Context: an optimization exercise on an open-source flow, tuned for small area. The choices shown serve that exercise and are no tape-out recipe.
RTL that was checked went through simulation tests only; none was proved equivalent to the original.
The series may have gaps, and a smaller design here may also do less where the tests do not look.
Only the layout flow was run in run 4; the RTL was not checked for function there.
Power is estimated from default activity; no workload was simulated.

**flow/design.v**
```verilog
`timescale 1ns / 1ps
module Debouncer(
    input  wire clk,
    input  wire rst,
    input  wire btn_in,
    output reg  btn_out
);
    reg sync_0, sync_1;
    parameter THRESH = 1000;
    reg [$clog2(THRESH+1)-1:0] count;
    reg stable_state;
    always @(posedge clk or posedge rst) begin
        if (rst) begin
            sync_0       <= 1'b0;
            sync_1       <= 1'b0;
            count        <= 0;
            stable_state <= 0;
            btn_out      <= 0;
        end else begin
            sync_0 <= btn_in;
            sync_1 <= sync_0;
            if (sync_1 != stable_state) begin
                if (count < THRESH)
                    count <= count + 1;
                else begin
                    stable_state <= sync_1;
                    count <= 0;
                    btn_out <= (sync_1 == 1'b1) ? 1'b1 : 1'b0;
                end
            end else begin
                count <= 0;
                btn_out <= 0;
            end
        end
    end
endmodule
`timescale 1ns / 1ps
module vending_fsm(
    input  wire        clk,
    input  wire        rst,
    input  wire [1:0]  sw_item,    
    input  wire        db_btnU,    
    input  wire        db_btnL,    
    input  wire        db_btnR,    
    input  wire        db_btnD,    
    input  wire        db_btnC,    
    output reg  [11:0] display_val,    
    output reg         led_purchase,
    output reg         led_insuff
);
    localparam [1:0] ST_SELECT = 2'b00,
                     ST_COIN   = 2'b01,
                     ST_VEND   = 2'b10;
    reg [1:0] state, nxt_state;
    reg [11:0] price;      
    reg [11:0] coin_sum;   
    reg [11:0] change;
    reg insufficient_flag;
    function [11:0] get_price(input [1:0] sel);
        case(sel)
            2'b00: get_price = 12'd50;    
            2'b01: get_price = 12'd75;    
            2'b10: get_price = 12'd100;   
            2'b11: get_price = 12'd135;   
        endcase
    endfunction
    always @(posedge clk or posedge rst) begin
        if (rst)
            state <= ST_SELECT;
        else
            state <= nxt_state;
    end
    always @(*) begin
        nxt_state = state;
        case(state)
            ST_SELECT: begin
                if (db_btnU)       nxt_state = ST_COIN;
                else if (db_btnL)  nxt_state = ST_COIN;
                else if (db_btnR)  nxt_state = ST_COIN;
                else if (db_btnC)  nxt_state = ST_COIN;
            end
            ST_COIN: begin
                if (db_btnD)
                    nxt_state = ST_SELECT;
                else if (db_btnC) begin
                    if (coin_sum >= price)
                        nxt_state = ST_VEND;
                    else
                        nxt_state = ST_COIN;
                end
            end
            ST_VEND: begin
                if (db_btnC || db_btnD)
                    nxt_state = ST_SELECT;
            end
            default: nxt_state = ST_SELECT;
        endcase
    end
    always @(posedge clk or posedge rst) begin
        if (rst) begin
            coin_sum          <= 12'd0;
            price             <= 12'd0;
            change            <= 12'd0;
            insufficient_flag <= 1'b0;
            led_purchase      <= 1'b0;
            led_insuff        <= 1'b0;
            display_val       <= 12'd0;
        end else begin
            case(state)
                ST_SELECT: begin
                    price <= get_price(sw_item);
                    coin_sum <= 0;
                    insufficient_flag <= 1'b0;
                    led_purchase <= 1'b0;
                    led_insuff   <= 1'b0;
                    if (db_btnU)                     
                        coin_sum <= 12'd50;
                    else if (db_btnL)                
                        coin_sum <= 12'd25;
                    else if (db_btnR)                
                        coin_sum <= 12'd10;
                    else if (db_btnC) begin          
                        if (coin_sum >= price)
                            change <= coin_sum - price;
                        else
                            insufficient_flag <= 1'b1;
                    end
                    display_val <= price;  
                end
                ST_COIN: begin
                    if (db_btnU)
                        coin_sum <= coin_sum + 12'd50;
                    else if (db_btnL)
                        coin_sum <= coin_sum + 12'd25;
                    else if (db_btnR)
                        coin_sum <= coin_sum + 12'd10;
                    if (coin_sum >= price)
                        insufficient_flag <= 1'b0;
                    if (db_btnC) begin
                        if (coin_sum >= price) begin
                            change       <= coin_sum - price;
                            led_purchase <= 1'b1;  
                        end else begin
                            led_insuff   <= 1'b1;
                            insufficient_flag <= 1'b1;
                        end
                    end
                    if (db_btnD) begin
                        coin_sum          <= 0;
                        led_purchase      <= 0;
                        led_insuff        <= 0;
                        insufficient_flag <= 0;
                    end
                    display_val <= coin_sum;  
                end
                ST_VEND: begin
                    coin_sum          <= 0;
                    led_insuff        <= 0;
                    insufficient_flag <= 0;
                    display_val <= change;
                end
            endcase
        end
    end
endmodule
`timescale 1ns / 1ps
module SevenSegmentDriver(
    input  wire        clk,
    input  wire        rst,
    input  wire [11:0] value,   
    output reg  [7:0]  seg,     
    output reg  [3:0]  an       
);
    reg [3:0] digit [3:0];
    integer temp;
    reg [15:0] refresh_count;
    reg [1:0]  digit_index;
    always @(posedge clk or posedge rst) begin
        if (rst) begin
            refresh_count <= 0;
            digit_index   <= 0;
        end else begin
            refresh_count <= refresh_count + 1;
            digit_index   <= refresh_count[15:14];
        end
    end
    always @(*) begin
        temp     = value; 
        digit[3] = temp / 1000; 
        temp     = temp % 1000;
        digit[2] = temp / 100;
        temp     = temp % 100;
        digit[1] = temp / 10;
        digit[0] = temp % 10;
    end
    reg [7:0] seg_pattern;
    reg [3:0] curr_digit;
    always @(*) begin
        curr_digit = digit[digit_index];
        case (curr_digit)
            4'd0: seg_pattern = 8'b11000000;  
            4'd1: seg_pattern = 8'b11111001;  
            4'd2: seg_pattern = 8'b10100100;  
            4'd3: seg_pattern = 8'b10110000;  
            4'd4: seg_pattern = 8'b10011001;  
            4'd5: seg_pattern = 8'b10010010;  
            4'd6: seg_pattern = 8'b10000010;  
            4'd7: seg_pattern = 8'b11111000;  
            4'd8: seg_pattern = 8'b10000000;  
            4'd9: seg_pattern = 8'b10010000;  
            default: seg_pattern = 8'b11111111;  
        endcase
    end
    always @(*) begin
        seg = seg_pattern;
        an  = 4'b1111;
        an[digit_index] = 1'b0;   
    end
endmodule
`timescale 1ns / 1ps
module vending_machine_top(
    input  wire clk,         
    input  wire rst,         
    input  wire [1:0] sw_item,
    input  wire btnU,   
    input  wire btnL,   
    input  wire btnR,   
    input  wire btnD,   
    input  wire btnC,   
    output wire [7:0] seg,   
    output wire [3:0] an,    
    output reg [15:0] led_purchase,  
    output wire led_insuff     
);
    wire db_btnU, db_btnL, db_btnR, db_btnD, db_btnC;
    Debouncer debU (
        .clk(clk),
        .rst(rst),
        .btn_in(btnU),
        .btn_out(db_btnU)
    );
    Debouncer debL (
        .clk(clk),
        .rst(rst),
        .btn_in(btnL),
        .btn_out(db_btnL)
    );
    Debouncer debR (
        .clk(clk),
        .rst(rst),
        .btn_in(btnR),
        .btn_out(db_btnR)
    );
    Debouncer debD (
        .clk(clk),
        .rst(rst),
        .btn_in(btnD),
        .btn_out(db_btnD)
    );
    Debouncer debC (
        .clk(clk),
        .rst(rst),
        .btn_in(btnC),
        .btn_out(db_btnC)
    );
    wire [11:0] display_val;     
    wire fsm_purchase, fsm_insuff;
    vending_fsm fsm_unit (
        .clk(clk),
        .rst(rst),
        .sw_item(sw_item),
        .db_btnU(db_btnU),
        .db_btnL(db_btnL),
        .db_btnR(db_btnR),
        .db_btnD(db_btnD),
        .db_btnC(db_btnC),
        .display_val(display_val),
        .led_purchase(fsm_purchase),
        .led_insuff(fsm_insuff)
    );
    always @(posedge clk or posedge rst) begin
        if (rst) begin
            led_purchase <= 16'h0000;
        end
        else if (fsm_purchase) begin
            led_purchase <= 16'hFFFF;  
        end
        else begin
            led_purchase <= 16'h0000;  
        end
    end
    assign led_insuff   = fsm_insuff;
    SevenSegmentDriver sseg_unit (
        .clk(clk),
        .rst(rst),
        .value(display_val),
        .seg(seg),
        .an(an)
    );
endmodule
```
**flow/run.sh**
```bash
#!/bin/bash
# synth_recipe.tcl (not shown) runs the flow's synth.tcl, then flattens the netlist and writes it again
# the make line also repeats each setting of config.mk as NAME=value (left out here)
make -C /OpenROAD-flow-scripts/flow DESIGN_CONFIG=/design/flow/config.mk WORK_HOME=/design/flow/orfs CLKGATE_MAP_FILE= SYNTH_SCRIPT=/design/flow/synth_recipe.tcl finish
```
**flow/config.mk**
```make
export PLATFORM = sky130hd
export DESIGN_NAME = vending_machine_top
export DESIGN_NICKNAME = vending_machine_top
export VERILOG_FILES = /design/flow/design.v
export SDC_FILE = /design/flow/constraint.sdc
export NUM_CORES = 4
export LEC_CHECK = 0
export CAP_MARGIN = 20
export CORE_MARGIN = 2
export CORE_UTILIZATION = 40
export SLEW_MARGIN = 20
```
**flow/constraint.sdc**
```tcl
create_clock -name core_clock -period 80.0 [get_ports {clk}]
set_input_delay 16.0000 -clock core_clock [delete_from_list [all_inputs] [get_ports {clk}]]
set_output_delay 16.0000 -clock core_clock [all_outputs]
set_load 0.01 [all_outputs]
```
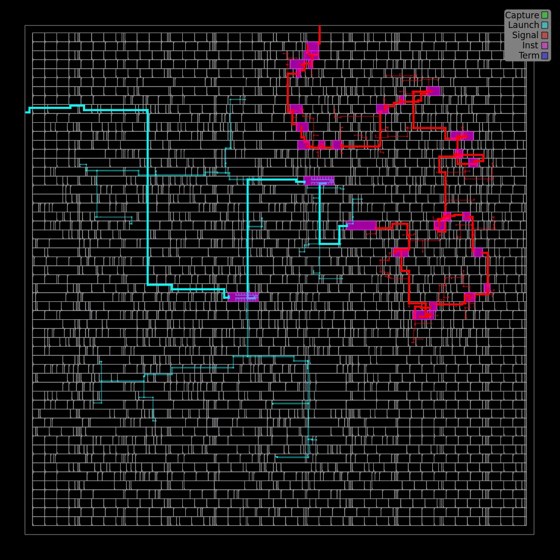
(run_1/final_worst_path.png)
setup ws final: 55.26 ns
final cell count without fillers: 1318
final core occ: 45.4%
min Tclk post-route: 24.74 ns

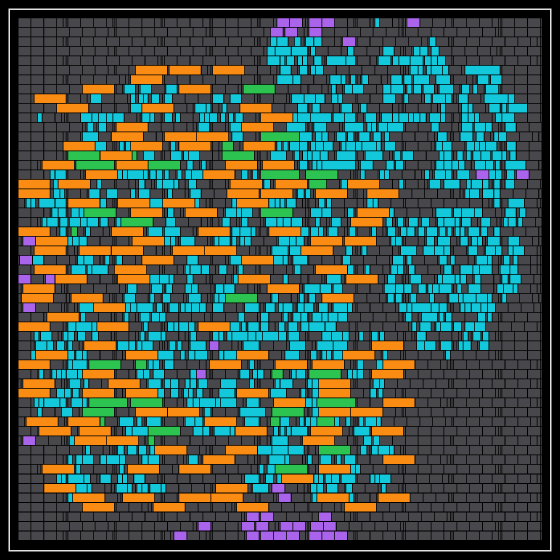
(run_1/cell_classes.png)
Fill, decap, tap and diode cells in grey.
- green: clock drivers and dummy loads (cells 32; share of their area 6.7%)
- cyan: all other logic (cells 825; share of their area 55%)
- orange: flops (cells 137; share of their area 35%)
- purple: other buffers and delay cells (cells 39; share of their area 3.9%)

==> flow_metrics.tcl, run 1 <==
set metrics [dict create \
    status "no timing/DRC/antenna violations" \
    drive_gt1_share_pct 9.29 \
    rsz0062_at_grt "no" \
    clk_pin_slew_ns 0.06 \
    nets 1067 \
    cts_buffers 17 \
    route.final.wire_length_um 19100 \
    grt_antenna_before_repair 0 \
    holdCritPathClass "flop to flop" \
    ctsResizeCount 0 \
    maxSlewHeadroom_pct 28.7 \
    grt_usage_pct 16.6 \
    initial_core_util_pct 40.4 \
    startpoint_type "flop" \
    final_antenna_net_count 0 \
    r2r.worst_path.cells 14 \
    synth_flop_cell "dfrtp_1" \
    synth_seq_area_share_pct 37.8 \
    dieArea_um2 23900 \
    final_hold_viol_count 0 \
    synth_adder_area_share_pct 5.33 \
    overflow 0 \
    muxShareOfSynthArea_pct 3.30 \
    die_h_um 155 \
    regToRegStartpoint "fsm_unit.coin_sum[0]$_DFFE_PP0P_" \
    yosys-top-cells-count "137 x dfrtp_1, 113 x nor2_1, 85 x nand2_1" \
    power_leakage_nw 4.35 \
    synth_top_area_share_pct 37.8 \
    cts_tree "yes" \
    fillers 2181 \
    yosys.area_share.xor_xnor_pct 7.06 \
    endpoint_kind "output pin" \
    ir_drop_uv 24.6 \
    vias 7303 \
    postCtsHoldBufs 0 \
    ys_ff_latch 137 \
    dr.pass1.iters 4 \
    synth_edf_count 0 \
    avgSynthCellArea_um2 8.90 \
    synth_area_um2 9070 \
    holdPathStages 0 \
    core_um2 22400 \
]
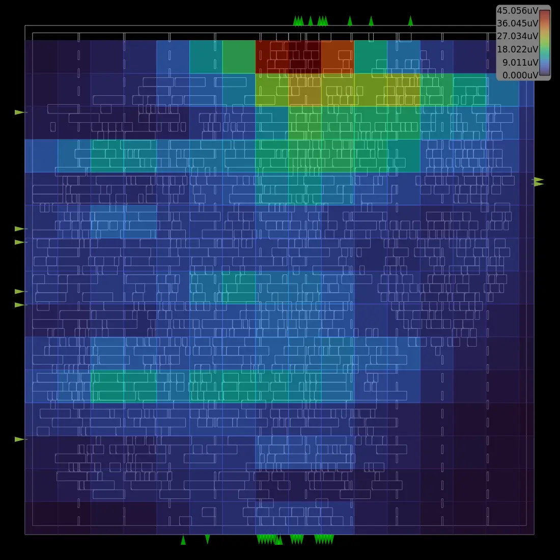
(run_1/final_ir_drop.png)
NetSw: 0.227 mW
cell area power density: 49.6 nW/um^2
Power Total: 0.504 mW

## run 1: per-layer routing
| layer | up-vias | GRT usage, % | part of all wire [%] |
|---|---|---|---|
| met5 | - | 0 | 0 |
| met4 | 0 | 5.64 | 1.6 |
| met1 | 3521 | 23.0 | 49 |
| met3 | 24 | 3.05 | 2.7 |
| li1 | 3647 | - | - |
| met2 | 111 | 26.2 | 47 |
## run 1: placed cells by master, fill, tap and decap left out, types with 12 or more instances in the layout
master and n:
nor3_1 17, ha_1 37, nor2_1 113, a21oi_1 45
a21o_1 13, a22oi_1 14, o21ai_0 67, nand4_1 12
clkbuf_16 17, nand2b_1 15, inv_1 45, nand2_1 85
and3_1 20, dfrtp_1 137, clkdlybuf4s50_1 36, xor2_1 35
mux2_2 16, nand3_1 49, xnor2_1 35, a31oi_1 12
## run 1: power breakdown
part	internal (mW)	leakage [nW]	total (mW)	switching, mW
clock network	0.0570	0.317	0.0863	0.0293
logic	0.140	2.25	0.322	0.182
registers	0.0805	1.79	0.0961	0.0156
total	0.278	4.35	0.504	0.227
## run 1: registers in the layout (all words and copies together), names as in the netlist, 2 cells and up
register                 flops
debU.count                  10
fsm_unit.change             12
debL.count                  10
debC.count                  10
debD.count                  10
fsm_unit.price               8
sseg_unit.refresh_count     16
debR.count                  10
fsm_unit.display_val        12
fsm_unit.coin_sum           12
sseg_unit.digit_index        2
fsm_unit.state               2
## run 1: how the worst max path moves through the flow
| stage | endpoint | cells past startpoint |
|---|---|---|
| 2_1_floorplan | seg[6] | 30 |
| 5_1_grt | seg[3] | 26 |
| 4_1_cts | seg[6] | 28 |
| 3_5_place_dp | seg[6] | 28 |
| 6_report | seg[6] | 28 |
| 3_3_place_gp | seg[6] | 28 |
## run 1: per-stage QoR
stage	total power [mW]	utilization, %	area, um^2	worst slack (ns)
final	0.504	45.4	10200	55.26
after global routing	0.548	45.4	10200	54.52
after CTS	0.505	45.4	10200	55.37
after detailed placement	0.417	42.4	9520	55.84
after global placement	0.415	42.4	9520	56.05
after floorplan	0.334	-	9070	57.46
## run 1: final cells by class
type	count	area, um^2	share of cell area (%)
flip-flops and latches	137	3430	33.7
clock inverters	11	194	1.91
well taps	285	357	3.50
inverters	46	178	1.75
multi-input cells	779	5180	50.9
repair buffers	39	383	3.76
clock buffers	21	460	4.52
==> run_1/met3.png <==
Scale bar: 50 um.
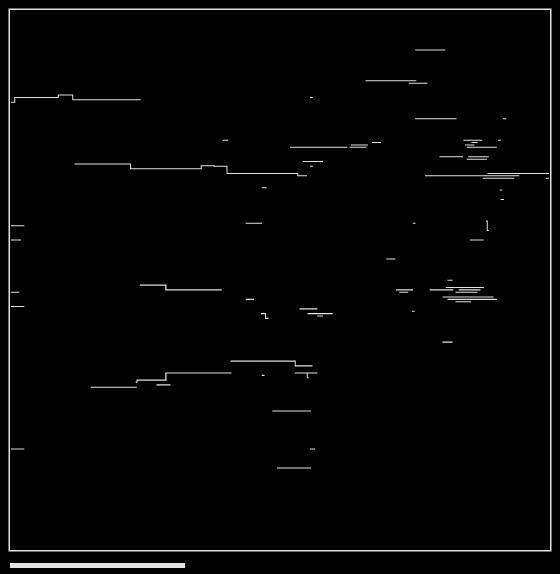

## Run 2: files that changed since run 1, shown whole
==> flow/design.v <==
`timescale 1ns / 1ps
module Debouncer(
    input  wire clk,
    input  wire rst,
    input  wire btn_in,
    output reg  btn_out
);
    localparam [9:0] CLR       = 10'h061;
    localparam [9:0] TERM_MASK = 10'h2fd;
    localparam [9:0] TERM      = 10'h055;
    reg sync_0, sync_1;
    reg stable_state;
    reg [9:0] q;
    wire differ = sync_1 ^ stable_state;
    wire term   = ((q & TERM_MASK) == TERM);
    wire run    = differ & ~term;
    always @(posedge clk or posedge rst) begin
        if (rst) begin
            sync_0       <= 1'b0;
            sync_1       <= 1'b0;
            stable_state <= 1'b0;
            btn_out      <= 1'b0;
        end else begin
            sync_0 <= btn_in;
            sync_1 <= sync_0;
            if (differ & term)
                stable_state <= sync_1;
            btn_out <= differ & (term ? sync_1 : btn_out);
        end
    end
    always @(posedge clk)
        q <= run ? {~q[8:0], q[2] ^ q[9]} : CLR;
endmodule
`timescale 1ns / 1ps
module vending_fsm(
    input  wire        clk,
    input  wire        rst,
    input  wire        started,
    input  wire [1:0]  sw_item,
    input  wire        db_btnU,    
    input  wire        db_btnL,    
    input  wire        db_btnR,    
    input  wire        db_btnD,    
    input  wire        db_btnC,    
    output reg  [14:0] display_val,    
    output wire        led_purchase,
    output reg         led_insuff
);
    localparam [1:0] ST_SELECT  = 2'b00,
                     ST_COIN    = 2'b01,
                     ST_SEL_PV  = 2'b10,    
                     ST_VEND    = 2'b11;
    reg [1:0]  state;
    reg [1:0]  item;
    reg [14:0] val;
    wire in_select = ~state[0];
    wire in_coin   = (state == ST_COIN);
    wire in_vend   = (state == ST_VEND);
    assign led_purchase = state[1];
    reg [14:0] price;
    always @(*) begin
        case (item)
            2'b00: price = 15'h050;
            2'b01: price = 15'h075;
            2'b10: price = 15'h100;
            default: price = 15'h135;
        endcase
    end
    wire enough = (val >= price);
    wire c50 = db_btnU;
    wire c25 = ~db_btnU & db_btnL;
    wire c10 = ~db_btnU & ~db_btnL & db_btnR;
    wire any_coin = db_btnU | db_btnL | db_btnR;
    reg [3:0] o, t, h;
    reg [2:0] k;
    reg [4:0] o1, t1, o4;
    reg [14:0] sum;
    always @(*) begin
        o1 = {1'b0, val[3:0]} + (c25 ? 5'd5 : 5'd0);
        o  = (o1 >= 5'd10) ? o1 - 5'd10 : o1;
        t1 = {1'b0, val[7:4]} + (c50 ? 5'd5 : c25 ? 5'd2 : c10 ? 5'd1 : 5'd0) + (o1 >= 5'd10);
        t  = (t1 >= 5'd10) ? t1 - 5'd10 : t1;
        h  = (t1 >= 5'd10) ? ((val[11:8] == 4'd9) ? 4'd0 : val[11:8] + 4'd1) : val[11:8];
        k  = val[14:12] + ((t1 >= 5'd10) && (val[11:8] == 4'd9));
        sum = {k, h, t, o};
        if (k == 3'd4 && (h != 4'd0 || (t == 4'd9 && o >= 4'd6))) begin
            if (h == 4'd0)
                sum = {11'd0, o - 4'd6};
            else begin
                o4 = {1'b0, o} + 5'd4;
                if (o4 >= 5'd10)
                    sum = {7'd0, t + 4'd1, o4[3:0] - 4'd10};
                else
                    sum = {7'd0, t, o4[3:0]};
            end
        end
    end
    reg [4:0] so, st, sh;
    reg [14:0] diff;
    always @(*) begin
        so = {1'b0, val[3:0]} - {1'b0, price[3:0]};
        if (so[4]) so = so + 5'd10;
        st = {1'b0, val[7:4]} - {1'b0, price[7:4]} - (({1'b0, val[3:0]} < {1'b0, price[3:0]}) ? 5'd1 : 5'd0);
        if (st[4]) st = st + 5'd10;
        sh = {1'b0, val[11:8]} - {1'b0, price[11:8]} - (({1'b0, val[7:0]} < {1'b0, price[7:0]}) ? 5'd1 : 5'd0);
        if (sh[4]) sh = sh + 5'd10;
        diff = {val[14:12] - ((val[11:0] < price[11:0]) ? 3'd1 : 3'd0), sh[3:0], st[3:0], so[3:0]};
    end
    wire vend_now = in_coin & ~db_btnD & db_btnC & enough;
    always @(posedge clk or posedge rst) begin
        if (rst) begin
            state       <= ST_SELECT;
            led_insuff  <= 1'b0;
            display_val <= 15'd0;
        end else begin
            case (state)
                ST_SELECT, ST_SEL_PV: begin
                    if (any_coin | db_btnC) state <= ST_COIN;
                    else                    state <= ST_SELECT;
                    led_insuff  <= 1'b0;
                    display_val <= started ? price : 15'd0;
                end
                ST_COIN: begin
                    if (db_btnD)
                        state <= ST_SELECT;
                    else if (db_btnC & enough)
                        state <= ST_VEND;
                    if (db_btnD)
                        led_insuff <= 1'b0;
                    else if (db_btnC & ~enough)
                        led_insuff <= 1'b1;
                    display_val <= val;
                end
                default: begin  
                    if (db_btnC | db_btnD) state <= ST_SEL_PV;
                    led_insuff  <= 1'b0;
                    display_val <= val;
                end
            endcase
        end
    end
    always @(posedge clk) begin
        if (in_select) begin
            item <= sw_item;
            val  <= c50 ? 15'h050 : c25 ? 15'h025 : c10 ? 15'h010 : 15'h000;
        end else if (vend_now)
            val <= diff;
        else if (in_coin)
            val <= sum;
    end
endmodule
`timescale 1ns / 1ps
module SevenSegmentDriver(
    input  wire        clk,
    input  wire        rst,
    input  wire [14:0] value,   
    output reg  [7:0]  seg,     
    output reg  [3:0]  an,      
    output reg         started  
);
    reg [13:0] refresh;
    reg [1:0]  digit_index;
    wire low_zero = (refresh[12:0] == 13'd0);
    wire fb       = refresh[13] ^ refresh[4] ^ refresh[2] ^ refresh[0] ^ low_zero;
    wire wrap     = low_zero & ~refresh[13];
    always @(posedge clk or posedge rst) begin
        if (rst) begin
            refresh     <= 14'd0;
            digit_index <= 2'd0;
            started     <= 1'b0;
        end else begin
            refresh <= {refresh[12:0], fb};
            started <= 1'b1;
            if (wrap & started)
                digit_index <= digit_index + 2'd1;
        end
    end
    reg [3:0] curr_digit;
    always @(*) begin
        case (digit_index)
            2'd0: curr_digit = value[3:0];
            2'd1: curr_digit = value[7:4];
            2'd2: curr_digit = value[11:8];
            default: curr_digit = {1'b0, value[14:12]};
        endcase
    end
    always @(*) begin
        case (curr_digit)
            4'd0: seg = 8'b11000000;
            4'd1: seg = 8'b11111001;
            4'd2: seg = 8'b10100100;
            4'd3: seg = 8'b10110000;
            4'd4: seg = 8'b10011001;
            4'd5: seg = 8'b10010010;
            4'd6: seg = 8'b10000010;
            4'd7: seg = 8'b11111000;
            4'd8: seg = 8'b10000000;
            4'd9: seg = 8'b10010000;
            default: seg = 8'b11111111;
        endcase
        an = 4'b1111;
        an[digit_index] = 1'b0;
    end
endmodule
`timescale 1ns / 1ps
module vending_machine_top(
    input  wire clk,         
    input  wire rst,         
    input  wire [1:0] sw_item,
    input  wire btnU,   
    input  wire btnL,   
    input  wire btnR,   
    input  wire btnD,   
    input  wire btnC,   
    output wire [7:0] seg,   
    output wire [3:0] an,    
    output wire [15:0] led_purchase,  
    output wire led_insuff
);
    wire db_btnU, db_btnL, db_btnR, db_btnD, db_btnC;
    Debouncer debU (.clk(clk), .rst(rst), .btn_in(btnU), .btn_out(db_btnU));
    Debouncer debL (.clk(clk), .rst(rst), .btn_in(btnL), .btn_out(db_btnL));
    Debouncer debR (.clk(clk), .rst(rst), .btn_in(btnR), .btn_out(db_btnR));
    Debouncer debD (.clk(clk), .rst(rst), .btn_in(btnD), .btn_out(db_btnD));
    Debouncer debC (.clk(clk), .rst(rst), .btn_in(btnC), .btn_out(db_btnC));
    wire [14:0] display_val;
    wire fsm_purchase;
    wire started;
    vending_fsm fsm_unit (
        .clk(clk), .rst(rst), .started(started), .sw_item(sw_item),
        .db_btnU(db_btnU), .db_btnL(db_btnL), .db_btnR(db_btnR),
        .db_btnD(db_btnD), .db_btnC(db_btnC),
        .display_val(display_val),
        .led_purchase(fsm_purchase),
        .led_insuff(led_insuff)
    );
    reg purchase_q;
    always @(posedge clk or posedge rst) begin
        if (rst) purchase_q <= 1'b0;
        else     purchase_q <= fsm_purchase;
    end
    assign led_purchase = {16{purchase_q}};
    SevenSegmentDriver sseg_unit (
        .clk(clk), .rst(rst), .value(display_val),
        .seg(seg), .an(an), .started(started)
    );
endmodule
==> flow/config.mk <==
export PLATFORM = sky130hd
export DESIGN_NAME = vending_machine_top
export DESIGN_NICKNAME = vending_machine_top
export VERILOG_FILES = /design/flow/design.v
export SDC_FILE = /design/flow/constraint.sdc
export NUM_CORES = 4
export LEC_CHECK = 0
export ABC_AREA = 1
export CAP_MARGIN = 20
export CORE_MARGIN = 2
export CORE_UTILIZATION = 40
export CTS_BUF_LIST = sky130_fd_sc_hd__clkbuf_4
export CTS_CLUSTER_SIZE = 30
export SLEW_MARGIN = 20
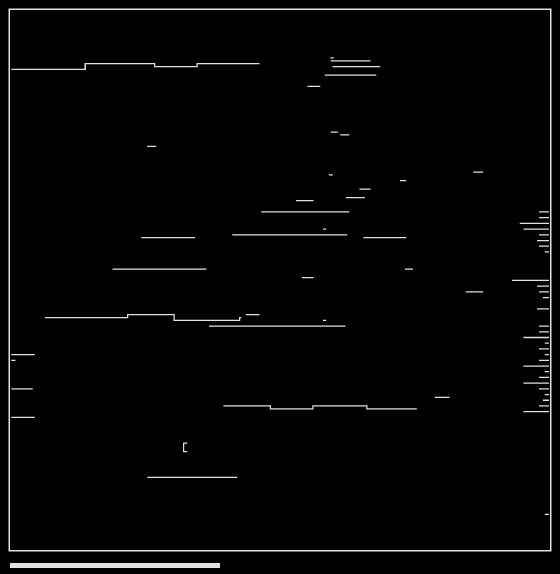
(run_2/met3.png)
Scale bar: 50 um.
- share of all routed wire: 3.9%
- longest straight run: 32.2 um
- main direction: horizontal
- nets with wire on the layer: 54
- wire length on this layer: 476 um

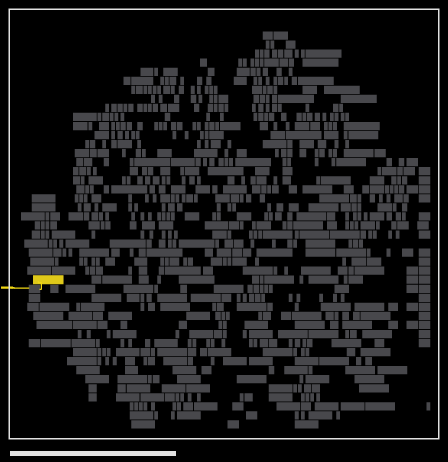
(run_2/port_nets.png)
Scale bar: 50 um.
- yellow: btnL (direction input; end cells 1; wire 9.20 um)

==> flow_metrics.tcl, run 2 <==
set metrics [dict create \
    wl_met2_um 5700 \
    holdPathStages 0 \
    dr.pass1.iters 5 \
    yosys-top-cells-count "138 x nand2_1, 99 x inv_1, 77 x nor2_1" \
    grt_usage_pct 16.0 \
    synth_flop_cell "dfrtp_1" \
    cp_max_fo 7 \
    tightestPinTransition_ns 0.777 \
    regToRegStartpoint "debU.btn_out$_DFF_PP0_" \
    rsz0062_at_grt "no" \
    holdCritPathClass "flop to flop" \
    synth_top_area_share_pct 22.5 \
    die_h_um 129 \
    finalSetupTns_ns 0 \
    finClkSkew_ns 0.0192 \
    hold_start "debL.sync_0$_DFF_PP0_" \
    final_common_cell "nand2_1" \
    synthArstFlopShare_pct 45.5 \
    endpoint_kind "output pin" \
    num_rows 45 \
    clk_pin_slew_ns 0.10 \
    final_hold_viol_count 0 \
    ir_drop_uv 19.0 \
    grt_antenna_before_repair 1 \
    utilization_pct 45.8 \
    place_area_um2 6680 \
    syn-instance-count 719 \
    r2r.worst_path.cells 30 \
    synth_area_um2 6220 \
    power_leakage_nw 3.44 \
    crit_end "seg[0]" \
    avgSynthCellArea_um2 8.66 \
    seq_area_um2 2910 \
    critPathKind "flop to output pin" \
    synth_adder_area_share_pct 9.77 \
    nets 807 \
    status "no timing/DRC/antenna violations" \
    gp_congestion 0.849 \
    finalCritPeriodShare_pct 23.9 \
    final_antenna_net_count 0 \
    reg2reg_to "fsm_unit.val[3]$_SDFFCE_PN0P_" \
    layout_common_cells "138 x nand2_1, 98 x inv_1, 77 x nor2_1" \
    grt_pass1_wl_um 21100 \
    route.final.wire_length_um 12200 \
    yosys.area_share.xor_xnor_pct 3.80 \
    ys_warn_count 4 \
    overflow 0 \
    postCtsSetupRepairBufs 0 \
    ys_ff_latch 123 \
    multi_input_area_um2 2770 \
    fillers 1476 \
    wirelength_met1_um 5820 \
    drive_gt1_share_pct 9.14 \
    crit_start "sseg_unit.digit_index[0]$_DFFE_PP0P_" \
    vias 4708 \
    cts_tree "yes" \
    postCtsHoldBufs 0 \
    fin_crit_ns 19.11 \
    maxSlewHeadroom_pct 48.2 \
    initial_core_util_pct 40.9 \
    route.met3.wl_um 475 \
    dieArea_um2 16600 \
    ctsResizeCount 0 \
    synth_compound_area_share_pct 7.40 \
    startpoint_type "flop" \
    arrival_ns 3.11 \
    slew_viol_final 0 \
    synth_seq_area_share_pct 46.8 \
    cts_buffers 17 \
    synth_edf_count 17 \
    ctsRootBufferMaster "clkbuf_4" \
    muxShareOfSynthArea_pct 0.523 \
    core_um2 15200 \
    portBuffers 36 \
    top_regs "fsm_unit.display_val (15), fsm_unit.val (15), sseg_unit.refresh (14)" \
    topRoutingLayerUsed "met4" \
    stdcell_area_um2 6960 \
]
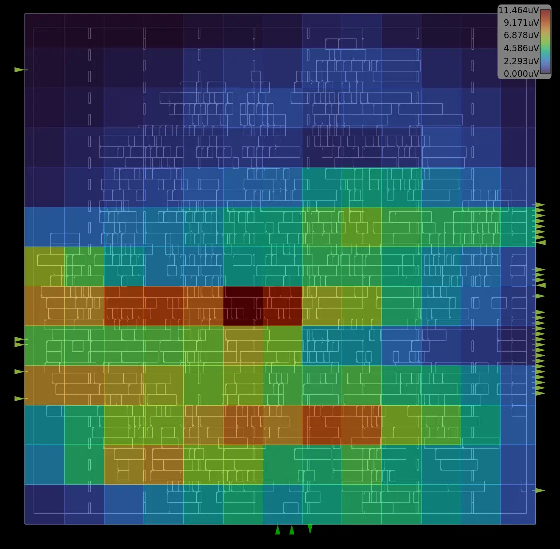
(run_2/final_ir_drop.png)
NetSw: 0.0646 mW
Internal: 0.120 mW
cell area power density: 26.5 nW/um^2
Power Total: 0.185 mW

run 2: cell count changes in the layout (fill, tap and decap cells not counted), sizes merged, moves of 27 or more:
cell | before | now
nor2 | 114 | 82
dfrtp | 137 | 56
o21ai | 72 | 40
dfxtp | 0 | 50
nand2 | 85 | 152
a21oi | 47 | 20
inv | 46 | 109
run 2: final cells by class:
| class | instances | share of cell area [%] |
|---|---|---|
| tap | 188 | 3.38 |
| sequential | 123 | 41.8 |
| multi-input combinational | 469 | 39.7 |
| clock buffer | 18 | 1.94 |
| clock inverter | 14 | 2.08 |
| inverter | 105 | 5.66 |
| timing repair buffer | 37 | 5.28 |
| antenna | 2 | 0.0719 |
run 2: where the power goes:
group / switching [mW] / total [mW] / internal (mW)
clock: 0.0230 / 0.0421 / 0.0190
combinational: 0.0315 / 0.0540 / 0.0225
sequential: 0.0101 / 0.0886 / 0.0785
run 2: critical path: stages (launching register included):
cell,delay [ns]
dfrtp_1,0.42
inv_1,0.11
ha_1,0.27
a21oi_1,0.17
nand3_1,0.08
o21ai_0,0.21
inv_1,0.23
o21ai_0,0.45
o21ai_0,0.17
clkdlybuf4s50_1,0.51
run 2: cell families after synthesis:
| logic type | count (synthesis) |
|---|---|
| buf+inv | 128 |
| xor+xnor | 27 |
| mux | 3 |
| fa+ha+maj | 45 |
| simple gates | 313 |
| flops | 123 |
| other cells | 1 |
| compound gates | 79 |
run 2: stage by stage:
stage | setup slack (ns) | std cells
global route | 60.47 | 956
CTS | 60.82 | 954
floorplan | 62.05 | 720
finish | 60.89 | 956
global placement | 61.54 | 922
detailed placement | 61.41 | 922
run 2: per-layer routing:
metal / track usage [%] / vias to the layer above
met5: 0 / -
met4: 6.01 / 0
met3: 3.74 / 16
met2: 26.3 / 92
met1: 20.7 / 2231
li1: - / 2369
==> run_2/cell_classes.png <==
Fill, decap, tap and diode cells in grey.
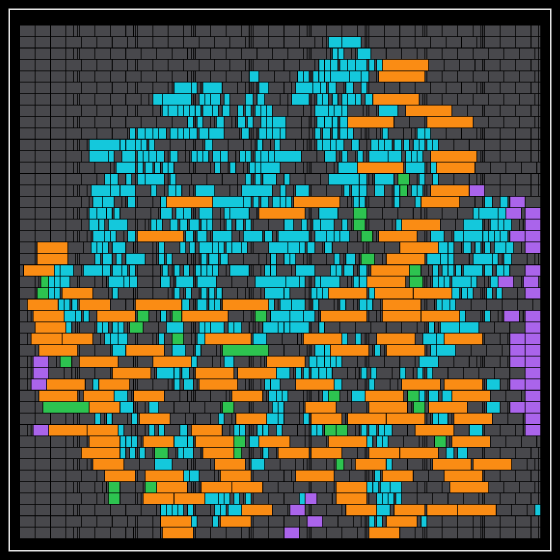

==> run 3: changes to the inputs <==
==> flow/config.mk (replaced) <==
export PLATFORM = sky130hd
export DESIGN_NAME = vending_machine_top
export DESIGN_NICKNAME = vending_machine_top
export VERILOG_FILES = /design/flow/design.v
export SDC_FILE = /design/flow/constraint.sdc
export NUM_CORES = 4
export LEC_CHECK = 0
export CAP_MARGIN = 20
export CORE_MARGIN = 2
export CORE_UTILIZATION = 40
export SLEW_MARGIN = 20
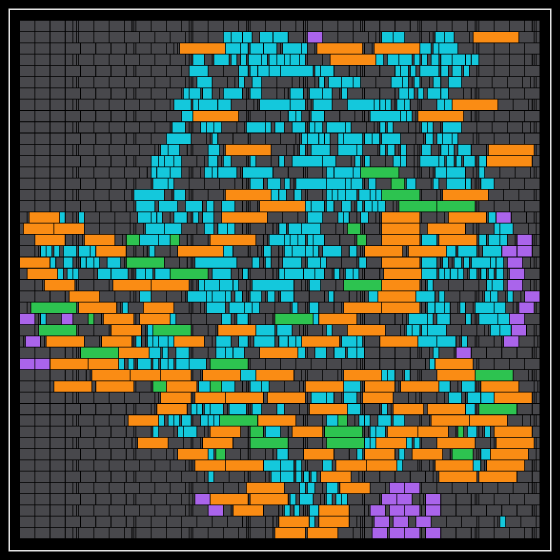
(run_3/cell_classes.png)
Fill, decap, tap and diode cells in grey.
- green: clock drivers and dummy loads (cells 32; share of their area 8.1%)
- orange: flops (cells 123; share of their area 41%)
- cyan: all other logic (cells 497; share of their area 46%)
- purple: other buffers and delay cells (cells 37; share of their area 5.2%)

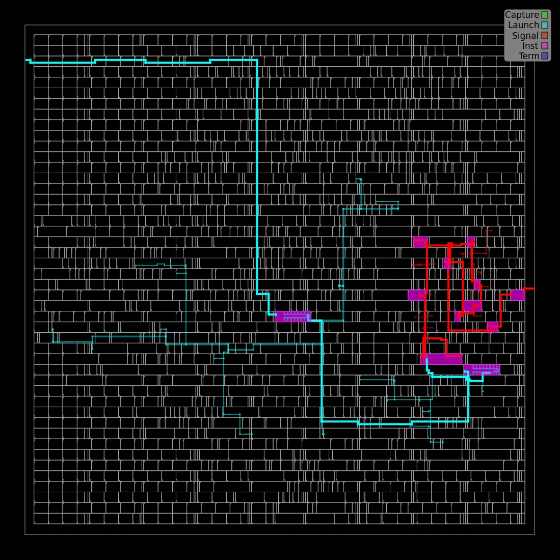
(run_3/final_worst_path.png)
final core occ: 47.2%
setup TNS: 0 ns
final cell count without fillers: 905
min Tclk post-route: 19.18 ns

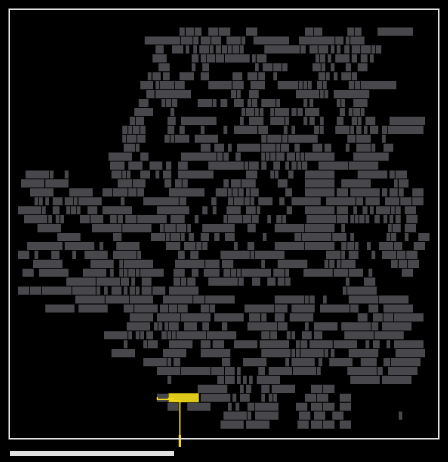
(run_3/port_nets.png)
Scale bar: 50 um.
# IOs: 38
I/O Buffers: 36

==> flow_metrics.tcl, run 3 <==
set metrics [dict create \
    setup_viol 0 \
    avgSynthCellArea_um2 9.81 \
    clk_pin_slew_ns 0.06 \
    initial_core_util_pct 40.6 \
    synthArstFlopShare_pct 45.5 \
    cp_max_fo 6 \
    ys_ff_latch 123 \
    final_common_cell "nor2_1" \
    gp_congestion 0.838 \
    overflow 0 \
    cts_max_level 4 \
    syn-instance-count 651 \
    num_antenna_cells 0 \
    fmax_mhz 52.2 \
    dr.pass1.iters 5 \
    die_width_um 130 \
    dieArea_um2 17000 \
    grt_max_degree 57 \
    dp_slack_ns 61.26 \
    wl_met2_um 6190 \
    stdcell_area_um2 7410 \
    yosys-top-cells-area "dfrtp_1 22%, dfxtp_1 16%, edfxtp_1 8.0%" \
    critPathKind "flop to output pin" \
    postCtsSetupRepairBufs 0 \
    cp_data_required_time_ns 64.00 \
    rsz0062_at_grt "no" \
    cts.sinks 123 \
    drive_gt1_share_pct 8.13 \
    critPathMaxStageDelay_ns 0.56 \
    insertion_delay_ns 0.41 \
    die_h_um 130 \
    final_antenna_net_count 0 \
    ys_types 75 \
    cp_slowest_cell "clkdlybuf4s50_1" \
    ys_warn_count 4 \
    synth_edf_count 17 \
    dp_cells 873 \
    grt_usage_pct 16.2 \
    wirelength_met1_um 6030 \
    ctsRootBufferMaster "clkbuf_16" \
    num_rows 46 \
    topRoutingLayerUsed "met4" \
    endpoint_kind "output pin" \
    synth_top_area_share_pct 22.0 \
    wl_per_cell_um 14.1 \
    tightestPinTransition_ns 0.943 \
    synth_area_um2 6380 \
    status "no timing/DRC/antenna violations" \
    holdCritPathClass "flop to flop" \
    crit_chain "inv_1 > ha_1 > a222oi_1 > a21oi_1 > inv_1 > ha_1 > nand2_1 > o21ai_0 > a22oi_1 > clkdlybuf4s50_1" \
    regToRegStartpoint "debU.btn_out$_DFF_PP0_" \
    syn_to_final_growth_pct 16.1 \
    maxSlewHeadroom_pct 36.7 \
    viasPerCell 5.05 \
    synth_most_common_cell "nor2_1" \
    fin_ws_ns 60.82 \
    ir_drop_uv 18.8 \
    cts_tree "yes" \
    r2r_slack_ns 72.33 \
    finalCritPeriodShare_pct 24.0 \
    power_leakage_nw 3.14 \
    synth_flop_cell "dfrtp_1" \
    layout_common_cells "81 x nor2_1, 56 x dfrtp_1, 55 x nand2_1" \
    initialDrtViolationCount 325 \
    first_global_vias 4483 \
    grt_pass1_wl_um 21700 \
    cts_buffer_depth 2 \
    yosys-top-cells-count "81 x nor2_1, 56 x dfrtp_1, 55 x nand2_1" \
    p_per_area_nw_per_um2 29.6 \
    route.met3.wl_um 417 \
    slew_viol_final 0 \
    maxCapViolCount 0 \
    ctsResizeCount 0 \
    cts_buffers 17 \
    core_um2 15700 \
    drc 0 \
    crit_start "sseg_unit.digit_index[0]$_DFFE_PP0P_" \
    whs_ns 0.346 \
    grt_antenna_before_repair 0 \
    postCtsHoldBufs 0 \
    startpoint_type "flop" \
    finClkSkew_ns 0.00850 \
    synth_top_cell_by_area "dfrtp_1" \
    total_power_mw 0.220 \
    hpwl_um 9420 \
    final_hold_viol_count 0 \
    nets 730 \
    synth_seq_area_share_pct 45.6 \
    place_area_um2 6830 \
    route.final.wire_length_um 12800 \
    vias 4569 \
    arrival_ns 3.18 \
    reg2reg_to "fsm_unit.val[7]$_SDFFCE_PN0P_" \
    crit_end "seg[4]" \
    r2r.worst_path.cells 26 \
    top_regs "fsm_unit.display_val (15), fsm_unit.val (15), sseg_unit.refresh (14)" \
]
==> run 3: cell count changes after synthesis, sizes merged, moves of 7 or more <==
cell | previous run | this run
nand2 | 152 | 55
inv | 105 | 46
nand3 | 47 | 6
xnor2 | 11 | 30
a21oi | 20 | 33
nor2b | 0 | 12
nor3b | 0 | 8
clkbuf | 4 | 11
nand2b | 0 | 7
==> run 3: how the worst min path moves through the flow <==
stage	from	to	depth (start not counted)
3_5_place_dp	debL.sync_0$_DFF_PP0_	debL.sync_1$_DFF_PP0_	0
2_1_floorplan	debC.sync_0$_DFF_PP0_	debC.sync_1$_DFF_PP0_	0
6_report	debD.sync_0$_DFF_PP0_	debD.sync_1$_DFF_PP0_	0
5_1_grt	debL.sync_0$_DFF_PP0_	debL.sync_1$_DFF_PP0_	0
3_3_place_gp	debR.sync_0$_DFF_PP0_	debR.sync_1$_DFF_PP0_	0
4_1_cts	debL.sync_0$_DFF_PP0_	debL.sync_1$_DFF_PP0_	0
==> run 3: cell families (layout without fill, tap and decap cells) <==
| group | after synthesis | after routing | share of synthesized area, % |
|---|---|---|---|
| AOI/OAI and AO/OA | 141 | 141 | 15.5 |
| xor gates and xnor gates | 40 | 40 | 5.78 |
| other | 1 | 2 | 0.0587 |
| adders and majority gates | 45 | 45 | 9.53 |
| muxes | 10 | 10 | 1.67 |
| buffers and inverters | 79 | 116 | 5.80 |
| DFF | 123 | 123 | 45.6 |
| and+or+nand+nor | 212 | 212 | 16.1 |
==> run 3: area by class of cell <==
| cell class | count | area (um^2) |
|---|---|---|
| clock buffers | 21 | 472 |
| clock inverters | 11 | 106 |
| fillers | 1445 | 8300 |
| inverters | 47 | 176 |
| multi-input cells | 450 | 3100 |
| flip-flops and latches | 123 | 2910 |
| well taps | 216 | 270 |
| repair buffers | 37 | 368 |
==> run 3: critical path, delay by kind of cell, from the launching register on <==
family	cells	cell delay, ns
AO/OA/AOI/OAI	4	0.92
adder cells (fa/ha/maj)	2	0.50
buffers and inverters	3	0.86
flip-flops	1	0.42
AND/OR/NAND/NOR	1	0.06
==> run 3: routing by layer <==
layer / global-route usage [%] / vias up
met2: 26.7 / 78
met5: 0 / -
met1: 21.1 / 2181
li1: - / 2298
met4: 5.44 / 0
met3: 3.57 / 12
==> run 3: power by group <==
part,switching (mW),internal [mW],total (mW)
Combinational,0.0311,0.0256,0.0567
Sequential,0.0109,0.0786,0.0894
Clock,0.0277,0.0458,0.0735
==> run_3/met3.png <==
Scale bar: 50 um.
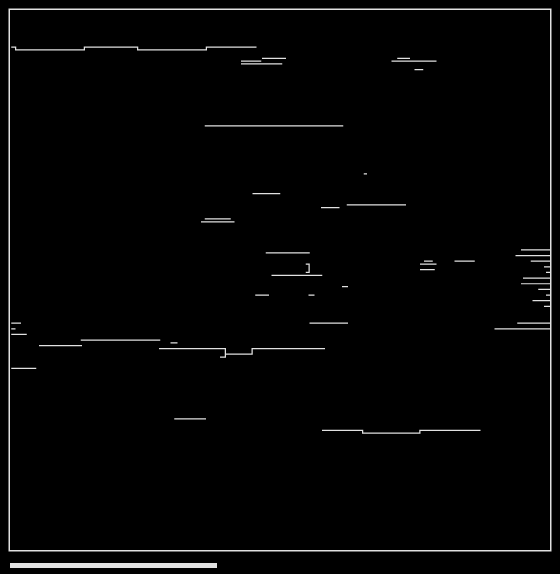

## Run 4: files that changed since run 3, shown whole
removed: flow/run.sh
==> flow/design.v <==
`timescale 1ns / 1ps
module Debouncer(
    input  wire clk,
    input  wire rst,
    input  wire btn_in,
    output reg  btn_out
);
    localparam [9:0] CLR       = 10'h061;
    localparam [9:0] TERM_MASK = 10'h2fd;
    localparam [9:0] TERM      = 10'h055;
    reg sync_0, sync_1;
    reg stable_state;
    reg [9:0] q;
    wire differ = sync_1 ^ stable_state;
    wire term   = ((q & TERM_MASK) == TERM);
    wire run    = differ & ~term;
    always @(posedge clk or posedge rst) begin
        if (rst) begin
            sync_0       <= 1'b0;
            sync_1       <= 1'b0;
            stable_state <= 1'b0;
            btn_out      <= 1'b0;
        end else begin
            sync_0 <= btn_in;
            sync_1 <= sync_0;
            if (differ & term)
                stable_state <= sync_1;
            btn_out <= differ & (term ? sync_1 : btn_out);
        end
    end
    always @(posedge clk)
        q <= run ? {~q[8:0], q[2] ^ q[9]} : CLR;
endmodule
`timescale 1ns / 1ps
module vending_fsm(
    input  wire        clk,
    input  wire        rst,
    input  wire        started,
    input  wire [1:0]  sw_item,
    input  wire        db_btnU,    
    input  wire        db_btnL,    
    input  wire        db_btnR,    
    input  wire        db_btnD,    
    input  wire        db_btnC,    
    output reg  [14:0] display_val,    
    output wire        led_purchase,
    output reg         led_insuff
);
    localparam [2:0] ST_SEL    = 3'b000,
                     ST_CABS   = 3'b001,
                     ST_COIN   = 3'b010,
                     ST_SELPV  = 3'b100,
                     ST_VEND   = 3'b110;
    localparam [14:0] V0   = 15'b000_0000_0000_0000,
                      V10  = 15'b000_0000_0001_0000,
                      V25  = 15'b000_0000_0010_1000,
                      V50  = 15'b000_0000_1000_0000,
                      V75  = 15'b000_0000_1010_1000,
                      V100 = 15'b000_0001_0000_0000,
                      V135 = 15'b000_0001_0011_1000;
    reg [2:0]  state;
    reg [1:0]  item;
    reg [2:0]  op;
    assign led_purchase = state[2];
    wire [2:0] r0 = display_val[2:0];
    wire       q0 = display_val[3];
    wire [2:0] r1 = display_val[6:4];
    wire       q1 = display_val[7];
    wire [2:0] r2 = display_val[10:8];
    wire       q2 = display_val[11];
    wire [2:0] r3 = display_val[14:12];
    wire sub = op[2];
    wire f5 = sub ? op[0] : (op[1:0] == 2'b10);
    reg       a5;
    reg [1:0] ar;
    always @(*) begin
        case (op)
            3'd0: {a5, ar} = {1'b0, 2'd0};    
            3'd1: {a5, ar} = {1'b0, 2'd1};    
            3'd2: {a5, ar} = {1'b0, 2'd2};    
            3'd3: {a5, ar} = {1'b1, 2'd0};    
            3'd4: {a5, ar} = {1'b1, 2'd0};    
            3'd5: {a5, ar} = {1'b0, 2'd2};    
            3'd6: {a5, ar} = {1'b0, 2'd0};    
            default: {a5, ar} = {1'b1, 2'd1};  
        endcase
    end
    wire c1  = q0 & f5;
    wire q0a = q0 ^ f5;
    wire [3:0] rs1 = r1 + ar + c1;
    wire k1  = (rs1 >= 4'd5);
    wire [2:0] r1a = k1 ? rs1 - 4'd5 : rs1[2:0];
    wire q1a = q1 ^ a5 ^ k1;
    wire c2  = (q1 & a5) | (q1 & k1) | (a5 & k1);
    reg [2:0] r2a; reg q2a; reg inc3, dec3;
    always @(*) begin
        r2a = r2; q2a = q2; inc3 = 1'b0; dec3 = 1'b0;
        if (!sub) begin
            if (c2) begin
                if (r2 == 3'd4) begin r2a = 3'd0; q2a = ~q2; inc3 = q2; end
                else r2a = r2 + 3'd1;
            end
        end else if ((op == 3'd7) ? c2 : !c2) begin    
            if (r2 == 3'd0) begin r2a = 3'd4; q2a = ~q2; dec3 = ~q2; end
            else r2a = r2 - 3'd1;
        end else if (op == 3'd7) begin                 
            if (r2 < 3'd2) begin r2a = r2 + 3'd3; q2a = ~q2; dec3 = ~q2; end
            else r2a = r2 - 3'd2;
        end
    end
    wire [2:0] r3a = inc3 ? r3 + 3'd1 : dec3 ? r3 - 3'd1 : r3;
    wire wrap = ~sub & r3[2] & (c2 | (q1a & (r1a == 3'd4) & q0a & (r0 != 3'd0)));
    wire       cw  = q0a & (r0 != 3'd0);
    wire [2:0] r0f = !wrap ? r0 : (r0 == 3'd0) ? 3'd4 : r0 - 3'd1;
    wire       q0f = q0a ^ (wrap & (r0 != 3'd0));
    wire [2:0] r1f = !(wrap & cw) ? r1a : (r1a == 3'd4) ? 3'd0 : r1a + 3'd1;
    wire       q1f = q1a ^ (wrap & cw & (r1a == 3'd4));
    wire [14:0] sum = wrap ? {7'd0, q1f, r1f, q0f, r0f}
                           : {r3a, q2a, r2a, q1a, r1a, q0a, r0};
    wire [1:0] coin = {db_btnU | db_btnL, db_btnU | (~db_btnL & db_btnR)};
    wire is_cabs = (state == ST_CABS);
    reg en;
    always @(*) begin
        case (item)
            2'b00: en = (sum >= V50);
            2'b01: en = (sum >= V75);
            2'b10: en = (sum >= V100);
            default: en = (sum >= V135);
        endcase
    end
    wire enough = is_cabs ? (op[1:0] == 2'b11 && item == 2'b00) : en;
    reg [14:0] konst;
    always @(*) begin
        if (is_cabs)
            case (op[1:0])
                2'b00: konst = V0;  2'b01: konst = V10;
                2'b10: konst = V25; default: konst = V50;
            endcase
        else if (!started)
            konst = V0;
        else case (item)
            2'b00: konst = V50;
            2'b01: konst = V75;
            2'b10: konst = V100;
            default: konst = V135;
        endcase
    end
    wire in_coin = ~state[2] & (state[1] | state[0]);
    wire vend_now = in_coin & ~db_btnD & db_btnC & enough;
    always @(posedge clk or posedge rst) begin
        if (rst) begin
            state       <= ST_SEL;
            led_insuff  <= 1'b0;
            display_val <= V0;
        end else begin
            case (state)
                ST_CABS, ST_COIN: begin
                    if (db_btnD)
                        state <= ST_SEL;
                    else if (db_btnC & enough)
                        state <= ST_VEND;
                    else
                        state <= ST_COIN;
                    if (db_btnD)
                        led_insuff <= 1'b0;
                    else if (db_btnC & ~enough)
                        led_insuff <= 1'b1;
                end
                ST_VEND: begin
                    if (db_btnC | db_btnD) state <= ST_SELPV;
                    led_insuff <= 1'b0;
                end
                default: begin  
                    state <= (db_btnU | db_btnL | db_btnR | db_btnC) ? ST_CABS : ST_SEL;
                    led_insuff <= 1'b0;
                end
            endcase
            if (in_coin && !is_cabs || state == ST_VEND)
                display_val <= sum;
            else
                display_val <= konst;
        end
    end
    always @(posedge clk) begin
        if (vend_now)
            op <= {1'b1, item};
        else if (state == ST_VEND)
            op <= 3'b000;
        else
            op <= {1'b0, coin};
        if (state[1:0] == 2'b00)
            item <= sw_item;
    end
endmodule
`timescale 1ns / 1ps
module SevenSegmentDriver(
    input  wire        clk,
    input  wire        rst,
    input  wire [14:0] value,   
    output reg  [7:0]  seg,     
    output reg  [3:0]  an,      
    output reg         started  
);
    reg [13:0] refresh;
    reg [1:0]  digit_index;
    wire low_zero = (refresh[12:0] == 13'd0);
    wire fb       = refresh[13] ^ refresh[4] ^ refresh[2] ^ refresh[0] ^ low_zero;
    wire wrap     = low_zero & ~refresh[13];
    always @(posedge clk or posedge rst) begin
        if (rst) begin
            refresh     <= 14'd0;
            digit_index <= 2'd0;
            started     <= 1'b0;
        end else begin
            refresh <= {refresh[12:0], fb};
            started <= 1'b1;
            if (wrap & started)
                digit_index <= digit_index + 2'd1;
        end
    end
    reg [3:0] curr_digit;
    always @(*) begin
        case (digit_index)
            2'd0: curr_digit = value[3:0];
            2'd1: curr_digit = value[7:4];
            2'd2: curr_digit = value[11:8];
            default: curr_digit = {1'b0, value[14:12]};
        endcase
    end
    always @(*) begin
        case (curr_digit)
            4'b0000: seg = 8'b11000000;  
            4'b0001: seg = 8'b11111001;  
            4'b0010: seg = 8'b10100100;  
            4'b0011: seg = 8'b10110000;  
            4'b0100: seg = 8'b10011001;  
            4'b1000: seg = 8'b10010010;  
            4'b1001: seg = 8'b10000010;  
            4'b1010: seg = 8'b11111000;  
            4'b1011: seg = 8'b10000000;  
            4'b1100: seg = 8'b10010000;  
            default: seg = 8'b11111111;
        endcase
        an = 4'b1111;
        an[digit_index] = 1'b0;
    end
endmodule
`timescale 1ns / 1ps
module vending_machine_top(
    input  wire clk,         
    input  wire rst,         
    input  wire [1:0] sw_item,
    input  wire btnU,   
    input  wire btnL,   
    input  wire btnR,   
    input  wire btnD,   
    input  wire btnC,   
    output wire [7:0] seg,   
    output wire [3:0] an,    
    output wire [15:0] led_purchase,  
    output wire led_insuff
);
    wire db_btnU, db_btnL, db_btnR, db_btnD, db_btnC;
    Debouncer debU (.clk(clk), .rst(rst), .btn_in(btnU), .btn_out(db_btnU));
    Debouncer debL (.clk(clk), .rst(rst), .btn_in(btnL), .btn_out(db_btnL));
    Debouncer debR (.clk(clk), .rst(rst), .btn_in(btnR), .btn_out(db_btnR));
    Debouncer debD (.clk(clk), .rst(rst), .btn_in(btnD), .btn_out(db_btnD));
    Debouncer debC (.clk(clk), .rst(rst), .btn_in(btnC), .btn_out(db_btnC));
    wire [14:0] display_val;
    wire fsm_purchase;
    wire started;
    vending_fsm fsm_unit (
        .clk(clk), .rst(rst), .started(started), .sw_item(sw_item),
        .db_btnU(db_btnU), .db_btnL(db_btnL), .db_btnR(db_btnR),
        .db_btnD(db_btnD), .db_btnC(db_btnC),
        .display_val(display_val),
        .led_purchase(fsm_purchase),
        .led_insuff(led_insuff)
    );
    reg purchase_q;
    always @(posedge clk or posedge rst) begin
        if (rst) purchase_q <= 1'b0;
        else     purchase_q <= fsm_purchase;
    end
    assign led_purchase = {16{purchase_q}};
    SevenSegmentDriver sseg_unit (
        .clk(clk), .rst(rst), .value(display_val),
        .seg(seg), .an(an), .started(started)
    );
endmodule
==> flow/flow/run.sh <==
#!/bin/bash
# Own layout flow: the standard synthesis, unchanged; then its
# combinational cells are mapped again by ABC with an area-only script (the
# registers, their names and cell types, and the ports are kept as they are);
# then the standard layout from floorplan to finish, with the port
# buffers made of sky130_fd_sc_hd__buf_1 and the clock tree built with the
# options in flow/cts_args.txt (no dummy loads).
# Each tool's output goes to a log file of its own in the work folder.
set -euo pipefail
WORK=$(pwd)
RES=$WORK/orfs/results/$FLOW_PLATFORM/vending_machine_top/base
LOGS=$WORK/orfs/logs/$FLOW_PLATFORM/vending_machine_top/base
LIB=$FLOW_HOME/platforms/$FLOW_PLATFORM/lib/sky130_fd_sc_hd__tt_025C_1v80.lib
YOSYS=$(command -v yosys || echo "$FLOW_HOME/../tools/install/yosys/bin/yosys")

# 1. standard synthesis
bash standard.sh synth > "$WORK/log_1_standard_synth.txt" 2>&1
cp "$RES/1_2_yosys.v" "$WORK/standard_synth.v"

# 2. map the logic again (registers kept)
python3 "$WORK/flow/libcells.py" "$LIB" > "$WORK/comb_cells.v"
DONT_USE=$(grep -o -- "-dont_use [A-Za-z0-9_]*" "$LOGS/1_2_yosys.log" | sort -u | tr '\n' ' ')
cat > "$WORK/resynth.ys" <<EOS
read_liberty -lib $LIB
read_verilog -overwrite $WORK/comb_cells.v
read_verilog $WORK/standard_synth.v
hierarchy -check -top $FLOW_TOP
flatten
techmap
opt -purge
rename -hide w:* x:* %d
abc -script $WORK/flow/area.abc -liberty $LIB $DONT_USE
opt_clean -purge
hilomap -singleton -hicell sky130_fd_sc_hd__conb_1 HI -locell sky130_fd_sc_hd__conb_1 LO
splitnets
opt_clean -purge
read_liberty -lib -ignore_redef $LIB
hierarchy -check -top $FLOW_TOP
check -assert
stat -liberty $LIB
write_verilog -noattr -nohex -nodec $WORK/resynth.v
EOS
"$YOSYS" -s "$WORK/resynth.ys" > "$WORK/log_2_resynth.txt" 2>&1
python3 "$WORK/flow/checkregs.py" "$WORK/standard_synth.v" "$WORK/resynth.v" > "$WORK/log_2_checkregs.txt" 2>&1
cp "$WORK/resynth.v" "$RES/1_2_yosys.v"
touch "$RES/1_2_yosys.v"
rm -f "$RES/1_synth.odb" "$RES/1_synth.sdc"

# 3. standard layout from the new netlist
CTS_ARGS=$(cat "$WORK/flow/cts_args.txt")
bash standard.sh BUFFER_PORTS_ARGS="-buffer_cell sky130_fd_sc_hd__buf_1" CTS_ARGS="$CTS_ARGS" finish > "$WORK/log_3_standard_layout.txt" 2>&1
test -f "$WORK/out/final.def"
==> flow/flow/area.abc <==
strash
&get -n
&deepsyn -T 60
&put
&get -n
&dch -f
&nf -R 1000
&put
==> flow/flow/checkregs.py <==
#!/usr/bin/env python3
# Checks that two netlists have the same registers: same instance names and
# the same cell types (drive strength aside), and the same ports.
import re, sys

def regs(path):
    text = open(path).read()
    out = {}
    for m in re.finditer(r'^\s*(sky130_fd_sc_hd__(\w+?)_\d+)\s+(\\\S+|\S+)\s*\(', text, re.M):
        base = m.group(2)
        if re.match(r'(s?e?df|dl)', base):
            out[m.group(3)] = base
    return out

a, b = regs(sys.argv[1]), regs(sys.argv[2])
print('registers: standard %d, new %d' % (len(a), len(b)))
bad = [k for k in set(a) | set(b) if a.get(k) != b.get(k)]
for k in sorted(bad)[:20]:
    print('differs:', k, a.get(k), b.get(k))
if bad or not a:
    sys.exit(1)
print('same registers')
==> flow/flow/cts_args.txt <==
-sink_clustering_enable -repair_clock_nets -buf_list sky130_fd_sc_hd__clkbuf_8 -sink_clustering_size 20 -dont_use_dummy_load
==> flow/flow/libcells.py <==
#!/usr/bin/env python3
# Writes Verilog models of the liberty's combinational cells (from their
# "function" attributes), for Yosys to read over its blackbox cells so that
# ABC can map the standard synthesis's logic again. Sequential cells, and
# cells with no function, are left out (they stay blackboxes).
import re, sys

def tokens(text):
    # strip comments
    text = re.sub(r'/\*.*?\*/', '', text, flags=re.S)
    return text

def parse_cells(text):
    cells = {}
    i = 0
    for m in re.finditer(r'\bcell\s*\(\s*"?([A-Za-z0-9_]+)"?\s*\)\s*\{', text):
        name = m.group(1)
        start = m.end()
        depth = 1; j = start
        while depth:
            c = text[j]
            if c == '{': depth += 1
            elif c == '}': depth -= 1
            j += 1
        cells[name] = text[start:j - 1]
    return cells

def pins(body):
    out = []
    for m in re.finditer(r'\bpin\s*\(\s*"?([A-Za-z0-9_]+)"?\s*\)\s*\{', body):
        name = m.group(1)
        start = m.end(); depth = 1; j = start
        while depth:
            c = body[j]
            if c == '{': depth += 1
            elif c == '}': depth -= 1
            j += 1
        pb = body[start:j - 1]
        # only the pin's own attributes (depth 0)
        own = re.sub(r'\{[^{}]*\}', '', pb)
        while re.search(r'\{[^{}]*\}', own):
            own = re.sub(r'\{[^{}]*\}', '', own)
        d = re.search(r'direction\s*:\s*"?(\w+)"?', own)
        f = re.search(r'function\s*:\s*"([^"]*)"', own)
        out.append((name, d.group(1) if d else None, f.group(1) if f else None))
    return out

def vexpr(f):
    f = f.replace('!', '~').replace('+', '|').replace('*', '&')
    return f

text = tokens(open(sys.argv[1]).read())
cells = parse_cells(text)
for name, body in sorted(cells.items()):
    if re.search(r'\b(ff|latch|statetable)\s*\(', body):
        continue
    ps = pins(body)
    outs = [(n, f) for n, d, f in ps if d == 'output']
    ins = [n for n, d, f in ps if d == 'input']
    if not outs or any(f is None for n, f in outs):
        continue
    if any(re.search(r'VPWR|VGND|KAPWR|VPB|VNB', f) for n, f in outs):
        continue
    print('module %s(%s);' % (name, ', '.join(ins + [n for n, f in outs])))
    for n in ins:
        print('  input %s;' % n)
    for n, f in outs:
        print('  output %s;' % n)
        print('  assign %s = %s;' % (n, vexpr(f)))
    print('endmodule')
==> flow/standard.sh <==
#!/bin/bash
# synth_recipe.tcl (not shown) runs the flow's synth.tcl, then flattens the netlist and writes it again
# the make line also repeats each setting of config.mk as NAME=value (left out here)
make -C /OpenROAD-flow-scripts/flow DESIGN_CONFIG=/design/flow/config.mk WORK_HOME=/design/flow/orfs CLKGATE_MAP_FILE= SYNTH_SCRIPT=/design/flow/synth_recipe.tcl "${@:-finish}"
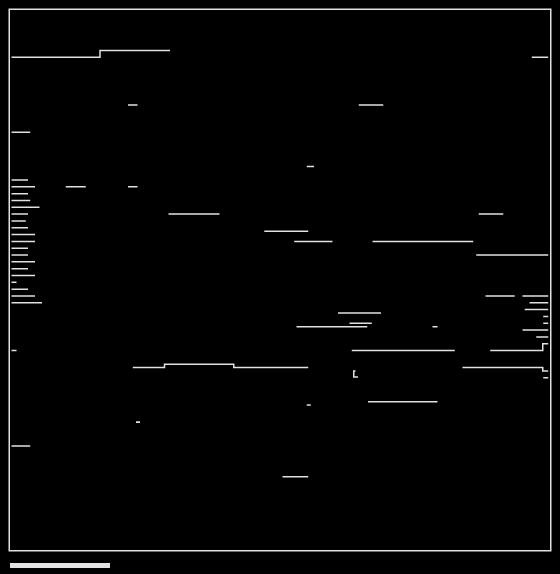
(run_4/met3.png)
Scale bar: 20 um.
- wire length on this layer: 349 um
- main direction: horizontal
- longest straight run: 20.2 um
- share of all routed wire: 4.3%
- nets with wire on the layer: 48

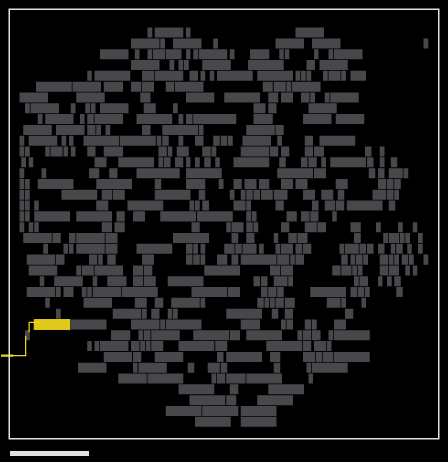
(run_4/port_nets.png)
Scale bar: 20 um.
- yellow: btnL (direction input; end cells 1; wire 13.5 um)

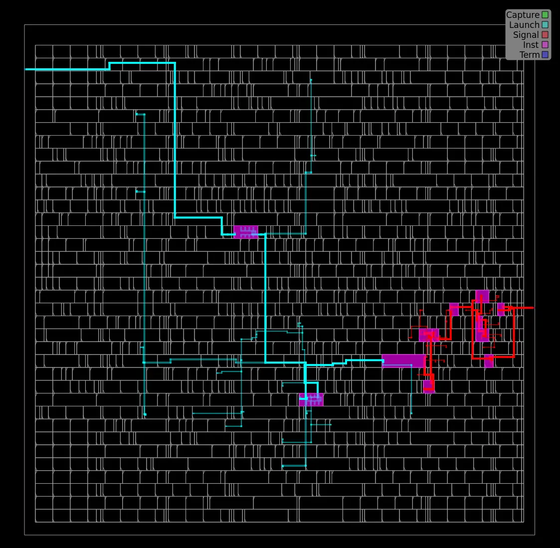
(run_4/final_worst_path.png)
setup ws final: 61.65 ns
final core occ: 45.7%

==> flow_metrics.tcl, run 4 <==
set metrics [dict create \
    endpoint_kind "output pin" \
    ir_drop_uv 15.2 \
    grt_max_degree 58 \
    cts_buffer_depth 2 \
    core_um2 10400 \
    avgSynthCellArea_um2 10.1 \
    slew_viol_final 0 \
    num_rows 37 \
    layout_common_cells "57 x dfrtp_1, 55 x nor2_1, 53 x dfxtp_1" \
    portBuffers 36 \
    hpwl_um 5890 \
    route.final.wire_length_um 8060 \
    ctsResizeCount 0 \
    final_common_cell "dfrtp_1" \
    regMostFlops "fsm_unit.display_val" \
    cp_max_fo 8 \
    first_global_vias 3013 \
    finalSetupTns_ns 0 \
    io_pins 38 \
    finalNonFillerCells 608 \
    min_to "debL.sync_1$_DFF_PP0_" \
    final_antenna_net_count 0 \
    critPathMaxStageDelay_ns 0.46 \
    postCtsSetupRepairBufs 0 \
    cts_max_level 3 \
    p_per_area_nw_per_um2 29.4 \
    cts.sinks 112 \
    nets 483 \
    maxCapViolCount 0 \
    grt_antenna_before_repair 0 \
    ctsRootBufferMaster "clkbuf_8" \
    initial_core_util_pct 41.5 \
    status "no timing/DRC/antenna violations" \
    overflow 0 \
    grt_pass1_wl_um 14000 \
    dr.pass1.iters 4 \
    finalCritPeriodShare_pct 22.9 \
    cp_data_required_time_ns 64.00 \
    wl_per_cell_um 13.3 \
    die_h_um 108 \
    grtUsageMet3_pct 2.66 \
    stdcell_area_um2 4740 \
    finClkSkew_ns 0.0205 \
    critPathKind "flop to output pin" \
    largest_reg_flops 15 \
    maxSlewHeadroom_pct 51.0 \
    synth_area_um2 4300 \
    holdPathStages 0 \
    num_antenna_cells 0 \
    final_hold_viol_count 0 \
    syn-instance-count 425 \
    reg2reg_to "fsm_unit.op[1]$_DFF_P_" \
    clk_pin_slew_ns 0.09 \
    regToRegStartpoint "fsm_unit.op[2]$_SDFF_PP1_" \
    fillers 1015 \
    holdCritPathClass "flop to flop" \
    startpoint_type "flop" \
    fmax_mhz 54.5 \
    drc 0 \
    initialDrtViolationCount 224 \
    cp_slowest_cell "dfrtp_1" \
    drive_gt1_share_pct 2.33 \
    tightestPinTransition_ns 0.735 \
    place_area_um2 4620 \
    rsz0062_at_grt "no" \
    fin_crit_ns 18.35 \
    viasPerCell 5.10 \
    dp_cells 599 \
    ys_warn_count 4 \
    power_leakage_nw 1.99 \
    hold_start "debL.sync_0$_DFF_PP0_" \
    top_regs "fsm_unit.display_val (15), sseg_unit.refresh (14)" \
    syn_to_final_growth_pct 10.2 \
    vias 3103 \
    cts_buffers 9 \
    grt_usage_pct 15.3 \
    dieArea_um2 11600 \
    grt_busiest_layer "met2" \
    grt_util_met1_pct 21.0 \
    gp_congestion 0.891 \
    whs_ns 0.349 \
    setup_viol 0 \
    crit_chain "nor2b_1 > a22oi_1 > nand2_1 > a21oi_1 > clkinv_1 > o21bai_1 > o21a_1 > o21ai_0 > buf_1" \
    r2r.worst_path.cells 22 \
    die_width_um 108 \
    arrival_ns 2.35 \
    insertion_delay_ns 0.36 \
    postCtsHoldBufs 0 \
    grt_use_met2_pct 23.5 \
    cts_tree "yes" \
]
-- run 4: layer usage --
layer / wire [um] / vias to the layer above
met2: 3560 / 70
met4: 145 / 0
met3: 348 / 13
met1: 4010 / 1468
li1: - / 1552
met5: 0 / -
-- run 4: worst max path at each step --
stage	from	slack [ns]	to
finish	sseg_unit.digit_index[1]$_DFFE_PP0P_	61.65	seg[6]
global route	sseg_unit.digit_index[0]$_DFFE_PP0P_	61.45	seg[6]
CTS	sseg_unit.digit_index[1]$_DFFE_PP0P_	61.69	seg[6]
detailed placement	sseg_unit.digit_index[0]$_DFFE_PP0P_	62.11	seg[6]
global placement	sseg_unit.digit_index[1]$_DFFE_PP0P_	62.23	seg[6]
floorplan	sseg_unit.digit_index[0]$_DFFE_PP0P_	62.33	seg[2]
-- run 4: report_power, final --
part           internal, mW  leakage, nW  total, mW  switching (mW)
Sequential           0.0704         1.17     0.0802         0.00972
Combinational        0.0142        0.756     0.0329          0.0187
Clock                0.0102       0.0647     0.0264          0.0163
-- run 4: final cells by class --
class | count | area (um^2) | area share, %
Sequential cell | 112 | 2550 | 53.7
Timing Repair Buffer | 37 | 143 | 3.01
Clock buffer | 9 | 124 | 2.61
Multi-Input combinational cell | 299 | 1700 | 35.9
Tap cell | 136 | 170 | 3.59
Inverter | 15 | 56.3 | 1.19
-- run 4: critical path: cells and delay by family, from the launching register on --
family | cells | cell delay [ns]
compound gates | 5 | 0.97
flops | 1 | 0.46
buf+inv | 2 | 0.29
simple gates | 2 | 0.28
-- run 4: through the flow --
| step | util [%] | total power, mW | setup slack, ns |
|---|---|---|---|
| finish | 45.7 | 0.139 | 61.65 |
| global route | 45.7 | 0.150 | 61.45 |
| CTS | 45.7 | 0.141 | 61.69 |
| detailed placement | 44.5 | 0.115 | 62.11 |
| global placement | 44.5 | 0.113 | 62.23 |
| floorplan | - | 0.104 | 62.33 |
==> run_4/met1.png <==
Scale bar: 20 um.
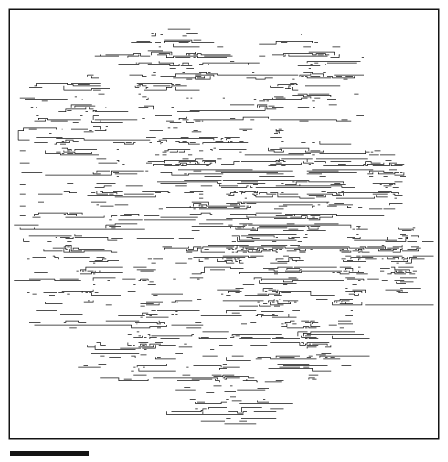

==> run 5: changes to the inputs <==
--- a/flow/design.v
+++ b/flow/design.v
@@ -19,15 +19,15 @@
             sync_0       <= 1'b0;
             sync_1       <= 1'b0;
             stable_state <= 1'b0;
-            btn_out      <= 1'b0;
         end else begin
             sync_0 <= btn_in;
             sync_1 <= sync_0;
             if (differ & term)
                 stable_state <= sync_1;
-            btn_out <= differ & (term ? sync_1 : btn_out);
-        end
-    end
+        end
+    end
+    always @(posedge clk)
+        btn_out <= differ & (term ? sync_1 : btn_out);
     always @(posedge clk)
         q <= run ? {~q[8:0], q[2] ^ q[9]} : CLR;
 endmodule
@@ -42,7 +42,7 @@
     input  wire        db_btnR,    
     input  wire        db_btnD,    
     input  wire        db_btnC,    
-    output reg  [14:0] display_val,    
+    output wire [14:0] display_val,    
     output wire        led_purchase,
     output reg         led_insuff
 );
@@ -61,7 +61,12 @@
     reg [2:0]  state;
     reg [1:0]  item;
     reg [2:0]  op;
+    reg [3:0]  d_lo;
+    reg [10:0] d_hi;
+    assign display_val = {d_hi, d_lo};
     assign led_purchase = state[2];
+    wire is_cabs = (state == ST_CABS);
+    wire in_coin = ~state[2] & (state[1] | state[0]);
     wire [2:0] r0 = display_val[2:0];
     wire       q0 = display_val[3];
     wire [2:0] r1 = display_val[6:4];
@@ -118,7 +123,6 @@
     wire [14:0] sum = wrap ? {7'd0, q1f, r1f, q0f, r0f}
                            : {r3a, q2a, r2a, q1a, r1a, q0a, r0};
     wire [1:0] coin = {db_btnU | db_btnL, db_btnU | (~db_btnL & db_btnR)};
-    wire is_cabs = (state == ST_CABS);
     reg en;
     always @(*) begin
         case (item)
@@ -145,13 +149,13 @@
             default: konst = V135;
         endcase
     end
-    wire in_coin = ~state[2] & (state[1] | state[0]);
+    wire [14:0] d_next = (in_coin && !is_cabs || state == ST_VEND) ? sum : konst;
     wire vend_now = in_coin & ~db_btnD & db_btnC & enough;
     always @(posedge clk or posedge rst) begin
         if (rst) begin
             state       <= ST_SEL;
             led_insuff  <= 1'b0;
-            display_val <= V0;
+            d_lo        <= 4'd0;
         end else begin
             case (state)
                 ST_CABS, ST_COIN: begin
@@ -171,17 +175,15 @@
                     led_insuff <= 1'b0;
                 end
                 default: begin  
-                    state <= (db_btnU | db_btnL | db_btnR | db_btnC) ? ST_CABS : ST_SEL;
+                    state <= (started & (db_btnU | db_btnL | db_btnR | db_btnC)) ? ST_CABS : ST_SEL;
                     led_insuff <= 1'b0;
                 end
             endcase
-            if (in_coin && !is_cabs || state == ST_VEND)
-                display_val <= sum;
-            else
-                display_val <= konst;
+            d_lo <= d_next[3:0];
         end
     end
     always @(posedge clk) begin
+        d_hi <= d_next[14:4];
         if (vend_now)
             op <= {1'b1, item};
         else if (state == ST_VEND)
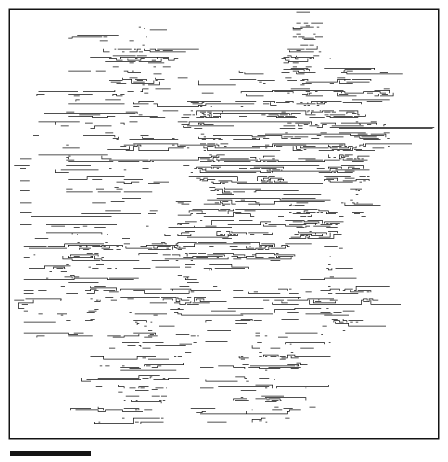
(run_5/met1.png)
Scale bar: 20 um.
- wire length on this layer: 3820 um
- share of all routed wire: 49%

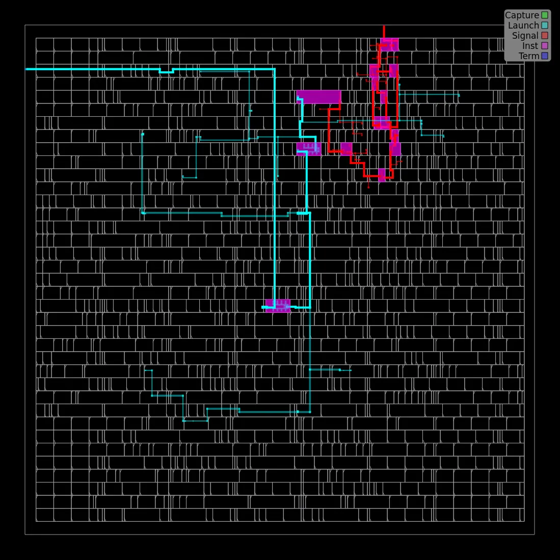
(run_5/final_worst_path.png)
min Tclk post-route: 18.68 ns
final core occ: 45.1%

==> flow_metrics.tcl, run 5 <==
set metrics [dict create \
    largest_reg_flops 14 \
    dieArea_um2 11300 \
    gp_congestion 0.866 \
    overflow 0 \
    wirelength_met1_um 3820 \
    regMostFlops "sseg_unit.refresh" \
    cp_data_required_time_ns 64.00 \
    syn-instance-count 425 \
    postCtsHoldBufs 0 \
    endpoint_kind "output pin" \
    setup_viol 0 \
    dp_slack_ns 61.74 \
    topRoutingLayerUsed "met4" \
    synth_area_um2 4170 \
    fmax_mhz 53.5 \
    p_per_area_nw_per_um2 30.6 \
    cp_num_buf_inv 2 \
    cts.sinks 112 \
    wl_per_cell_um 12.7 \
    power_leakage_nw 1.82 \
    ctsResizeCount 0 \
    grt_max_degree 42 \
    cp_slowest_cell "dfrtp_1" \
    ys_warn_count 4 \
    dr.pass1.iters 4 \
    finalSetupTns_ns 0 \
    layout_common_cells "71 x nor2_1, 69 x dfxtp_1, 42 x nand2_1" \
    ctsRootBufferMaster "clkbuf_8" \
    wl_met2_um 3440 \
    slew_viol_final 0 \
    critPathMaxStageDelay_ns 0.46 \
    arrival_ns 2.68 \
    first_global_vias 2889 \
    cts_tree "yes" \
    crit_family "simple AND/OR/NAND/NOR gates" \
    io_pins 38 \
    final_hold_viol_count 0 \
    num_rows 37 \
    nets 483 \
    initialDrtViolationCount 127 \
    core_um2 10200 \
    die_width_um 106 \
    portBuffers 36 \
    route.met3.wl_um 308 \
    top_regs "sseg_unit.refresh (14), fsm_unit.d_hi (11)" \
    drc 0 \
    r2r.worst_path.cells 22 \
    hpwl_um 5600 \
    grt_antenna_before_repair 0 \
    crit_end "seg[0]" \
    insertion_delay_ns 0.36 \
    avgSynthCellArea_um2 9.81 \
    maxSlewHeadroom_pct 51.5 \
    fin_ws_ns 61.32 \
    final_antenna_net_count 0 \
    drive_gt1_share_pct 2.12 \
    cp_max_fo 7 \
    postCtsSetupRepairBufs 0 \
    path_common_cell "nor2_1" \
    viasPerCell 4.98 \
    grt_usage_pct 14.8 \
    cts_max_level 3 \
    regToRegStartpoint "fsm_unit.op[2]$_SDFF_PP1_" \
    holdCritPathClass "flop to flop" \
    num_antenna_cells 0 \
    grt_pass1_wl_um 13100 \
    cts_buffers 9 \
    syn_to_final_growth_pct 10.6 \
    cts_buffer_depth 2 \
    tightestPinTransition_ns 0.717 \
    critPathKind "flop to output pin" \
    finClkSkew_ns 0.0232 \
    status "no timing/DRC/antenna violations" \
    ir_drop_uv 12.8 \
    finalCritPeriodShare_pct 23.4 \
    clk_pin_slew_ns 0.09 \
    rsz0062_at_grt "no" \
    crit_chain "nor2b_1 > clkinv_1 > o22ai_1 > nor2_1 > o21ai_0 > nand2_1 > nor2_1 > nor2_1 > a21oi_1 > a21oi_1 > and2_0 > buf_1" \
    maxCapViolCount 0 \
    startpoint_type "flop" \
    initial_core_util_pct 40.7 \
    reg2reg_to "fsm_unit.led_insuff$_DFFE_PP0P_" \
    worst-path-stages 12 \
    crit_start "sseg_unit.digit_index[0]$_DFFE_PP0P_" \
    fillers 995 \
]
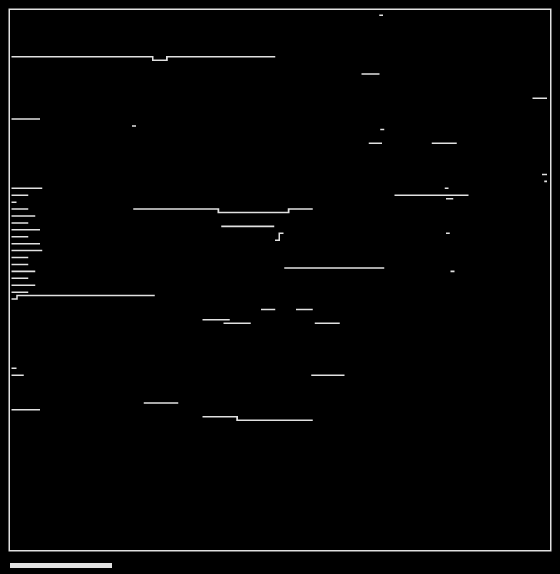
(run_5/met3.png)
Scale bar: 20 um.
Via Count: 3028
met3 GRT Util: 3.92%
DRT Wirelength: 7720 um

run 5: final cells by class:
type                    instances  area [um^2]  share of cell area, %
flip-flops and latches        112         2470                   53.5
clock buffers                   9          124                   2.69
repair buffers                 37          143                   3.09
well taps                     136          170                   3.69
inverters                      15         56.3                   1.22
multi-input cells             299         1650                   35.8
run 5: how the worst min path moves through the flow:
stage	startpoint	end	slack (ns)	cells past startpoint
2_1_floorplan	debC.sync_0$_DFF_PP0_	debC.sync_1$_DFF_PP0_	0.33	0
3_3_place_gp	debR.sync_0$_DFF_PP0_	debR.sync_1$_DFF_PP0_	0.33	0
3_5_place_dp	debL.sync_0$_DFF_PP0_	debL.sync_1$_DFF_PP0_	0.34	0
4_1_cts	debL.sync_0$_DFF_PP0_	debL.sync_1$_DFF_PP0_	0.36	0
5_1_grt	debU.sync_0$_DFF_PP0_	debU.sync_1$_DFF_PP0_	0.36	0
6_report	debR.sync_0$_DFF_PP0_	debR.sync_1$_DFF_PP0_	0.36	0
run 5: per-stage QoR:
stage / std cells / hold slack (ns) / instance area (um^2) / utilization [%] / total power, mW
finish: 608 / 0.356 / 4610 / 45.1 / 0.141
global route: 608 / 0.364 / 4610 / 45.1 / 0.151
CTS: 608 / 0.359 / 4610 / 45.1 / 0.143
detailed placement: 599 / 0.336 / 4490 / 43.8 / 0.116
global placement: 599 / 0.332 / 4490 / 43.8 / 0.115
floorplan: 426 / 0.331 / 4170 / - / 0.106
run 5: report_power, final:
group	leakage (nW)	internal, mW	switching (mW)
clock	0.0647	0.0102	0.0162
combinational	0.660	0.0142	0.0197
sequential	1.10	0.0716	0.00935
run 5: worst reg2reg max path, stage by stage, from the launching register on:
cell      delay (ns)
dfxtp_1         0.52
nand2b_1        0.14
a311o_1         0.37
nor2_1          0.23
nand3_1         0.16
a21oi_1         0.22
nor2_1          0.07
o21ai_0         0.58
o21ai_0         0.23
nand3_1         0.18
nor2b_1         0.24
nand2_1         0.10
nor3b_1         0.49
nor2_1          0.16
o22ai_1         0.33
a21oi_1         0.12
nor2_1          0.20
o32a_1          0.19
nor4_1          0.09
a41o_1          0.24
clkinv_1        0.06
a21oi_1         0.06
nor4_1          0.24
run 5: per-layer routing:
| metal | up-vias | track usage (%) |
|---|---|---|
| met4 | 0 | 6.48 |
| met5 | - | 0 |
| met1 | 1419 | 19.6 |
| met3 | 14 | 3.92 |
| li1 | 1535 | - |
| met2 | 60 | 22.8 |
==> run_5/final_ir_drop.png <==
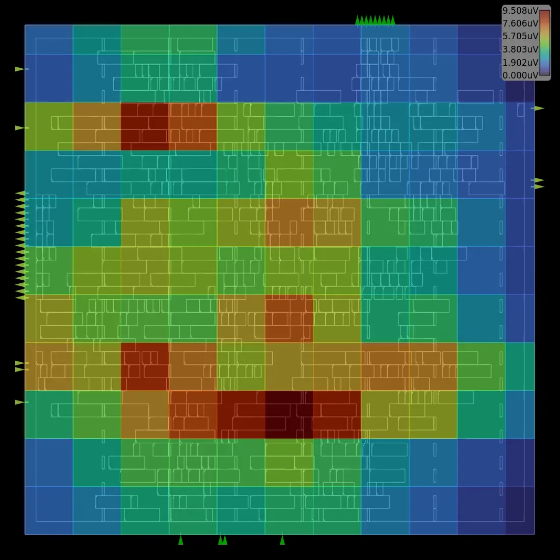

==> run 6: changes to the inputs <==
--- a/flow/design.v
+++ b/flow/design.v
@@ -46,11 +46,10 @@
     output wire        led_purchase,
     output reg         led_insuff
 );
-    localparam [2:0] ST_SEL    = 3'b000,
-                     ST_CABS   = 3'b001,
-                     ST_COIN   = 3'b010,
-                     ST_SELPV  = 3'b100,
-                     ST_VEND   = 3'b110;
+    localparam [1:0] ST_SEL    = 2'b00,
+                     ST_COIN   = 2'b01,
+                     ST_SELPV  = 2'b10,
+                     ST_VEND   = 2'b11;
     localparam [14:0] V0   = 15'b000_0000_0000_0000,
                       V10  = 15'b000_0000_0001_0000,
                       V25  = 15'b000_0000_0010_1000,
@@ -58,15 +57,16 @@
                       V75  = 15'b000_0000_1010_1000,
                       V100 = 15'b000_0001_0000_0000,
                       V135 = 15'b000_0001_0011_1000;
-    reg [2:0]  state;
+    reg [1:0]  state;
     reg [1:0]  item;
-    reg [2:0]  op;
+    reg [3:0]  op4;      
+    wire [2:0] op = op4[2:0];
     reg [3:0]  d_lo;
     reg [10:0] d_hi;
     assign display_val = {d_hi, d_lo};
-    assign led_purchase = state[2];
-    wire is_cabs = (state == ST_CABS);
-    wire in_coin = ~state[2] & (state[1] | state[0]);
+    assign led_purchase = state[1];
+    wire in_coin = (state == ST_COIN);
+    wire is_cabs = in_coin & op4[3];
     wire [2:0] r0 = display_val[2:0];
     wire       q0 = display_val[3];
     wire [2:0] r1 = display_val[6:4];
@@ -140,14 +140,15 @@
                 2'b00: konst = V0;  2'b01: konst = V10;
                 2'b10: konst = V25; default: konst = V50;
             endcase
-        else if (!started)
-            konst = V0;
-        else case (item)
-            2'b00: konst = V50;
-            2'b01: konst = V75;
-            2'b10: konst = V100;
-            default: konst = V135;
-        endcase
+        else begin
+            case (item)
+                2'b00: konst = V50;
+                2'b01: konst = V75;
+                2'b10: konst = V100;
+                default: konst = V135;
+            endcase
+            konst[3] = konst[3] & started;
+        end
     end
     wire [14:0] d_next = (in_coin && !is_cabs || state == ST_VEND) ? sum : konst;
     wire vend_now = in_coin & ~db_btnD & db_btnC & enough;
@@ -158,7 +159,7 @@
             d_lo        <= 4'd0;
         end else begin
             case (state)
-                ST_CABS, ST_COIN: begin
+                ST_COIN: begin
                     if (db_btnD)
                         state <= ST_SEL;
                     else if (db_btnC & enough)
@@ -175,7 +176,7 @@
                     led_insuff <= 1'b0;
                 end
                 default: begin  
-                    state <= (started & (db_btnU | db_btnL | db_btnR | db_btnC)) ? ST_CABS : ST_SEL;
+                    state <= (started & (db_btnU | db_btnL | db_btnR | db_btnC)) ? ST_COIN : ST_SEL;
                     led_insuff <= 1'b0;
                 end
             endcase
@@ -185,12 +186,12 @@
     always @(posedge clk) begin
         d_hi <= d_next[14:4];
         if (vend_now)
-            op <= {1'b1, item};
+            op4 <= {2'b01, item};
         else if (state == ST_VEND)
-            op <= 3'b000;
+            op4 <= 4'b0000;
         else
-            op <= {1'b0, coin};
-        if (state[1:0] == 2'b00)
+            op4 <= {~state[0], 1'b0, coin};    
+        if (!state[0])
             item <= sw_item;
     end
 endmodule
@@ -229,20 +230,16 @@
             default: curr_digit = {1'b0, value[14:12]};
         endcase
     end
-    always @(*) begin
-        case (curr_digit)
-            4'b0000: seg = 8'b11000000;  
-            4'b0001: seg = 8'b11111001;  
-            4'b0010: seg = 8'b10100100;  
-            4'b0011: seg = 8'b10110000;  
-            4'b0100: seg = 8'b10011001;  
-            4'b1000: seg = 8'b10010010;  
-            4'b1001: seg = 8'b10000010;  
-            4'b1010: seg = 8'b11111000;  
-            4'b1011: seg = 8'b10000000;  
-            4'b1100: seg = 8'b10010000;  
-            default: seg = 8'b11111111;
-        endcase
+    wire [3:0] c = curr_digit;
+    always @(*) begin
+        seg[7] = 1'b1;
+        seg[6] = (~c[1] & ~c[2] & ~c[3]) | (~c[0] & c[1] & c[3]);
+        seg[5] = (~c[0] & c[1]) | (c[0] & ~c[3]);
+        seg[4] = (c[0] & ~c[3]) | c[2] | (~c[0] & c[3]);
+        seg[3] = (c[0] & ~c[1] & ~c[3]) | (~c[0] & c[1] & c[3]) | (c[2] & ~c[3]);
+        seg[2] = (~c[0] & c[1] & ~c[3]);
+        seg[1] = (~c[1] & ~c[2] & c[3]);
+        seg[0] = (c[0] & ~c[1] & ~c[3]) | (c[2] & ~c[3]);
         an = 4'b1111;
         an[digit_index] = 1'b0;
     end
==> flow/flow/area.abc (replaced) <==
strash
&get -n
&deepsyn -T 120
&put
dch -f
amap -m
==> flow/flow/cts_args.txt (replaced) <==
-sink_clustering_enable -repair_clock_nets -buf_list sky130_fd_sc_hd__clkbuf_4 -root_buf sky130_fd_sc_hd__clkbuf_16 -tree_buf sky130_fd_sc_hd__clkbuf_4 -sink_clustering_size 20 -dont_use_dummy_load
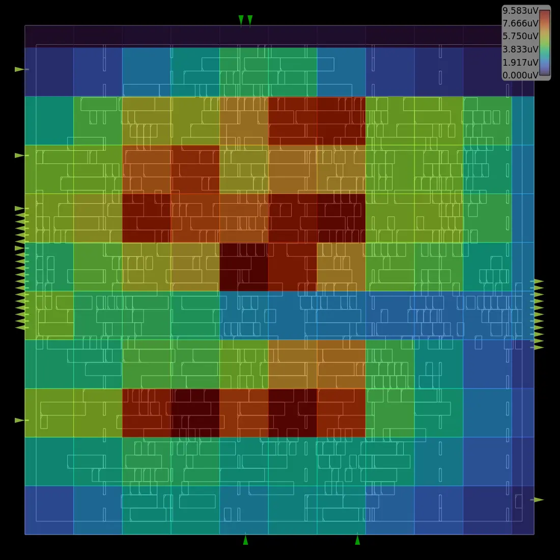
(run_6/final_ir_drop.png)
Power Total: 0.149 mW
NetSw: 0.0465 mW
cell area power density: 32.5 nW/um^2

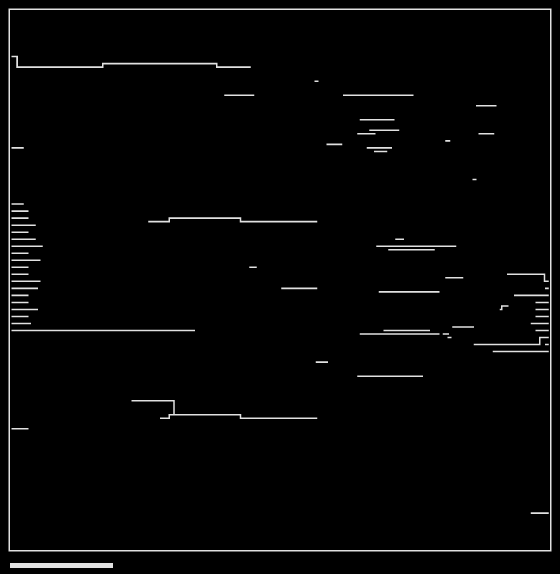
(run_6/met3.png)
Scale bar: 20 um.
met3 GRT Util: 3.87%
Via Count: 3080
DRT Wirelength: 7610 um

==> flow_metrics.tcl, run 6 <==
set metrics [dict create \
    gp_congestion 0.828 \
    portBuffers 36 \
    endpoint_kind "output pin" \
    num_antenna_cells 0 \
    critPathMaxStageDelay_ns 0.42 \
    setup_viol 0 \
    cp_slowest_cell "a31oi_1" \
    overflow 0 \
    final_hold_viol_count 0 \
    io_pins 38 \
    ctsRootBufferMaster "clkbuf_16" \
    fillers 943 \
    status "no timing/DRC/antenna violations" \
    layout_common_cells "99 x nor2_1, 70 x dfxtp_1, 54 x clkinv_1" \
    dr.pass1.iters 5 \
    dieArea_um2 10900 \
    holdCritPathClass "flop to flop" \
    final_antenna_net_count 0 \
    insertion_delay_ns 0.34 \
    synth_area_um2 4050 \
    path_common_cell "clkinv_1" \
    grt_antenna_before_repair 0 \
    utilization_pct 46.9 \
    grt_pass1_wl_um 12900 \
    ys_warn_count 4 \
    drc 0 \
    slew_viol_final 0 \
    num_rows 36 \
    largest_reg_flops 14 \
    nets 499 \
    die_width_um 105 \
    grt_usage_pct 14.6 \
    regMostFlops "sseg_unit.refresh" \
    first_global_vias 2844 \
    maxCapViolCount 0 \
    cts_buffer_depth 2 \
    drive_gt1_share_pct 2.05 \
    fin_crit_ns 18.38 \
    ir_drop_uv 12.6 \
    critPathKind "flop to output pin" \
    fmax_mhz 54.4 \
    power_leakage_nw 1.83 \
    cp_data_required_time_ns 64.00 \
    cts_tree "yes" \
    grt_max_degree 41 \
    avgSynthCellArea_um2 9.17 \
    maxSlewHeadroom_pct 56.8 \
]
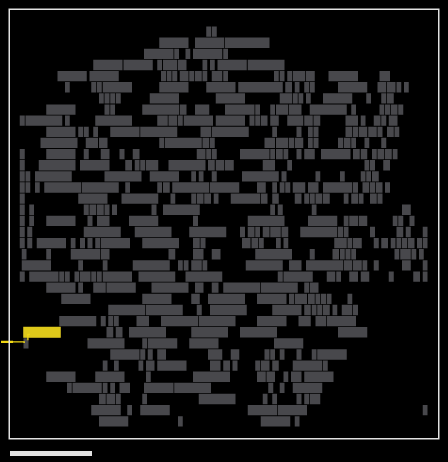
(run_6/port_nets.png)
Scale bar: 20 um.

## run 6: layout make-up
type / count / area (um^2) / share of cell area (%)
Tap cell: 133 / 166 / 3.63
Multi-Input combinational cell: 276 / 1380 / 30.2
Clock buffer: 9 / 225 / 4.91
Inverter: 54 / 203 / 4.42
Sequential cell: 112 / 2460 / 53.7
Timing Repair Buffer: 37 / 143 / 3.11
## run 6: final timing paths
path | startpoint | slack, ns | end | depth (start not counted)
max | sseg_unit.digit_index[0]$_DFFE_PP0P_ | 61.62 | seg[3] | 9
min | debC.sync_0$_DFF_PP0_ | 0.34 | debC.sync_1$_DFF_PP0_ | 0
max reg2reg | fsm_unit.op4[2]$_SDFF_PP1_ | 75.48 | fsm_unit.op4[0]$_DFF_P_ | 25
min reg2reg | debC.sync_0$_DFF_PP0_ | 0.34 | debC.sync_1$_DFF_PP0_ | 0
max in group asynchronous | rst | 63.88 | debR.sync_0$_DFF_PP0_ | 3
min in group asynchronous | rst | 15.75 | debC.sync_1$_DFF_PP0_ | 3
## run 6: through the flow
stage | setup WS (ns) | hold slack, ns | cells | instance area (um^2)
after global routing | 61.38 | 0.368 | 621 | 4580
after floorplan | 62.36 | 0.331 | 442 | 4050
after global placement | 62.23 | 0.334 | 612 | 4360
after detailed placement | 62.03 | 0.338 | 612 | 4360
final | 61.62 | 0.343 | 621 | 4580
after CTS | 61.68 | 0.346 | 621 | 4580
## run 6: worst register-to-register path, cell delays in order, from the launching register on
cell and delay (ns):
dfxtp_1 0.47, clkinv_1 0.19, nor2_1 0.17, o22ai_1 0.10, a31oi_1 0.24, nand2_1 0.15
and2_0 0.21, o22ai_1 0.26, nand2_1 0.13, nor2_1 0.13, o22ai_1 0.11, nor3_1 0.48
clkinv_1 0.17, nand2_1 0.15, nor2_1 0.08, clkinv_1 0.14, nor2_1 0.09, o21a_1 0.11
a311oi_1 0.21, nor2_1 0.08, o22a_1 0.20, a21oi_1 0.18, nor3_1 0.09, clkinv_1 0.07
a21oi_1 0.09, o22ai_1 0.18
## run 6: power breakdown
group / switching [mW] / internal [mW]
combinational: 0.0219 / 0.0121
clock: 0.0170 / 0.0199
sequential: 0.00757 / 0.0706
## run 6: metal layers
metal,up-vias,GRT usage (%),part of all wire [%]
met5,-,0,0
met4,0,6.66,2.2
met3,11,3.87,5.7
met2,88,22.0,43
met1,1396,19.8,49
li1,1585,-,-
==> run 7: changes to the inputs <==
==> flow/flow/cts_args.txt (replaced) <==
-sink_clustering_enable -repair_clock_nets -buf_list sky130_fd_sc_hd__clkbuf_16 -root_buf sky130_fd_sc_hd__clkbuf_16 -sink_clustering_size 40 -sink_clustering_max_diameter 300 -dont_use_dummy_load
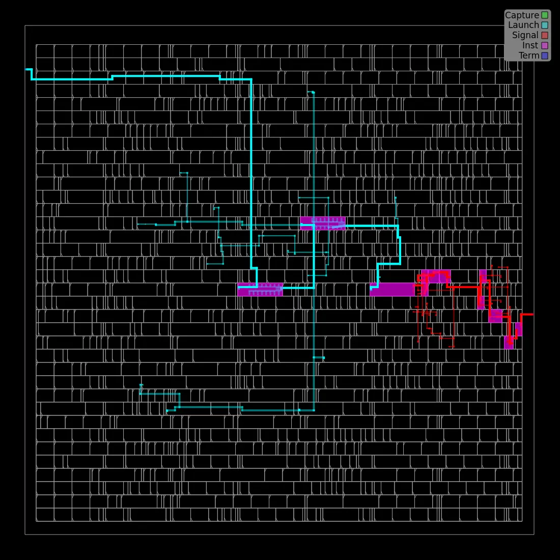
(run_7/final_worst_path.png)
final cell count without fillers: 621
min Tclk post-route: 18.38 ns
final core occ: 46.9%

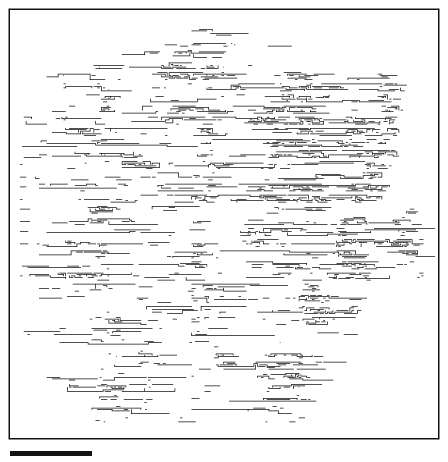
(run_7/met1.png)
Scale bar: 20 um.
met1 Use GR: 19.8%

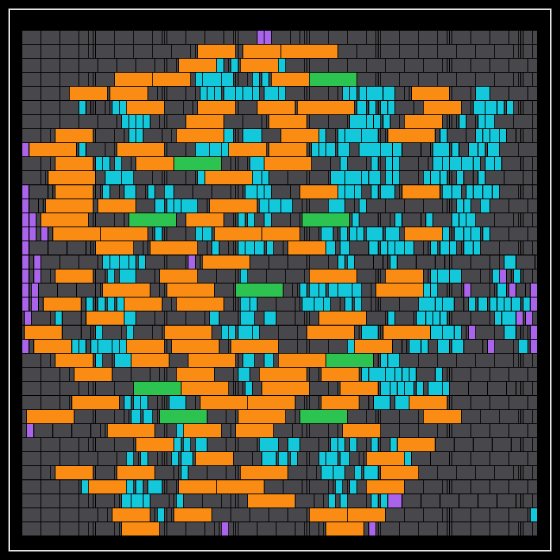
(run_7/cell_classes.png)
Fill, decap, tap and diode cells in grey.
- cyan: all other logic (cells 330; share of their area 36%)
- orange: flops (cells 112; share of their area 56%)
- green: cells driving clock nets (cells 9; share of their area 5.1%)
- purple: other buffers and delay cells (cells 37; share of their area 3.2%)

==> flow_metrics.tcl, run 7 <==
set metrics [dict create \
    status "no timing/DRC/antenna violations" \
    insertion_delay_ns 0.34 \
    whs_ns 0.343 \
    dp_slack_ns 62.03 \
    critPathKind "flop to output pin" \
    grt_pass1_wl_um 12900 \
    cts_tree "yes" \
    fmax_mhz 54.4 \
    grt_antenna_before_repair 0 \
    initial_core_util_pct 41.4 \
    hpwl_um 5690 \
    cts_buffer_depth 2 \
    arrival_ns 2.38 \
    final_hold_viol_count 0 \
    cp_max_fo 6 \
    synth_area_um2 4050 \
    postCtsSetupRepairBufs 0 \
    nets 499 \
    viasPerCell 4.96 \
    cts_buffers 9 \
    postCtsHoldBufs 0 \
    endpoint_kind "output pin" \
    final_antenna_net_count 0 \
    setup_viol 0 \
    rsz0062_at_grt "no" \
    grt_usage_pct 14.6 \
    num_antenna_cells 0 \
    layout_common_cells "99 x nor2_1, 70 x dfxtp_1, 54 x clkinv_1" \
    finClkSkew_ns 0.0126 \
    vias 3080 \
    fin_ws_ns 61.62 \
    cts.sinks 112 \
    portBuffers 36 \
    total_power_mw 0.149 \
    finalSetupTns_ns 0 \
    ctsResizeCount 0 \
    wl_per_cell_um 12.2 \
    cts_max_level 3 \
    io_pins 38 \
    regMostFlops "sseg_unit.refresh" \
    num_rows 36 \
    ctsRootBufferMaster "clkbuf_16" \
    first_global_vias 2844 \
    cp_data_required_time_ns 64.00 \
    avgSynthCellArea_um2 9.17 \
    maxCapViolCount 0 \
    syn-instance-count 441 \
    grt_max_degree 41 \
    p_per_area_nw_per_um2 32.5 \
    drive_gt1_share_pct 2.05 \
    fillers 943 \
    startpoint_type "flop" \
    route.final.wire_length_um 7610 \
    tightestPinTransition_ns 0.642 \
    slew_viol_final 0 \
    initialDrtViolationCount 184 \
    syn_to_final_growth_pct 13.3 \
    power_leakage_nw 1.83 \
    finalCritPeriodShare_pct 23.0 \
    ir_drop_uv 12.6 \
]
-- run 7: cell counts in the layout (fill, tap and decap cells not counted) --
No cell type changed its count.
-- run 7: layout make-up --
cell class / count / area [um^2] / area share [%]
inverter: 54 / 203 / 4.42
tap: 133 / 166 / 3.63
clock buffer: 9 / 225 / 4.91
multi-input combinational: 276 / 1380 / 30.2
sequential: 112 / 2460 / 53.7
timing repair buffer: 37 / 143 / 3.11
-- run 7: stage by stage --
| stage | cell area, um^2 | utilization [%] |
|---|---|---|
| after floorplan | 4050 | - |
| after global placement | 4360 | 44.6 |
| after detailed placement | 4360 | 44.6 |
| after CTS | 4580 | 46.9 |
| after global routing | 4580 | 46.9 |
| final | 4580 | 46.9 |
-- run 7: worst paths after layout --
check,from,to,slack [ns],depth (start not counted)
min reg2reg,debC.sync_0$_DFF_PP0_,debC.sync_1$_DFF_PP0_,0.34,0
max reg2reg,fsm_unit.op4[2]$_SDFF_PP1_,fsm_unit.op4[0]$_DFF_P_,75.48,25
max in group asynchronous,rst,debR.sync_0$_DFF_PP0_,63.88,3
min in group asynchronous,rst,debC.sync_1$_DFF_PP0_,15.75,3
min,debC.sync_0$_DFF_PP0_,debC.sync_1$_DFF_PP0_,0.34,0
max,sseg_unit.digit_index[0]$_DFFE_PP0P_,seg[3],61.62,9
-- run 7: where the power goes --
group | internal, mW | leakage (nW) | switching [mW]
Combinational | 0.0121 | 0.622 | 0.0219
Clock | 0.0199 | 0.111 | 0.0170
Sequential | 0.0706 | 1.09 | 0.00757
Total | 0.103 | 1.83 | 0.0465
-- run 7: worst max-delay path, stage by stage (launching register included) --
cell and delay, ns:
dfrtp_1 0.39, clkinv_1 0.15, nand2_1 0.19, o22ai_1 0.09, a31oi_1 0.42, clkinv_1 0.24, nor2_1 0.18, a22oi_1 0.11
o21ai_0 0.11, buf_1 0.17
-- run 7: metal layers --
metal | wire (um) | up-vias | track usage (%)
li1 | - | 1585 | -
met1 | 3710 | 1396 | 19.8
met2 | 3290 | 88 | 22.0
met3 | 435 | 11 | 3.87
met4 | 170 | 0 | 6.66
met5 | 0 | - | 0
==> run 8: changes to the inputs <==
==> flow/flow/cts_args.txt (replaced) <==
-sink_clustering_enable -repair_clock_nets -buf_list sky130_fd_sc_hd__clkbuf_8 -root_buf sky130_fd_sc_hd__clkbuf_8 -sink_clustering_size 30 -sink_clustering_max_diameter 300 -dont_use_dummy_load
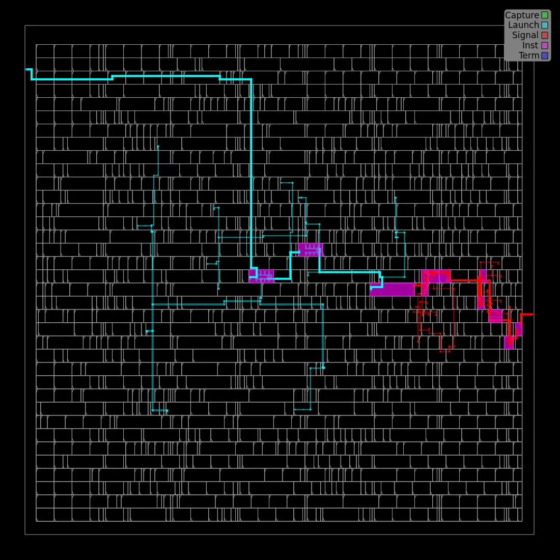
(run_8/final_worst_path.png)
final core occ: 45.9%
min Tclk post-route: 18.38 ns
setup ws final: 61.62 ns

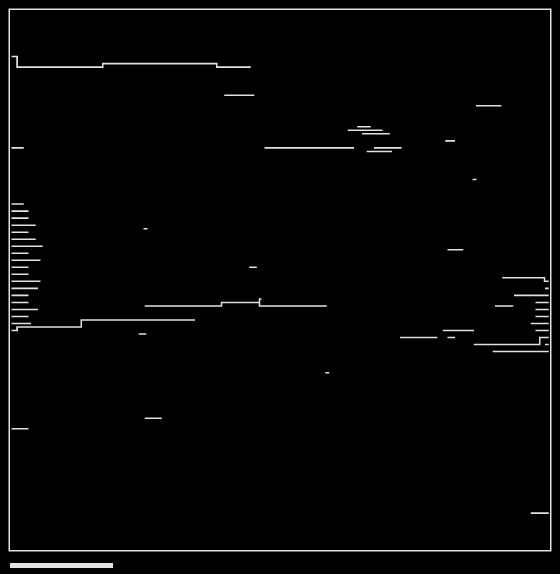
(run_8/met3.png)
Scale bar: 20 um.
- share of all routed wire: 4.4%
- main direction: horizontal
- longest straight run: 22.1 um
- nets with wire on the layer: 48

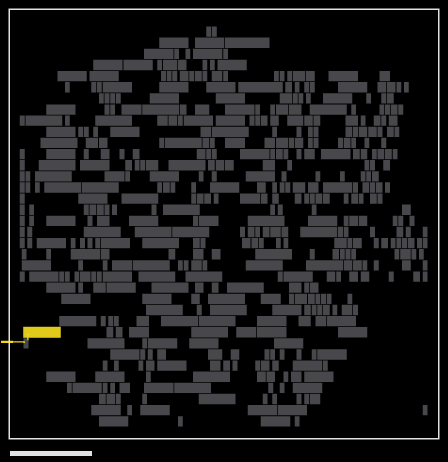
(run_8/port_nets.png)
Scale bar: 20 um.
- yellow: btnL (direction input; end cells 1; wire 5.00 um)

==> flow_metrics.tcl, run 8 <==
set metrics [dict create \
    dp_slack_ns 62.03 \
    dieArea_um2 10900 \
    top_regs "sseg_unit.refresh (14), fsm_unit.d_hi (11)" \
    critPathKind "flop to output pin" \
    postCtsHoldBufs 0 \
    startpoint_type "flop" \
    grt_util_met1_pct 19.6 \
    grt_use_met2_pct 21.9 \
    slew_viol_final 0 \
    grtUsageMet3_pct 3.62 \
    setup_viol 0 \
    die_width_um 105 \
    cp_slowest_cell "a31oi_1" \
    ctsRootBufferMaster "clkbuf_8" \
    drive_gt1_share_pct 2.05 \
    status "no timing/DRC/antenna violations" \
    grt_pass1_wl_um 12800 \
    path_common_cell "clkinv_1" \
    num_rows 36 \
    first_global_vias 2853 \
    power_leakage_nw 1.78 \
    initial_core_util_pct 41.4 \
    maxSlewHeadroom_pct 56.8 \
    grt_max_degree 41 \
    finalSetupTns_ns 0 \
    cts.sinks 112 \
    num_antenna_cells 0 \
    arrival_ns 2.38 \
    fmax_mhz 54.4 \
    drc 0 \
    postCtsSetupRepairBufs 0 \
    maxCapViolCount 0 \
    synth_area_um2 4050 \
    syn_to_final_growth_pct 10.8 \
    fillers 951 \
    multi_input_area_um2 1380 \
    syn-instance-count 441 \
    portBuffers 36 \
    wl_per_cell_um 12.2 \
    ctsResizeCount 0 \
    cp_max_fo 6 \
    finClkSkew_ns 0.0165 \
    grt_antenna_before_repair 0 \
    finalCritPeriodShare_pct 23.0 \
    avgSynthCellArea_um2 9.17 \
    largest_reg_flops 14 \
    clk_pin_slew_ns 0.09 \
    final_common_cell "nor2_1" \
    tightestPinTransition_ns 0.642 \
    die_h_um 105 \
    regMostFlops "sseg_unit.refresh" \
    layout_common_cells "99 x nor2_1, 70 x dfxtp_1, 54 x clkinv_1" \
    route.final.wire_length_um 7570 \
    endpoint_kind "output pin" \
    cts_buffers 9 \
    nets 499 \
    cts_buffer_depth 2 \
    core_um2 9770 \
    insertion_delay_ns 0.35 \
    overflow 0 \
    place_area_um2 4360 \
    viasPerCell 4.94 \
    io_pins 38 \
    ys_warn_count 4 \
    hpwl_um 5690 \
    critPathMaxStageDelay_ns 0.41 \
    stdcell_area_um2 4480 \
    dr.pass1.iters 4 \
    grt_busiest_layer "met2" \
    p_per_area_nw_per_um2 30.7 \
    cts_max_level 3 \
    rsz0062_at_grt "no" \
    final_antenna_net_count 0 \
    holdCritPathClass "flop to flop" \
    seq_area_um2 2460 \
    cp_data_required_time_ns 64.00 \
    vias 3067 \
    final_hold_viol_count 0 \
    crit_chain "clkinv_1 > nand2_1 > o22ai_1 > a31oi_1 > clkinv_1 > nor2_1 > a22oi_1 > o21ai_0 > buf_1" \
    initialDrtViolationCount 192 \
    gp_congestion 0.828 \
    grt_usage_pct 14.5 \
    cts_tree "yes" \
    ir_drop_uv 12.1 \
]
run 8: report_power, final:
group / leakage (nW) / internal (mW) / switching (mW) / total (mW)
combinational: 0.622 / 0.0121 / 0.0218 / 0.0339
sequential: 1.09 / 0.0705 / 0.00757 / 0.0781
clock: 0.0647 / 0.0102 / 0.0155 / 0.0257
run 8: metrics by stage:
step / power [mW] / hold slack, ns / std cells
CTS: 0.139 / 0.350 / 621
detailed placement: 0.113 / 0.338 / 612
global placement: 0.112 / 0.334 / 612
finish: 0.138 / 0.345 / 621
global route: 0.148 / 0.374 / 621
floorplan: 0.104 / 0.331 / 442
run 8: path summary, 6_finish.rpt:
| check | cells after the start | to | start | slack (ns) |
|---|---|---|---|---|
| setup / recovery | 9 | seg[3] | sseg_unit.digit_index[0]$_DFFE_PP0P_ | 61.62 |
| hold / removal | 0 | debC.sync_1$_DFF_PP0_ | debC.sync_0$_DFF_PP0_ | 0.35 |
| hold reg to reg | 0 | debC.sync_1$_DFF_PP0_ | debC.sync_0$_DFF_PP0_ | 0.35 |
| min in group asynchronous | 3 | debC.sync_1$_DFF_PP0_ | rst | 15.73 |
| max in group asynchronous | 3 | fsm_unit.state[1]$_DFFE_PP0P_ | rst | 63.89 |
| setup reg to reg | 25 | fsm_unit.op4[1]$_DFF_P_ | fsm_unit.op4[2]$_SDFF_PP1_ | 75.47 |
run 8: worst max-delay path: cells and delay by family, from the launching register on:
family | cells | cell delay, ns
AND/OR/NAND/NOR | 2 | 0.36
buffers and inverters | 3 | 0.56
AO/OA/AOI/OAI | 4 | 0.72
flip-flops | 1 | 0.40
run 8: cell type report:
| cell class | count | share of cell area (%) |
|---|---|---|
| flip-flops and latches | 112 | 54.9 |
| multi-input cells | 276 | 30.9 |
| inverters | 54 | 4.52 |
| well taps | 133 | 3.71 |
| repair buffers | 37 | 3.18 |
| clock buffers | 9 | 2.76 |
run 8: routing by layer:
| layer | share of wire, % | wire, um | vias up |
|---|---|---|---|
| li1 | - | - | 1585 |
| met1 | 50 | 3800 | 1404 |
| met2 | 43 | 3290 | 66 |
| met3 | 4.4 | 332 | 12 |
| met4 | 2.0 | 155 | 0 |
| met5 | 0 | 0 | - |
==> run 9: changes to the inputs <==
==> flow/flow/cts_args.txt (replaced) <==
-sink_clustering_enable -repair_clock_nets -buf_list sky130_fd_sc_hd__clkbuf_8 -sink_clustering_size 20 -dont_use_dummy_load
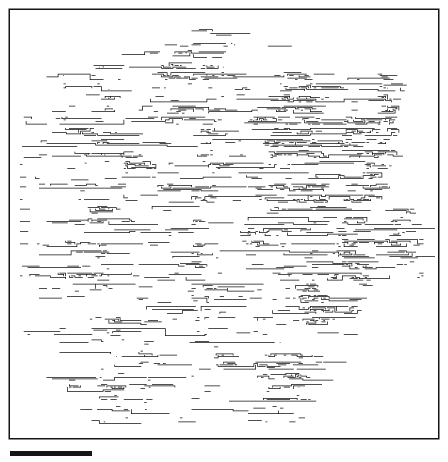
(run_9/met1.png)
Scale bar: 20 um.
met1 Use GR: 19.6%
Via Count: 3067
DRT Wirelength: 7570 um

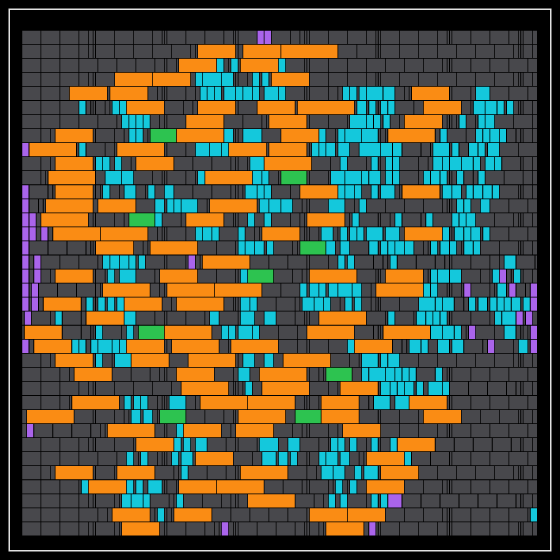
(run_9/cell_classes.png)
Fill, decap, tap and diode cells in grey.
- green: cells driving clock nets (cells 9; share of their area 2.9%)
- cyan: all other logic (cells 330; share of their area 37%)
- purple: other buffers and delay cells (cells 37; share of their area 3.3%)
- orange: flops (cells 112; share of their area 57%)

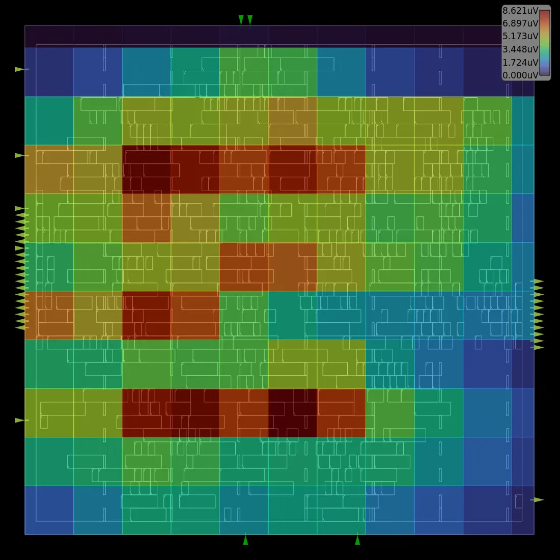
(run_9/final_ir_drop.png)
Power Total: 0.138 mW
Internal: 0.0928 mW
NetSw: 0.0449 mW

==> flow_metrics.tcl, run 9 <==
set metrics [dict create \
    status "no timing/DRC/antenna violations" \
    r2r.worst_path.cells 25 \
    gp_congestion 0.828 \
    crit_chain "clkinv_1 > nand2_1 > o22ai_1 > a31oi_1 > clkinv_1 > nor2_1 > a22oi_1 > o21ai_0 > buf_1" \
    nets 499 \
    first_global_vias 2853 \
    cp_data_required_time_ns 64.00 \
    clk_pin_slew_ns 0.09 \
    fmax_mhz 54.4 \
    grt_antenna_before_repair 0 \
    syn-instance-count 441 \
    rsz0062_at_grt "no" \
    drc 0 \
    portBuffers 36 \
    cts_buffers 9 \
    holdCritPathClass "flop to flop" \
    reg2reg_to "fsm_unit.op4[1]$_DFF_P_" \
    regMostFlops "sseg_unit.refresh" \
    min_to "debC.sync_1$_DFF_PP0_" \
    drive_gt1_share_pct 2.05 \
    ys_warn_count 4 \
    cts_buffer_depth 2 \
    slew_viol_final 0 \
    die_width_um 105 \
    cts_tree "yes" \
    power_leakage_nw 1.78 \
    cts_max_level 3 \
    layout_common_cells "99 x nor2_1, 70 x dfxtp_1, 54 x clkinv_1" \
    grt_pass1_wl_um 12800 \
    critPathMaxStageDelay_ns 0.41 \
    final_common_cell "nor2_1" \
    finalSetupTns_ns 0 \
    arrival_ns 2.38 \
    regToRegStartpoint "fsm_unit.op4[2]$_SDFF_PP1_" \
    grt_usage_pct 14.5 \
    syn_to_final_growth_pct 10.8 \
    grt_max_degree 41 \
    maxSlewHeadroom_pct 56.8 \
    dr.pass1.iters 4 \
    core_um2 9770 \
    fin_crit_ns 18.38 \
    num_rows 36 \
    path_common_cell "clkinv_1" \
    top_regs "sseg_unit.refresh (14), fsm_unit.d_hi (11)" \
    finClkSkew_ns 0.0165 \
    num_antenna_cells 0 \
    maxCapViolCount 0 \
    multi_input_area_um2 1380 \
    ctsRootBufferMaster "clkbuf_8" \
    p_per_area_nw_per_um2 30.7 \
    ir_drop_uv 12.1 \
]
## run 9: worst max path at each step
stage,slack (ns),cells past startpoint,end,startpoint
after floorplan,62.36,8,seg[3],sseg_unit.digit_index[0]$_DFFE_PP0P_
after global placement,62.23,9,seg[3],sseg_unit.digit_index[0]$_DFFE_PP0P_
after detailed placement,62.03,9,seg[3],sseg_unit.digit_index[0]$_DFFE_PP0P_
after CTS,61.65,9,seg[3],sseg_unit.digit_index[0]$_DFFE_PP0P_
after global routing,61.35,9,seg[3],sseg_unit.digit_index[0]$_DFFE_PP0P_
final,61.62,9,seg[3],sseg_unit.digit_index[0]$_DFFE_PP0P_
## run 9: through the flow
step / hold slack (ns) / total power [mW] / instances / setup slack (ns) / instance area, um^2
3_5_place_dp: 0.338 / 0.113 / 612 / 62.03 / 4360
5_1_grt: 0.374 / 0.148 / 621 / 61.35 / 4480
6_report: 0.345 / 0.138 / 621 / 61.62 / 4480
3_3_place_gp: 0.334 / 0.112 / 612 / 62.23 / 4360
2_1_floorplan: 0.331 / 0.104 / 442 / 62.36 / 4050
4_1_cts: 0.350 / 0.139 / 621 / 61.65 / 4480
## run 9: cell type report
type,instances,share of cell area [%]
clock buffer,9,2.76
inverter,54,4.52
multi-input combinational,276,30.9
sequential,112,54.9
tap,133,3.71
timing repair buffer,37,3.18
## run 9: layer usage
layer  GRT usage [%]  share of wire (%)  vias to the layer above
li1                -                  -                     1585
met1            19.6                 50                     1404
met2            21.9                 43                       66
met3            3.62                4.4                       12
met4            6.76                2.0                        0
met5               0                  0                        -
## run 9: power breakdown
| part | switching (mW) | internal (mW) | total, mW |
|---|---|---|---|
| sequential | 0.00757 | 0.0705 | 0.0781 |
| clock | 0.0155 | 0.0102 | 0.0257 |
| combinational | 0.0218 | 0.0121 | 0.0339 |
## run 9: critical path: cells and delay by family, from the launching register on
kind / cells / cell delay [ns]
buffers and inverters: 3 / 0.56
and+or+nand+nor: 2 / 0.36
DFF: 1 / 0.40
AOI/OAI and AO/OA: 4 / 0.72
==> run 10: changes to the inputs <==
==> flow/flow/cts_args.txt (replaced) <==
-sink_clustering_enable -repair_clock_nets -buf_list sky130_fd_sc_hd__clkbuf_16 -root_buf sky130_fd_sc_hd__clkbuf_16 -sink_clustering_size 40 -sink_clustering_max_diameter 300 -sink_clustering_levels 1 -dont_use_dummy_load
==> flow_metrics.tcl, run 10 <==
set metrics [dict create \
    portBuffers 36 \
    grt_usage_pct 14.6 \
    layout_common_cells "99 x nor2_1, 70 x dfxtp_1, 54 x clkinv_1" \
    setup_viol 0 \
    die_h_um 105 \
    grt_busiest_layer "met2" \
    viasPerCell 4.96 \
    clk_pin_slew_ns 0.07 \
    vias 3080 \
    rsz0062_at_grt "no" \
    grt_use_met2_pct 22.0 \
    dr.pass1.iters 5 \
    final_common_cell "nor2_1" \
    top_regs "sseg_unit.refresh (14), fsm_unit.d_hi (11)" \
    drive_gt1_share_pct 2.05 \
    route.final.wire_length_um 7610 \
    hold_start "debC.sync_0$_DFF_PP0_" \
    maxCapViolCount 0 \
    first_global_vias 2844 \
    io_pins 38 \
    wl_per_cell_um 12.2 \
    syn-instance-count 441 \
    crit_family "compound AO/OA/AOI/OAI gates" \
    stdcell_area_um2 4580 \
    grt_antenna_before_repair 0 \
    dieArea_um2 10900 \
    hpwl_um 5690 \
    overflow 0 \
    status "no timing/DRC/antenna violations" \
    total_power_mw 0.149 \
    largest_reg_flops 14 \
    cp_num_buf_inv 3 \
    final_hold_viol_count 0 \
    core_um2 9770 \
    insertion_delay_ns 0.34 \
    finClkSkew_ns 0.0126 \
    path_common_cell "clkinv_1" \
    crit_start "sseg_unit.digit_index[0]$_DFFE_PP0P_" \
    ctsResizeCount 0 \
    cp_data_required_time_ns 64.00 \
    initial_core_util_pct 41.4 \
    initialDrtViolationCount 184 \
    final_antenna_net_count 0 \
    regToRegStartpoint "fsm_unit.op4[2]$_SDFF_PP1_" \
    place_area_um2 4360 \
    cts_max_level 3 \
    ctsRootBufferMaster "clkbuf_16" \
    finalCritPeriodShare_pct 23.0 \
    fmax_mhz 54.4 \
    startpoint_type "flop" \
    regMostFlops "sseg_unit.refresh" \
    postCtsSetupRepairBufs 0 \
    p_per_area_nw_per_um2 32.5 \
    fin_crit_ns 18.38 \
    cts_buffers 9 \
    critPathKind "flop to output pin" \
    gp_congestion 0.828 \
    grtUsageMet3_pct 3.87 \
    ys_warn_count 4 \
    maxSlewHeadroom_pct 56.8 \
    critPathMaxStageDelay_ns 0.42 \
    grt_pass1_wl_um 12900 \
    tightestPinTransition_ns 0.642 \
    cp_slowest_cell "a31oi_1" \
    crit_chain "clkinv_1 > nand2_1 > o22ai_1 > a31oi_1 > clkinv_1 > nor2_1 > a22oi_1 > o21ai_0 > buf_1" \
    grt_max_degree 41 \
    grt_util_met1_pct 19.8 \
]
==> run 10: report_power, final <==
part / total, mW / leakage (nW) / internal, mW / switching [mW]
Sequential: 0.0782 / 1.09 / 0.0706 / 0.00757
Combinational: 0.0340 / 0.622 / 0.0121 / 0.0219
Clock: 0.0369 / 0.111 / 0.0199 / 0.0170
Total: 0.149 / 1.83 / 0.103 / 0.0465
==> run 10: stage by stage <==
step                      cells  worst slack (ns)  utilization, %  hold WS, ns
final                       621             61.62            46.9        0.343
after global routing        621             61.38            46.9        0.368
after CTS                   621             61.68            46.9        0.346
after detailed placement    612             62.03            44.6        0.338
after global placement      612             62.23            44.6        0.334
after floorplan             442             62.36               -        0.331
==> run 10: worst paths after layout <==
path | end | slack (ns) | cells past startpoint
setup / recovery | seg[3] | 61.62 | 9
hold / removal | debC.sync_1$_DFF_PP0_ | 0.34 | 0
setup reg to reg | fsm_unit.op4[0]$_DFF_P_ | 75.48 | 25
hold reg to reg | debC.sync_1$_DFF_PP0_ | 0.34 | 0
max in group asynchronous | debR.sync_0$_DFF_PP0_ | 63.88 | 3
min in group asynchronous | debC.sync_1$_DFF_PP0_ | 15.75 | 3
==> run 10: per-layer routing <==
metal | wire length, um | share of wire [%] | up-vias
li1 | - | - | 1585
met1 | 3710 | 49 | 1396
met2 | 3290 | 43 | 88
met3 | 435 | 5.7 | 11
met4 | 170 | 2.2 | 0
met5 | 0 | 0 | -
==> run 10: final cells by class <==
type                    count  area [um^2]  area share, %
flip-flops and latches    112         2460           53.7
multi-input cells         276         1380           30.2
clock buffers               9          225           4.91
inverters                  54          203           4.42
well taps                 133          166           3.63
repair buffers             37          143           3.11

==> layout pictures side by side <==
Met1 routing.
Scale bar: 50 um.
shot_01.png
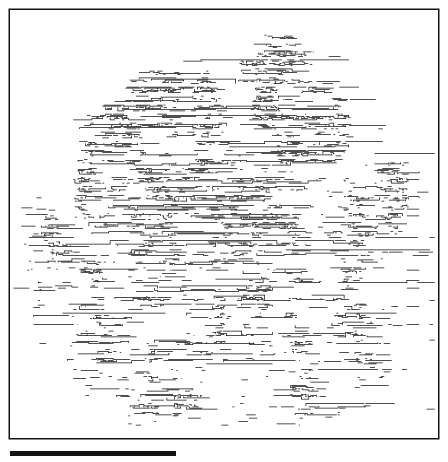
shot_02.png
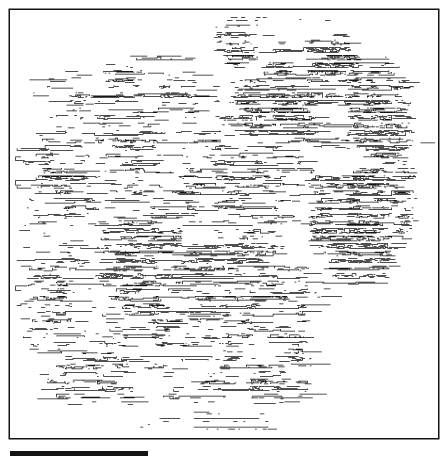
shot_01.png -> run 2
shot_02.png -> run 1
- largest die: shot_02.png

Key to shot_02.png:
- nets with wire on the layer: 999
- main direction: horizontal
- wire length on this layer: 9360 um

-- static timing again, ports no longer ideal --
The results above use ideal ports. As a check the final layouts listed here were re-extracted and re-timed, cells and wires unchanged. Step 1 assumes that a clkbuf_16 drives the clock port and a buf_2 every other input. Step 2 times the ports against the registers' clock, not the clock port: input delays grow and output delays shrink by t, the midpoint of the rising clock arrivals with the driver on. a / b / c = ideal / step 1 / step 2; a / b = the first two.
| run | t (ns) | setup WS [ns] | hold WS [ns] | worst setup path after step 2 |
|---|---|---|---|---|
| run 1 | 0.456 | 55.259 / 55.216 / 55.672 | 0.350 / 0.350 / 0.350 | register to output |
| run 2 | 0.540 | 60.888 / 60.847 / 61.387 | 0.360 / 0.360 / 0.360 | register to output |
| run 3 | 0.451 | 60.825 / 60.780 / 61.230 | 0.346 / 0.346 / 0.346 | register to output |
| run 4 | 0.382 | 61.652 / 61.622 / 62.004 | 0.349 / 0.349 / 0.349 | register to output |
| run 5 | 0.386 | 61.319 / 61.284 / 61.670 | 0.356 / 0.356 / 0.356 | register to output |
| run 6 | 0.367 | 61.625 / 61.587 / 61.955 | 0.343 / 0.343 / 0.343 | register to output |
| run 7 | 0.367 | 61.625 / 61.587 / 61.955 | 0.343 / 0.343 / 0.343 | register to output |
| run 8 | 0.373 | 61.616 / 61.584 / 61.957 | 0.345 / 0.345 / 0.345 | register to output |
| run 9 | 0.373 | 61.616 / 61.584 / 61.957 | 0.345 / 0.345 / 0.345 | register to output |
| run 10 | 0.367 | 61.625 / 61.587 / 61.955 | 0.343 / 0.343 / 0.343 | register to output |
After both steps setup and hold are still met in every run listed.
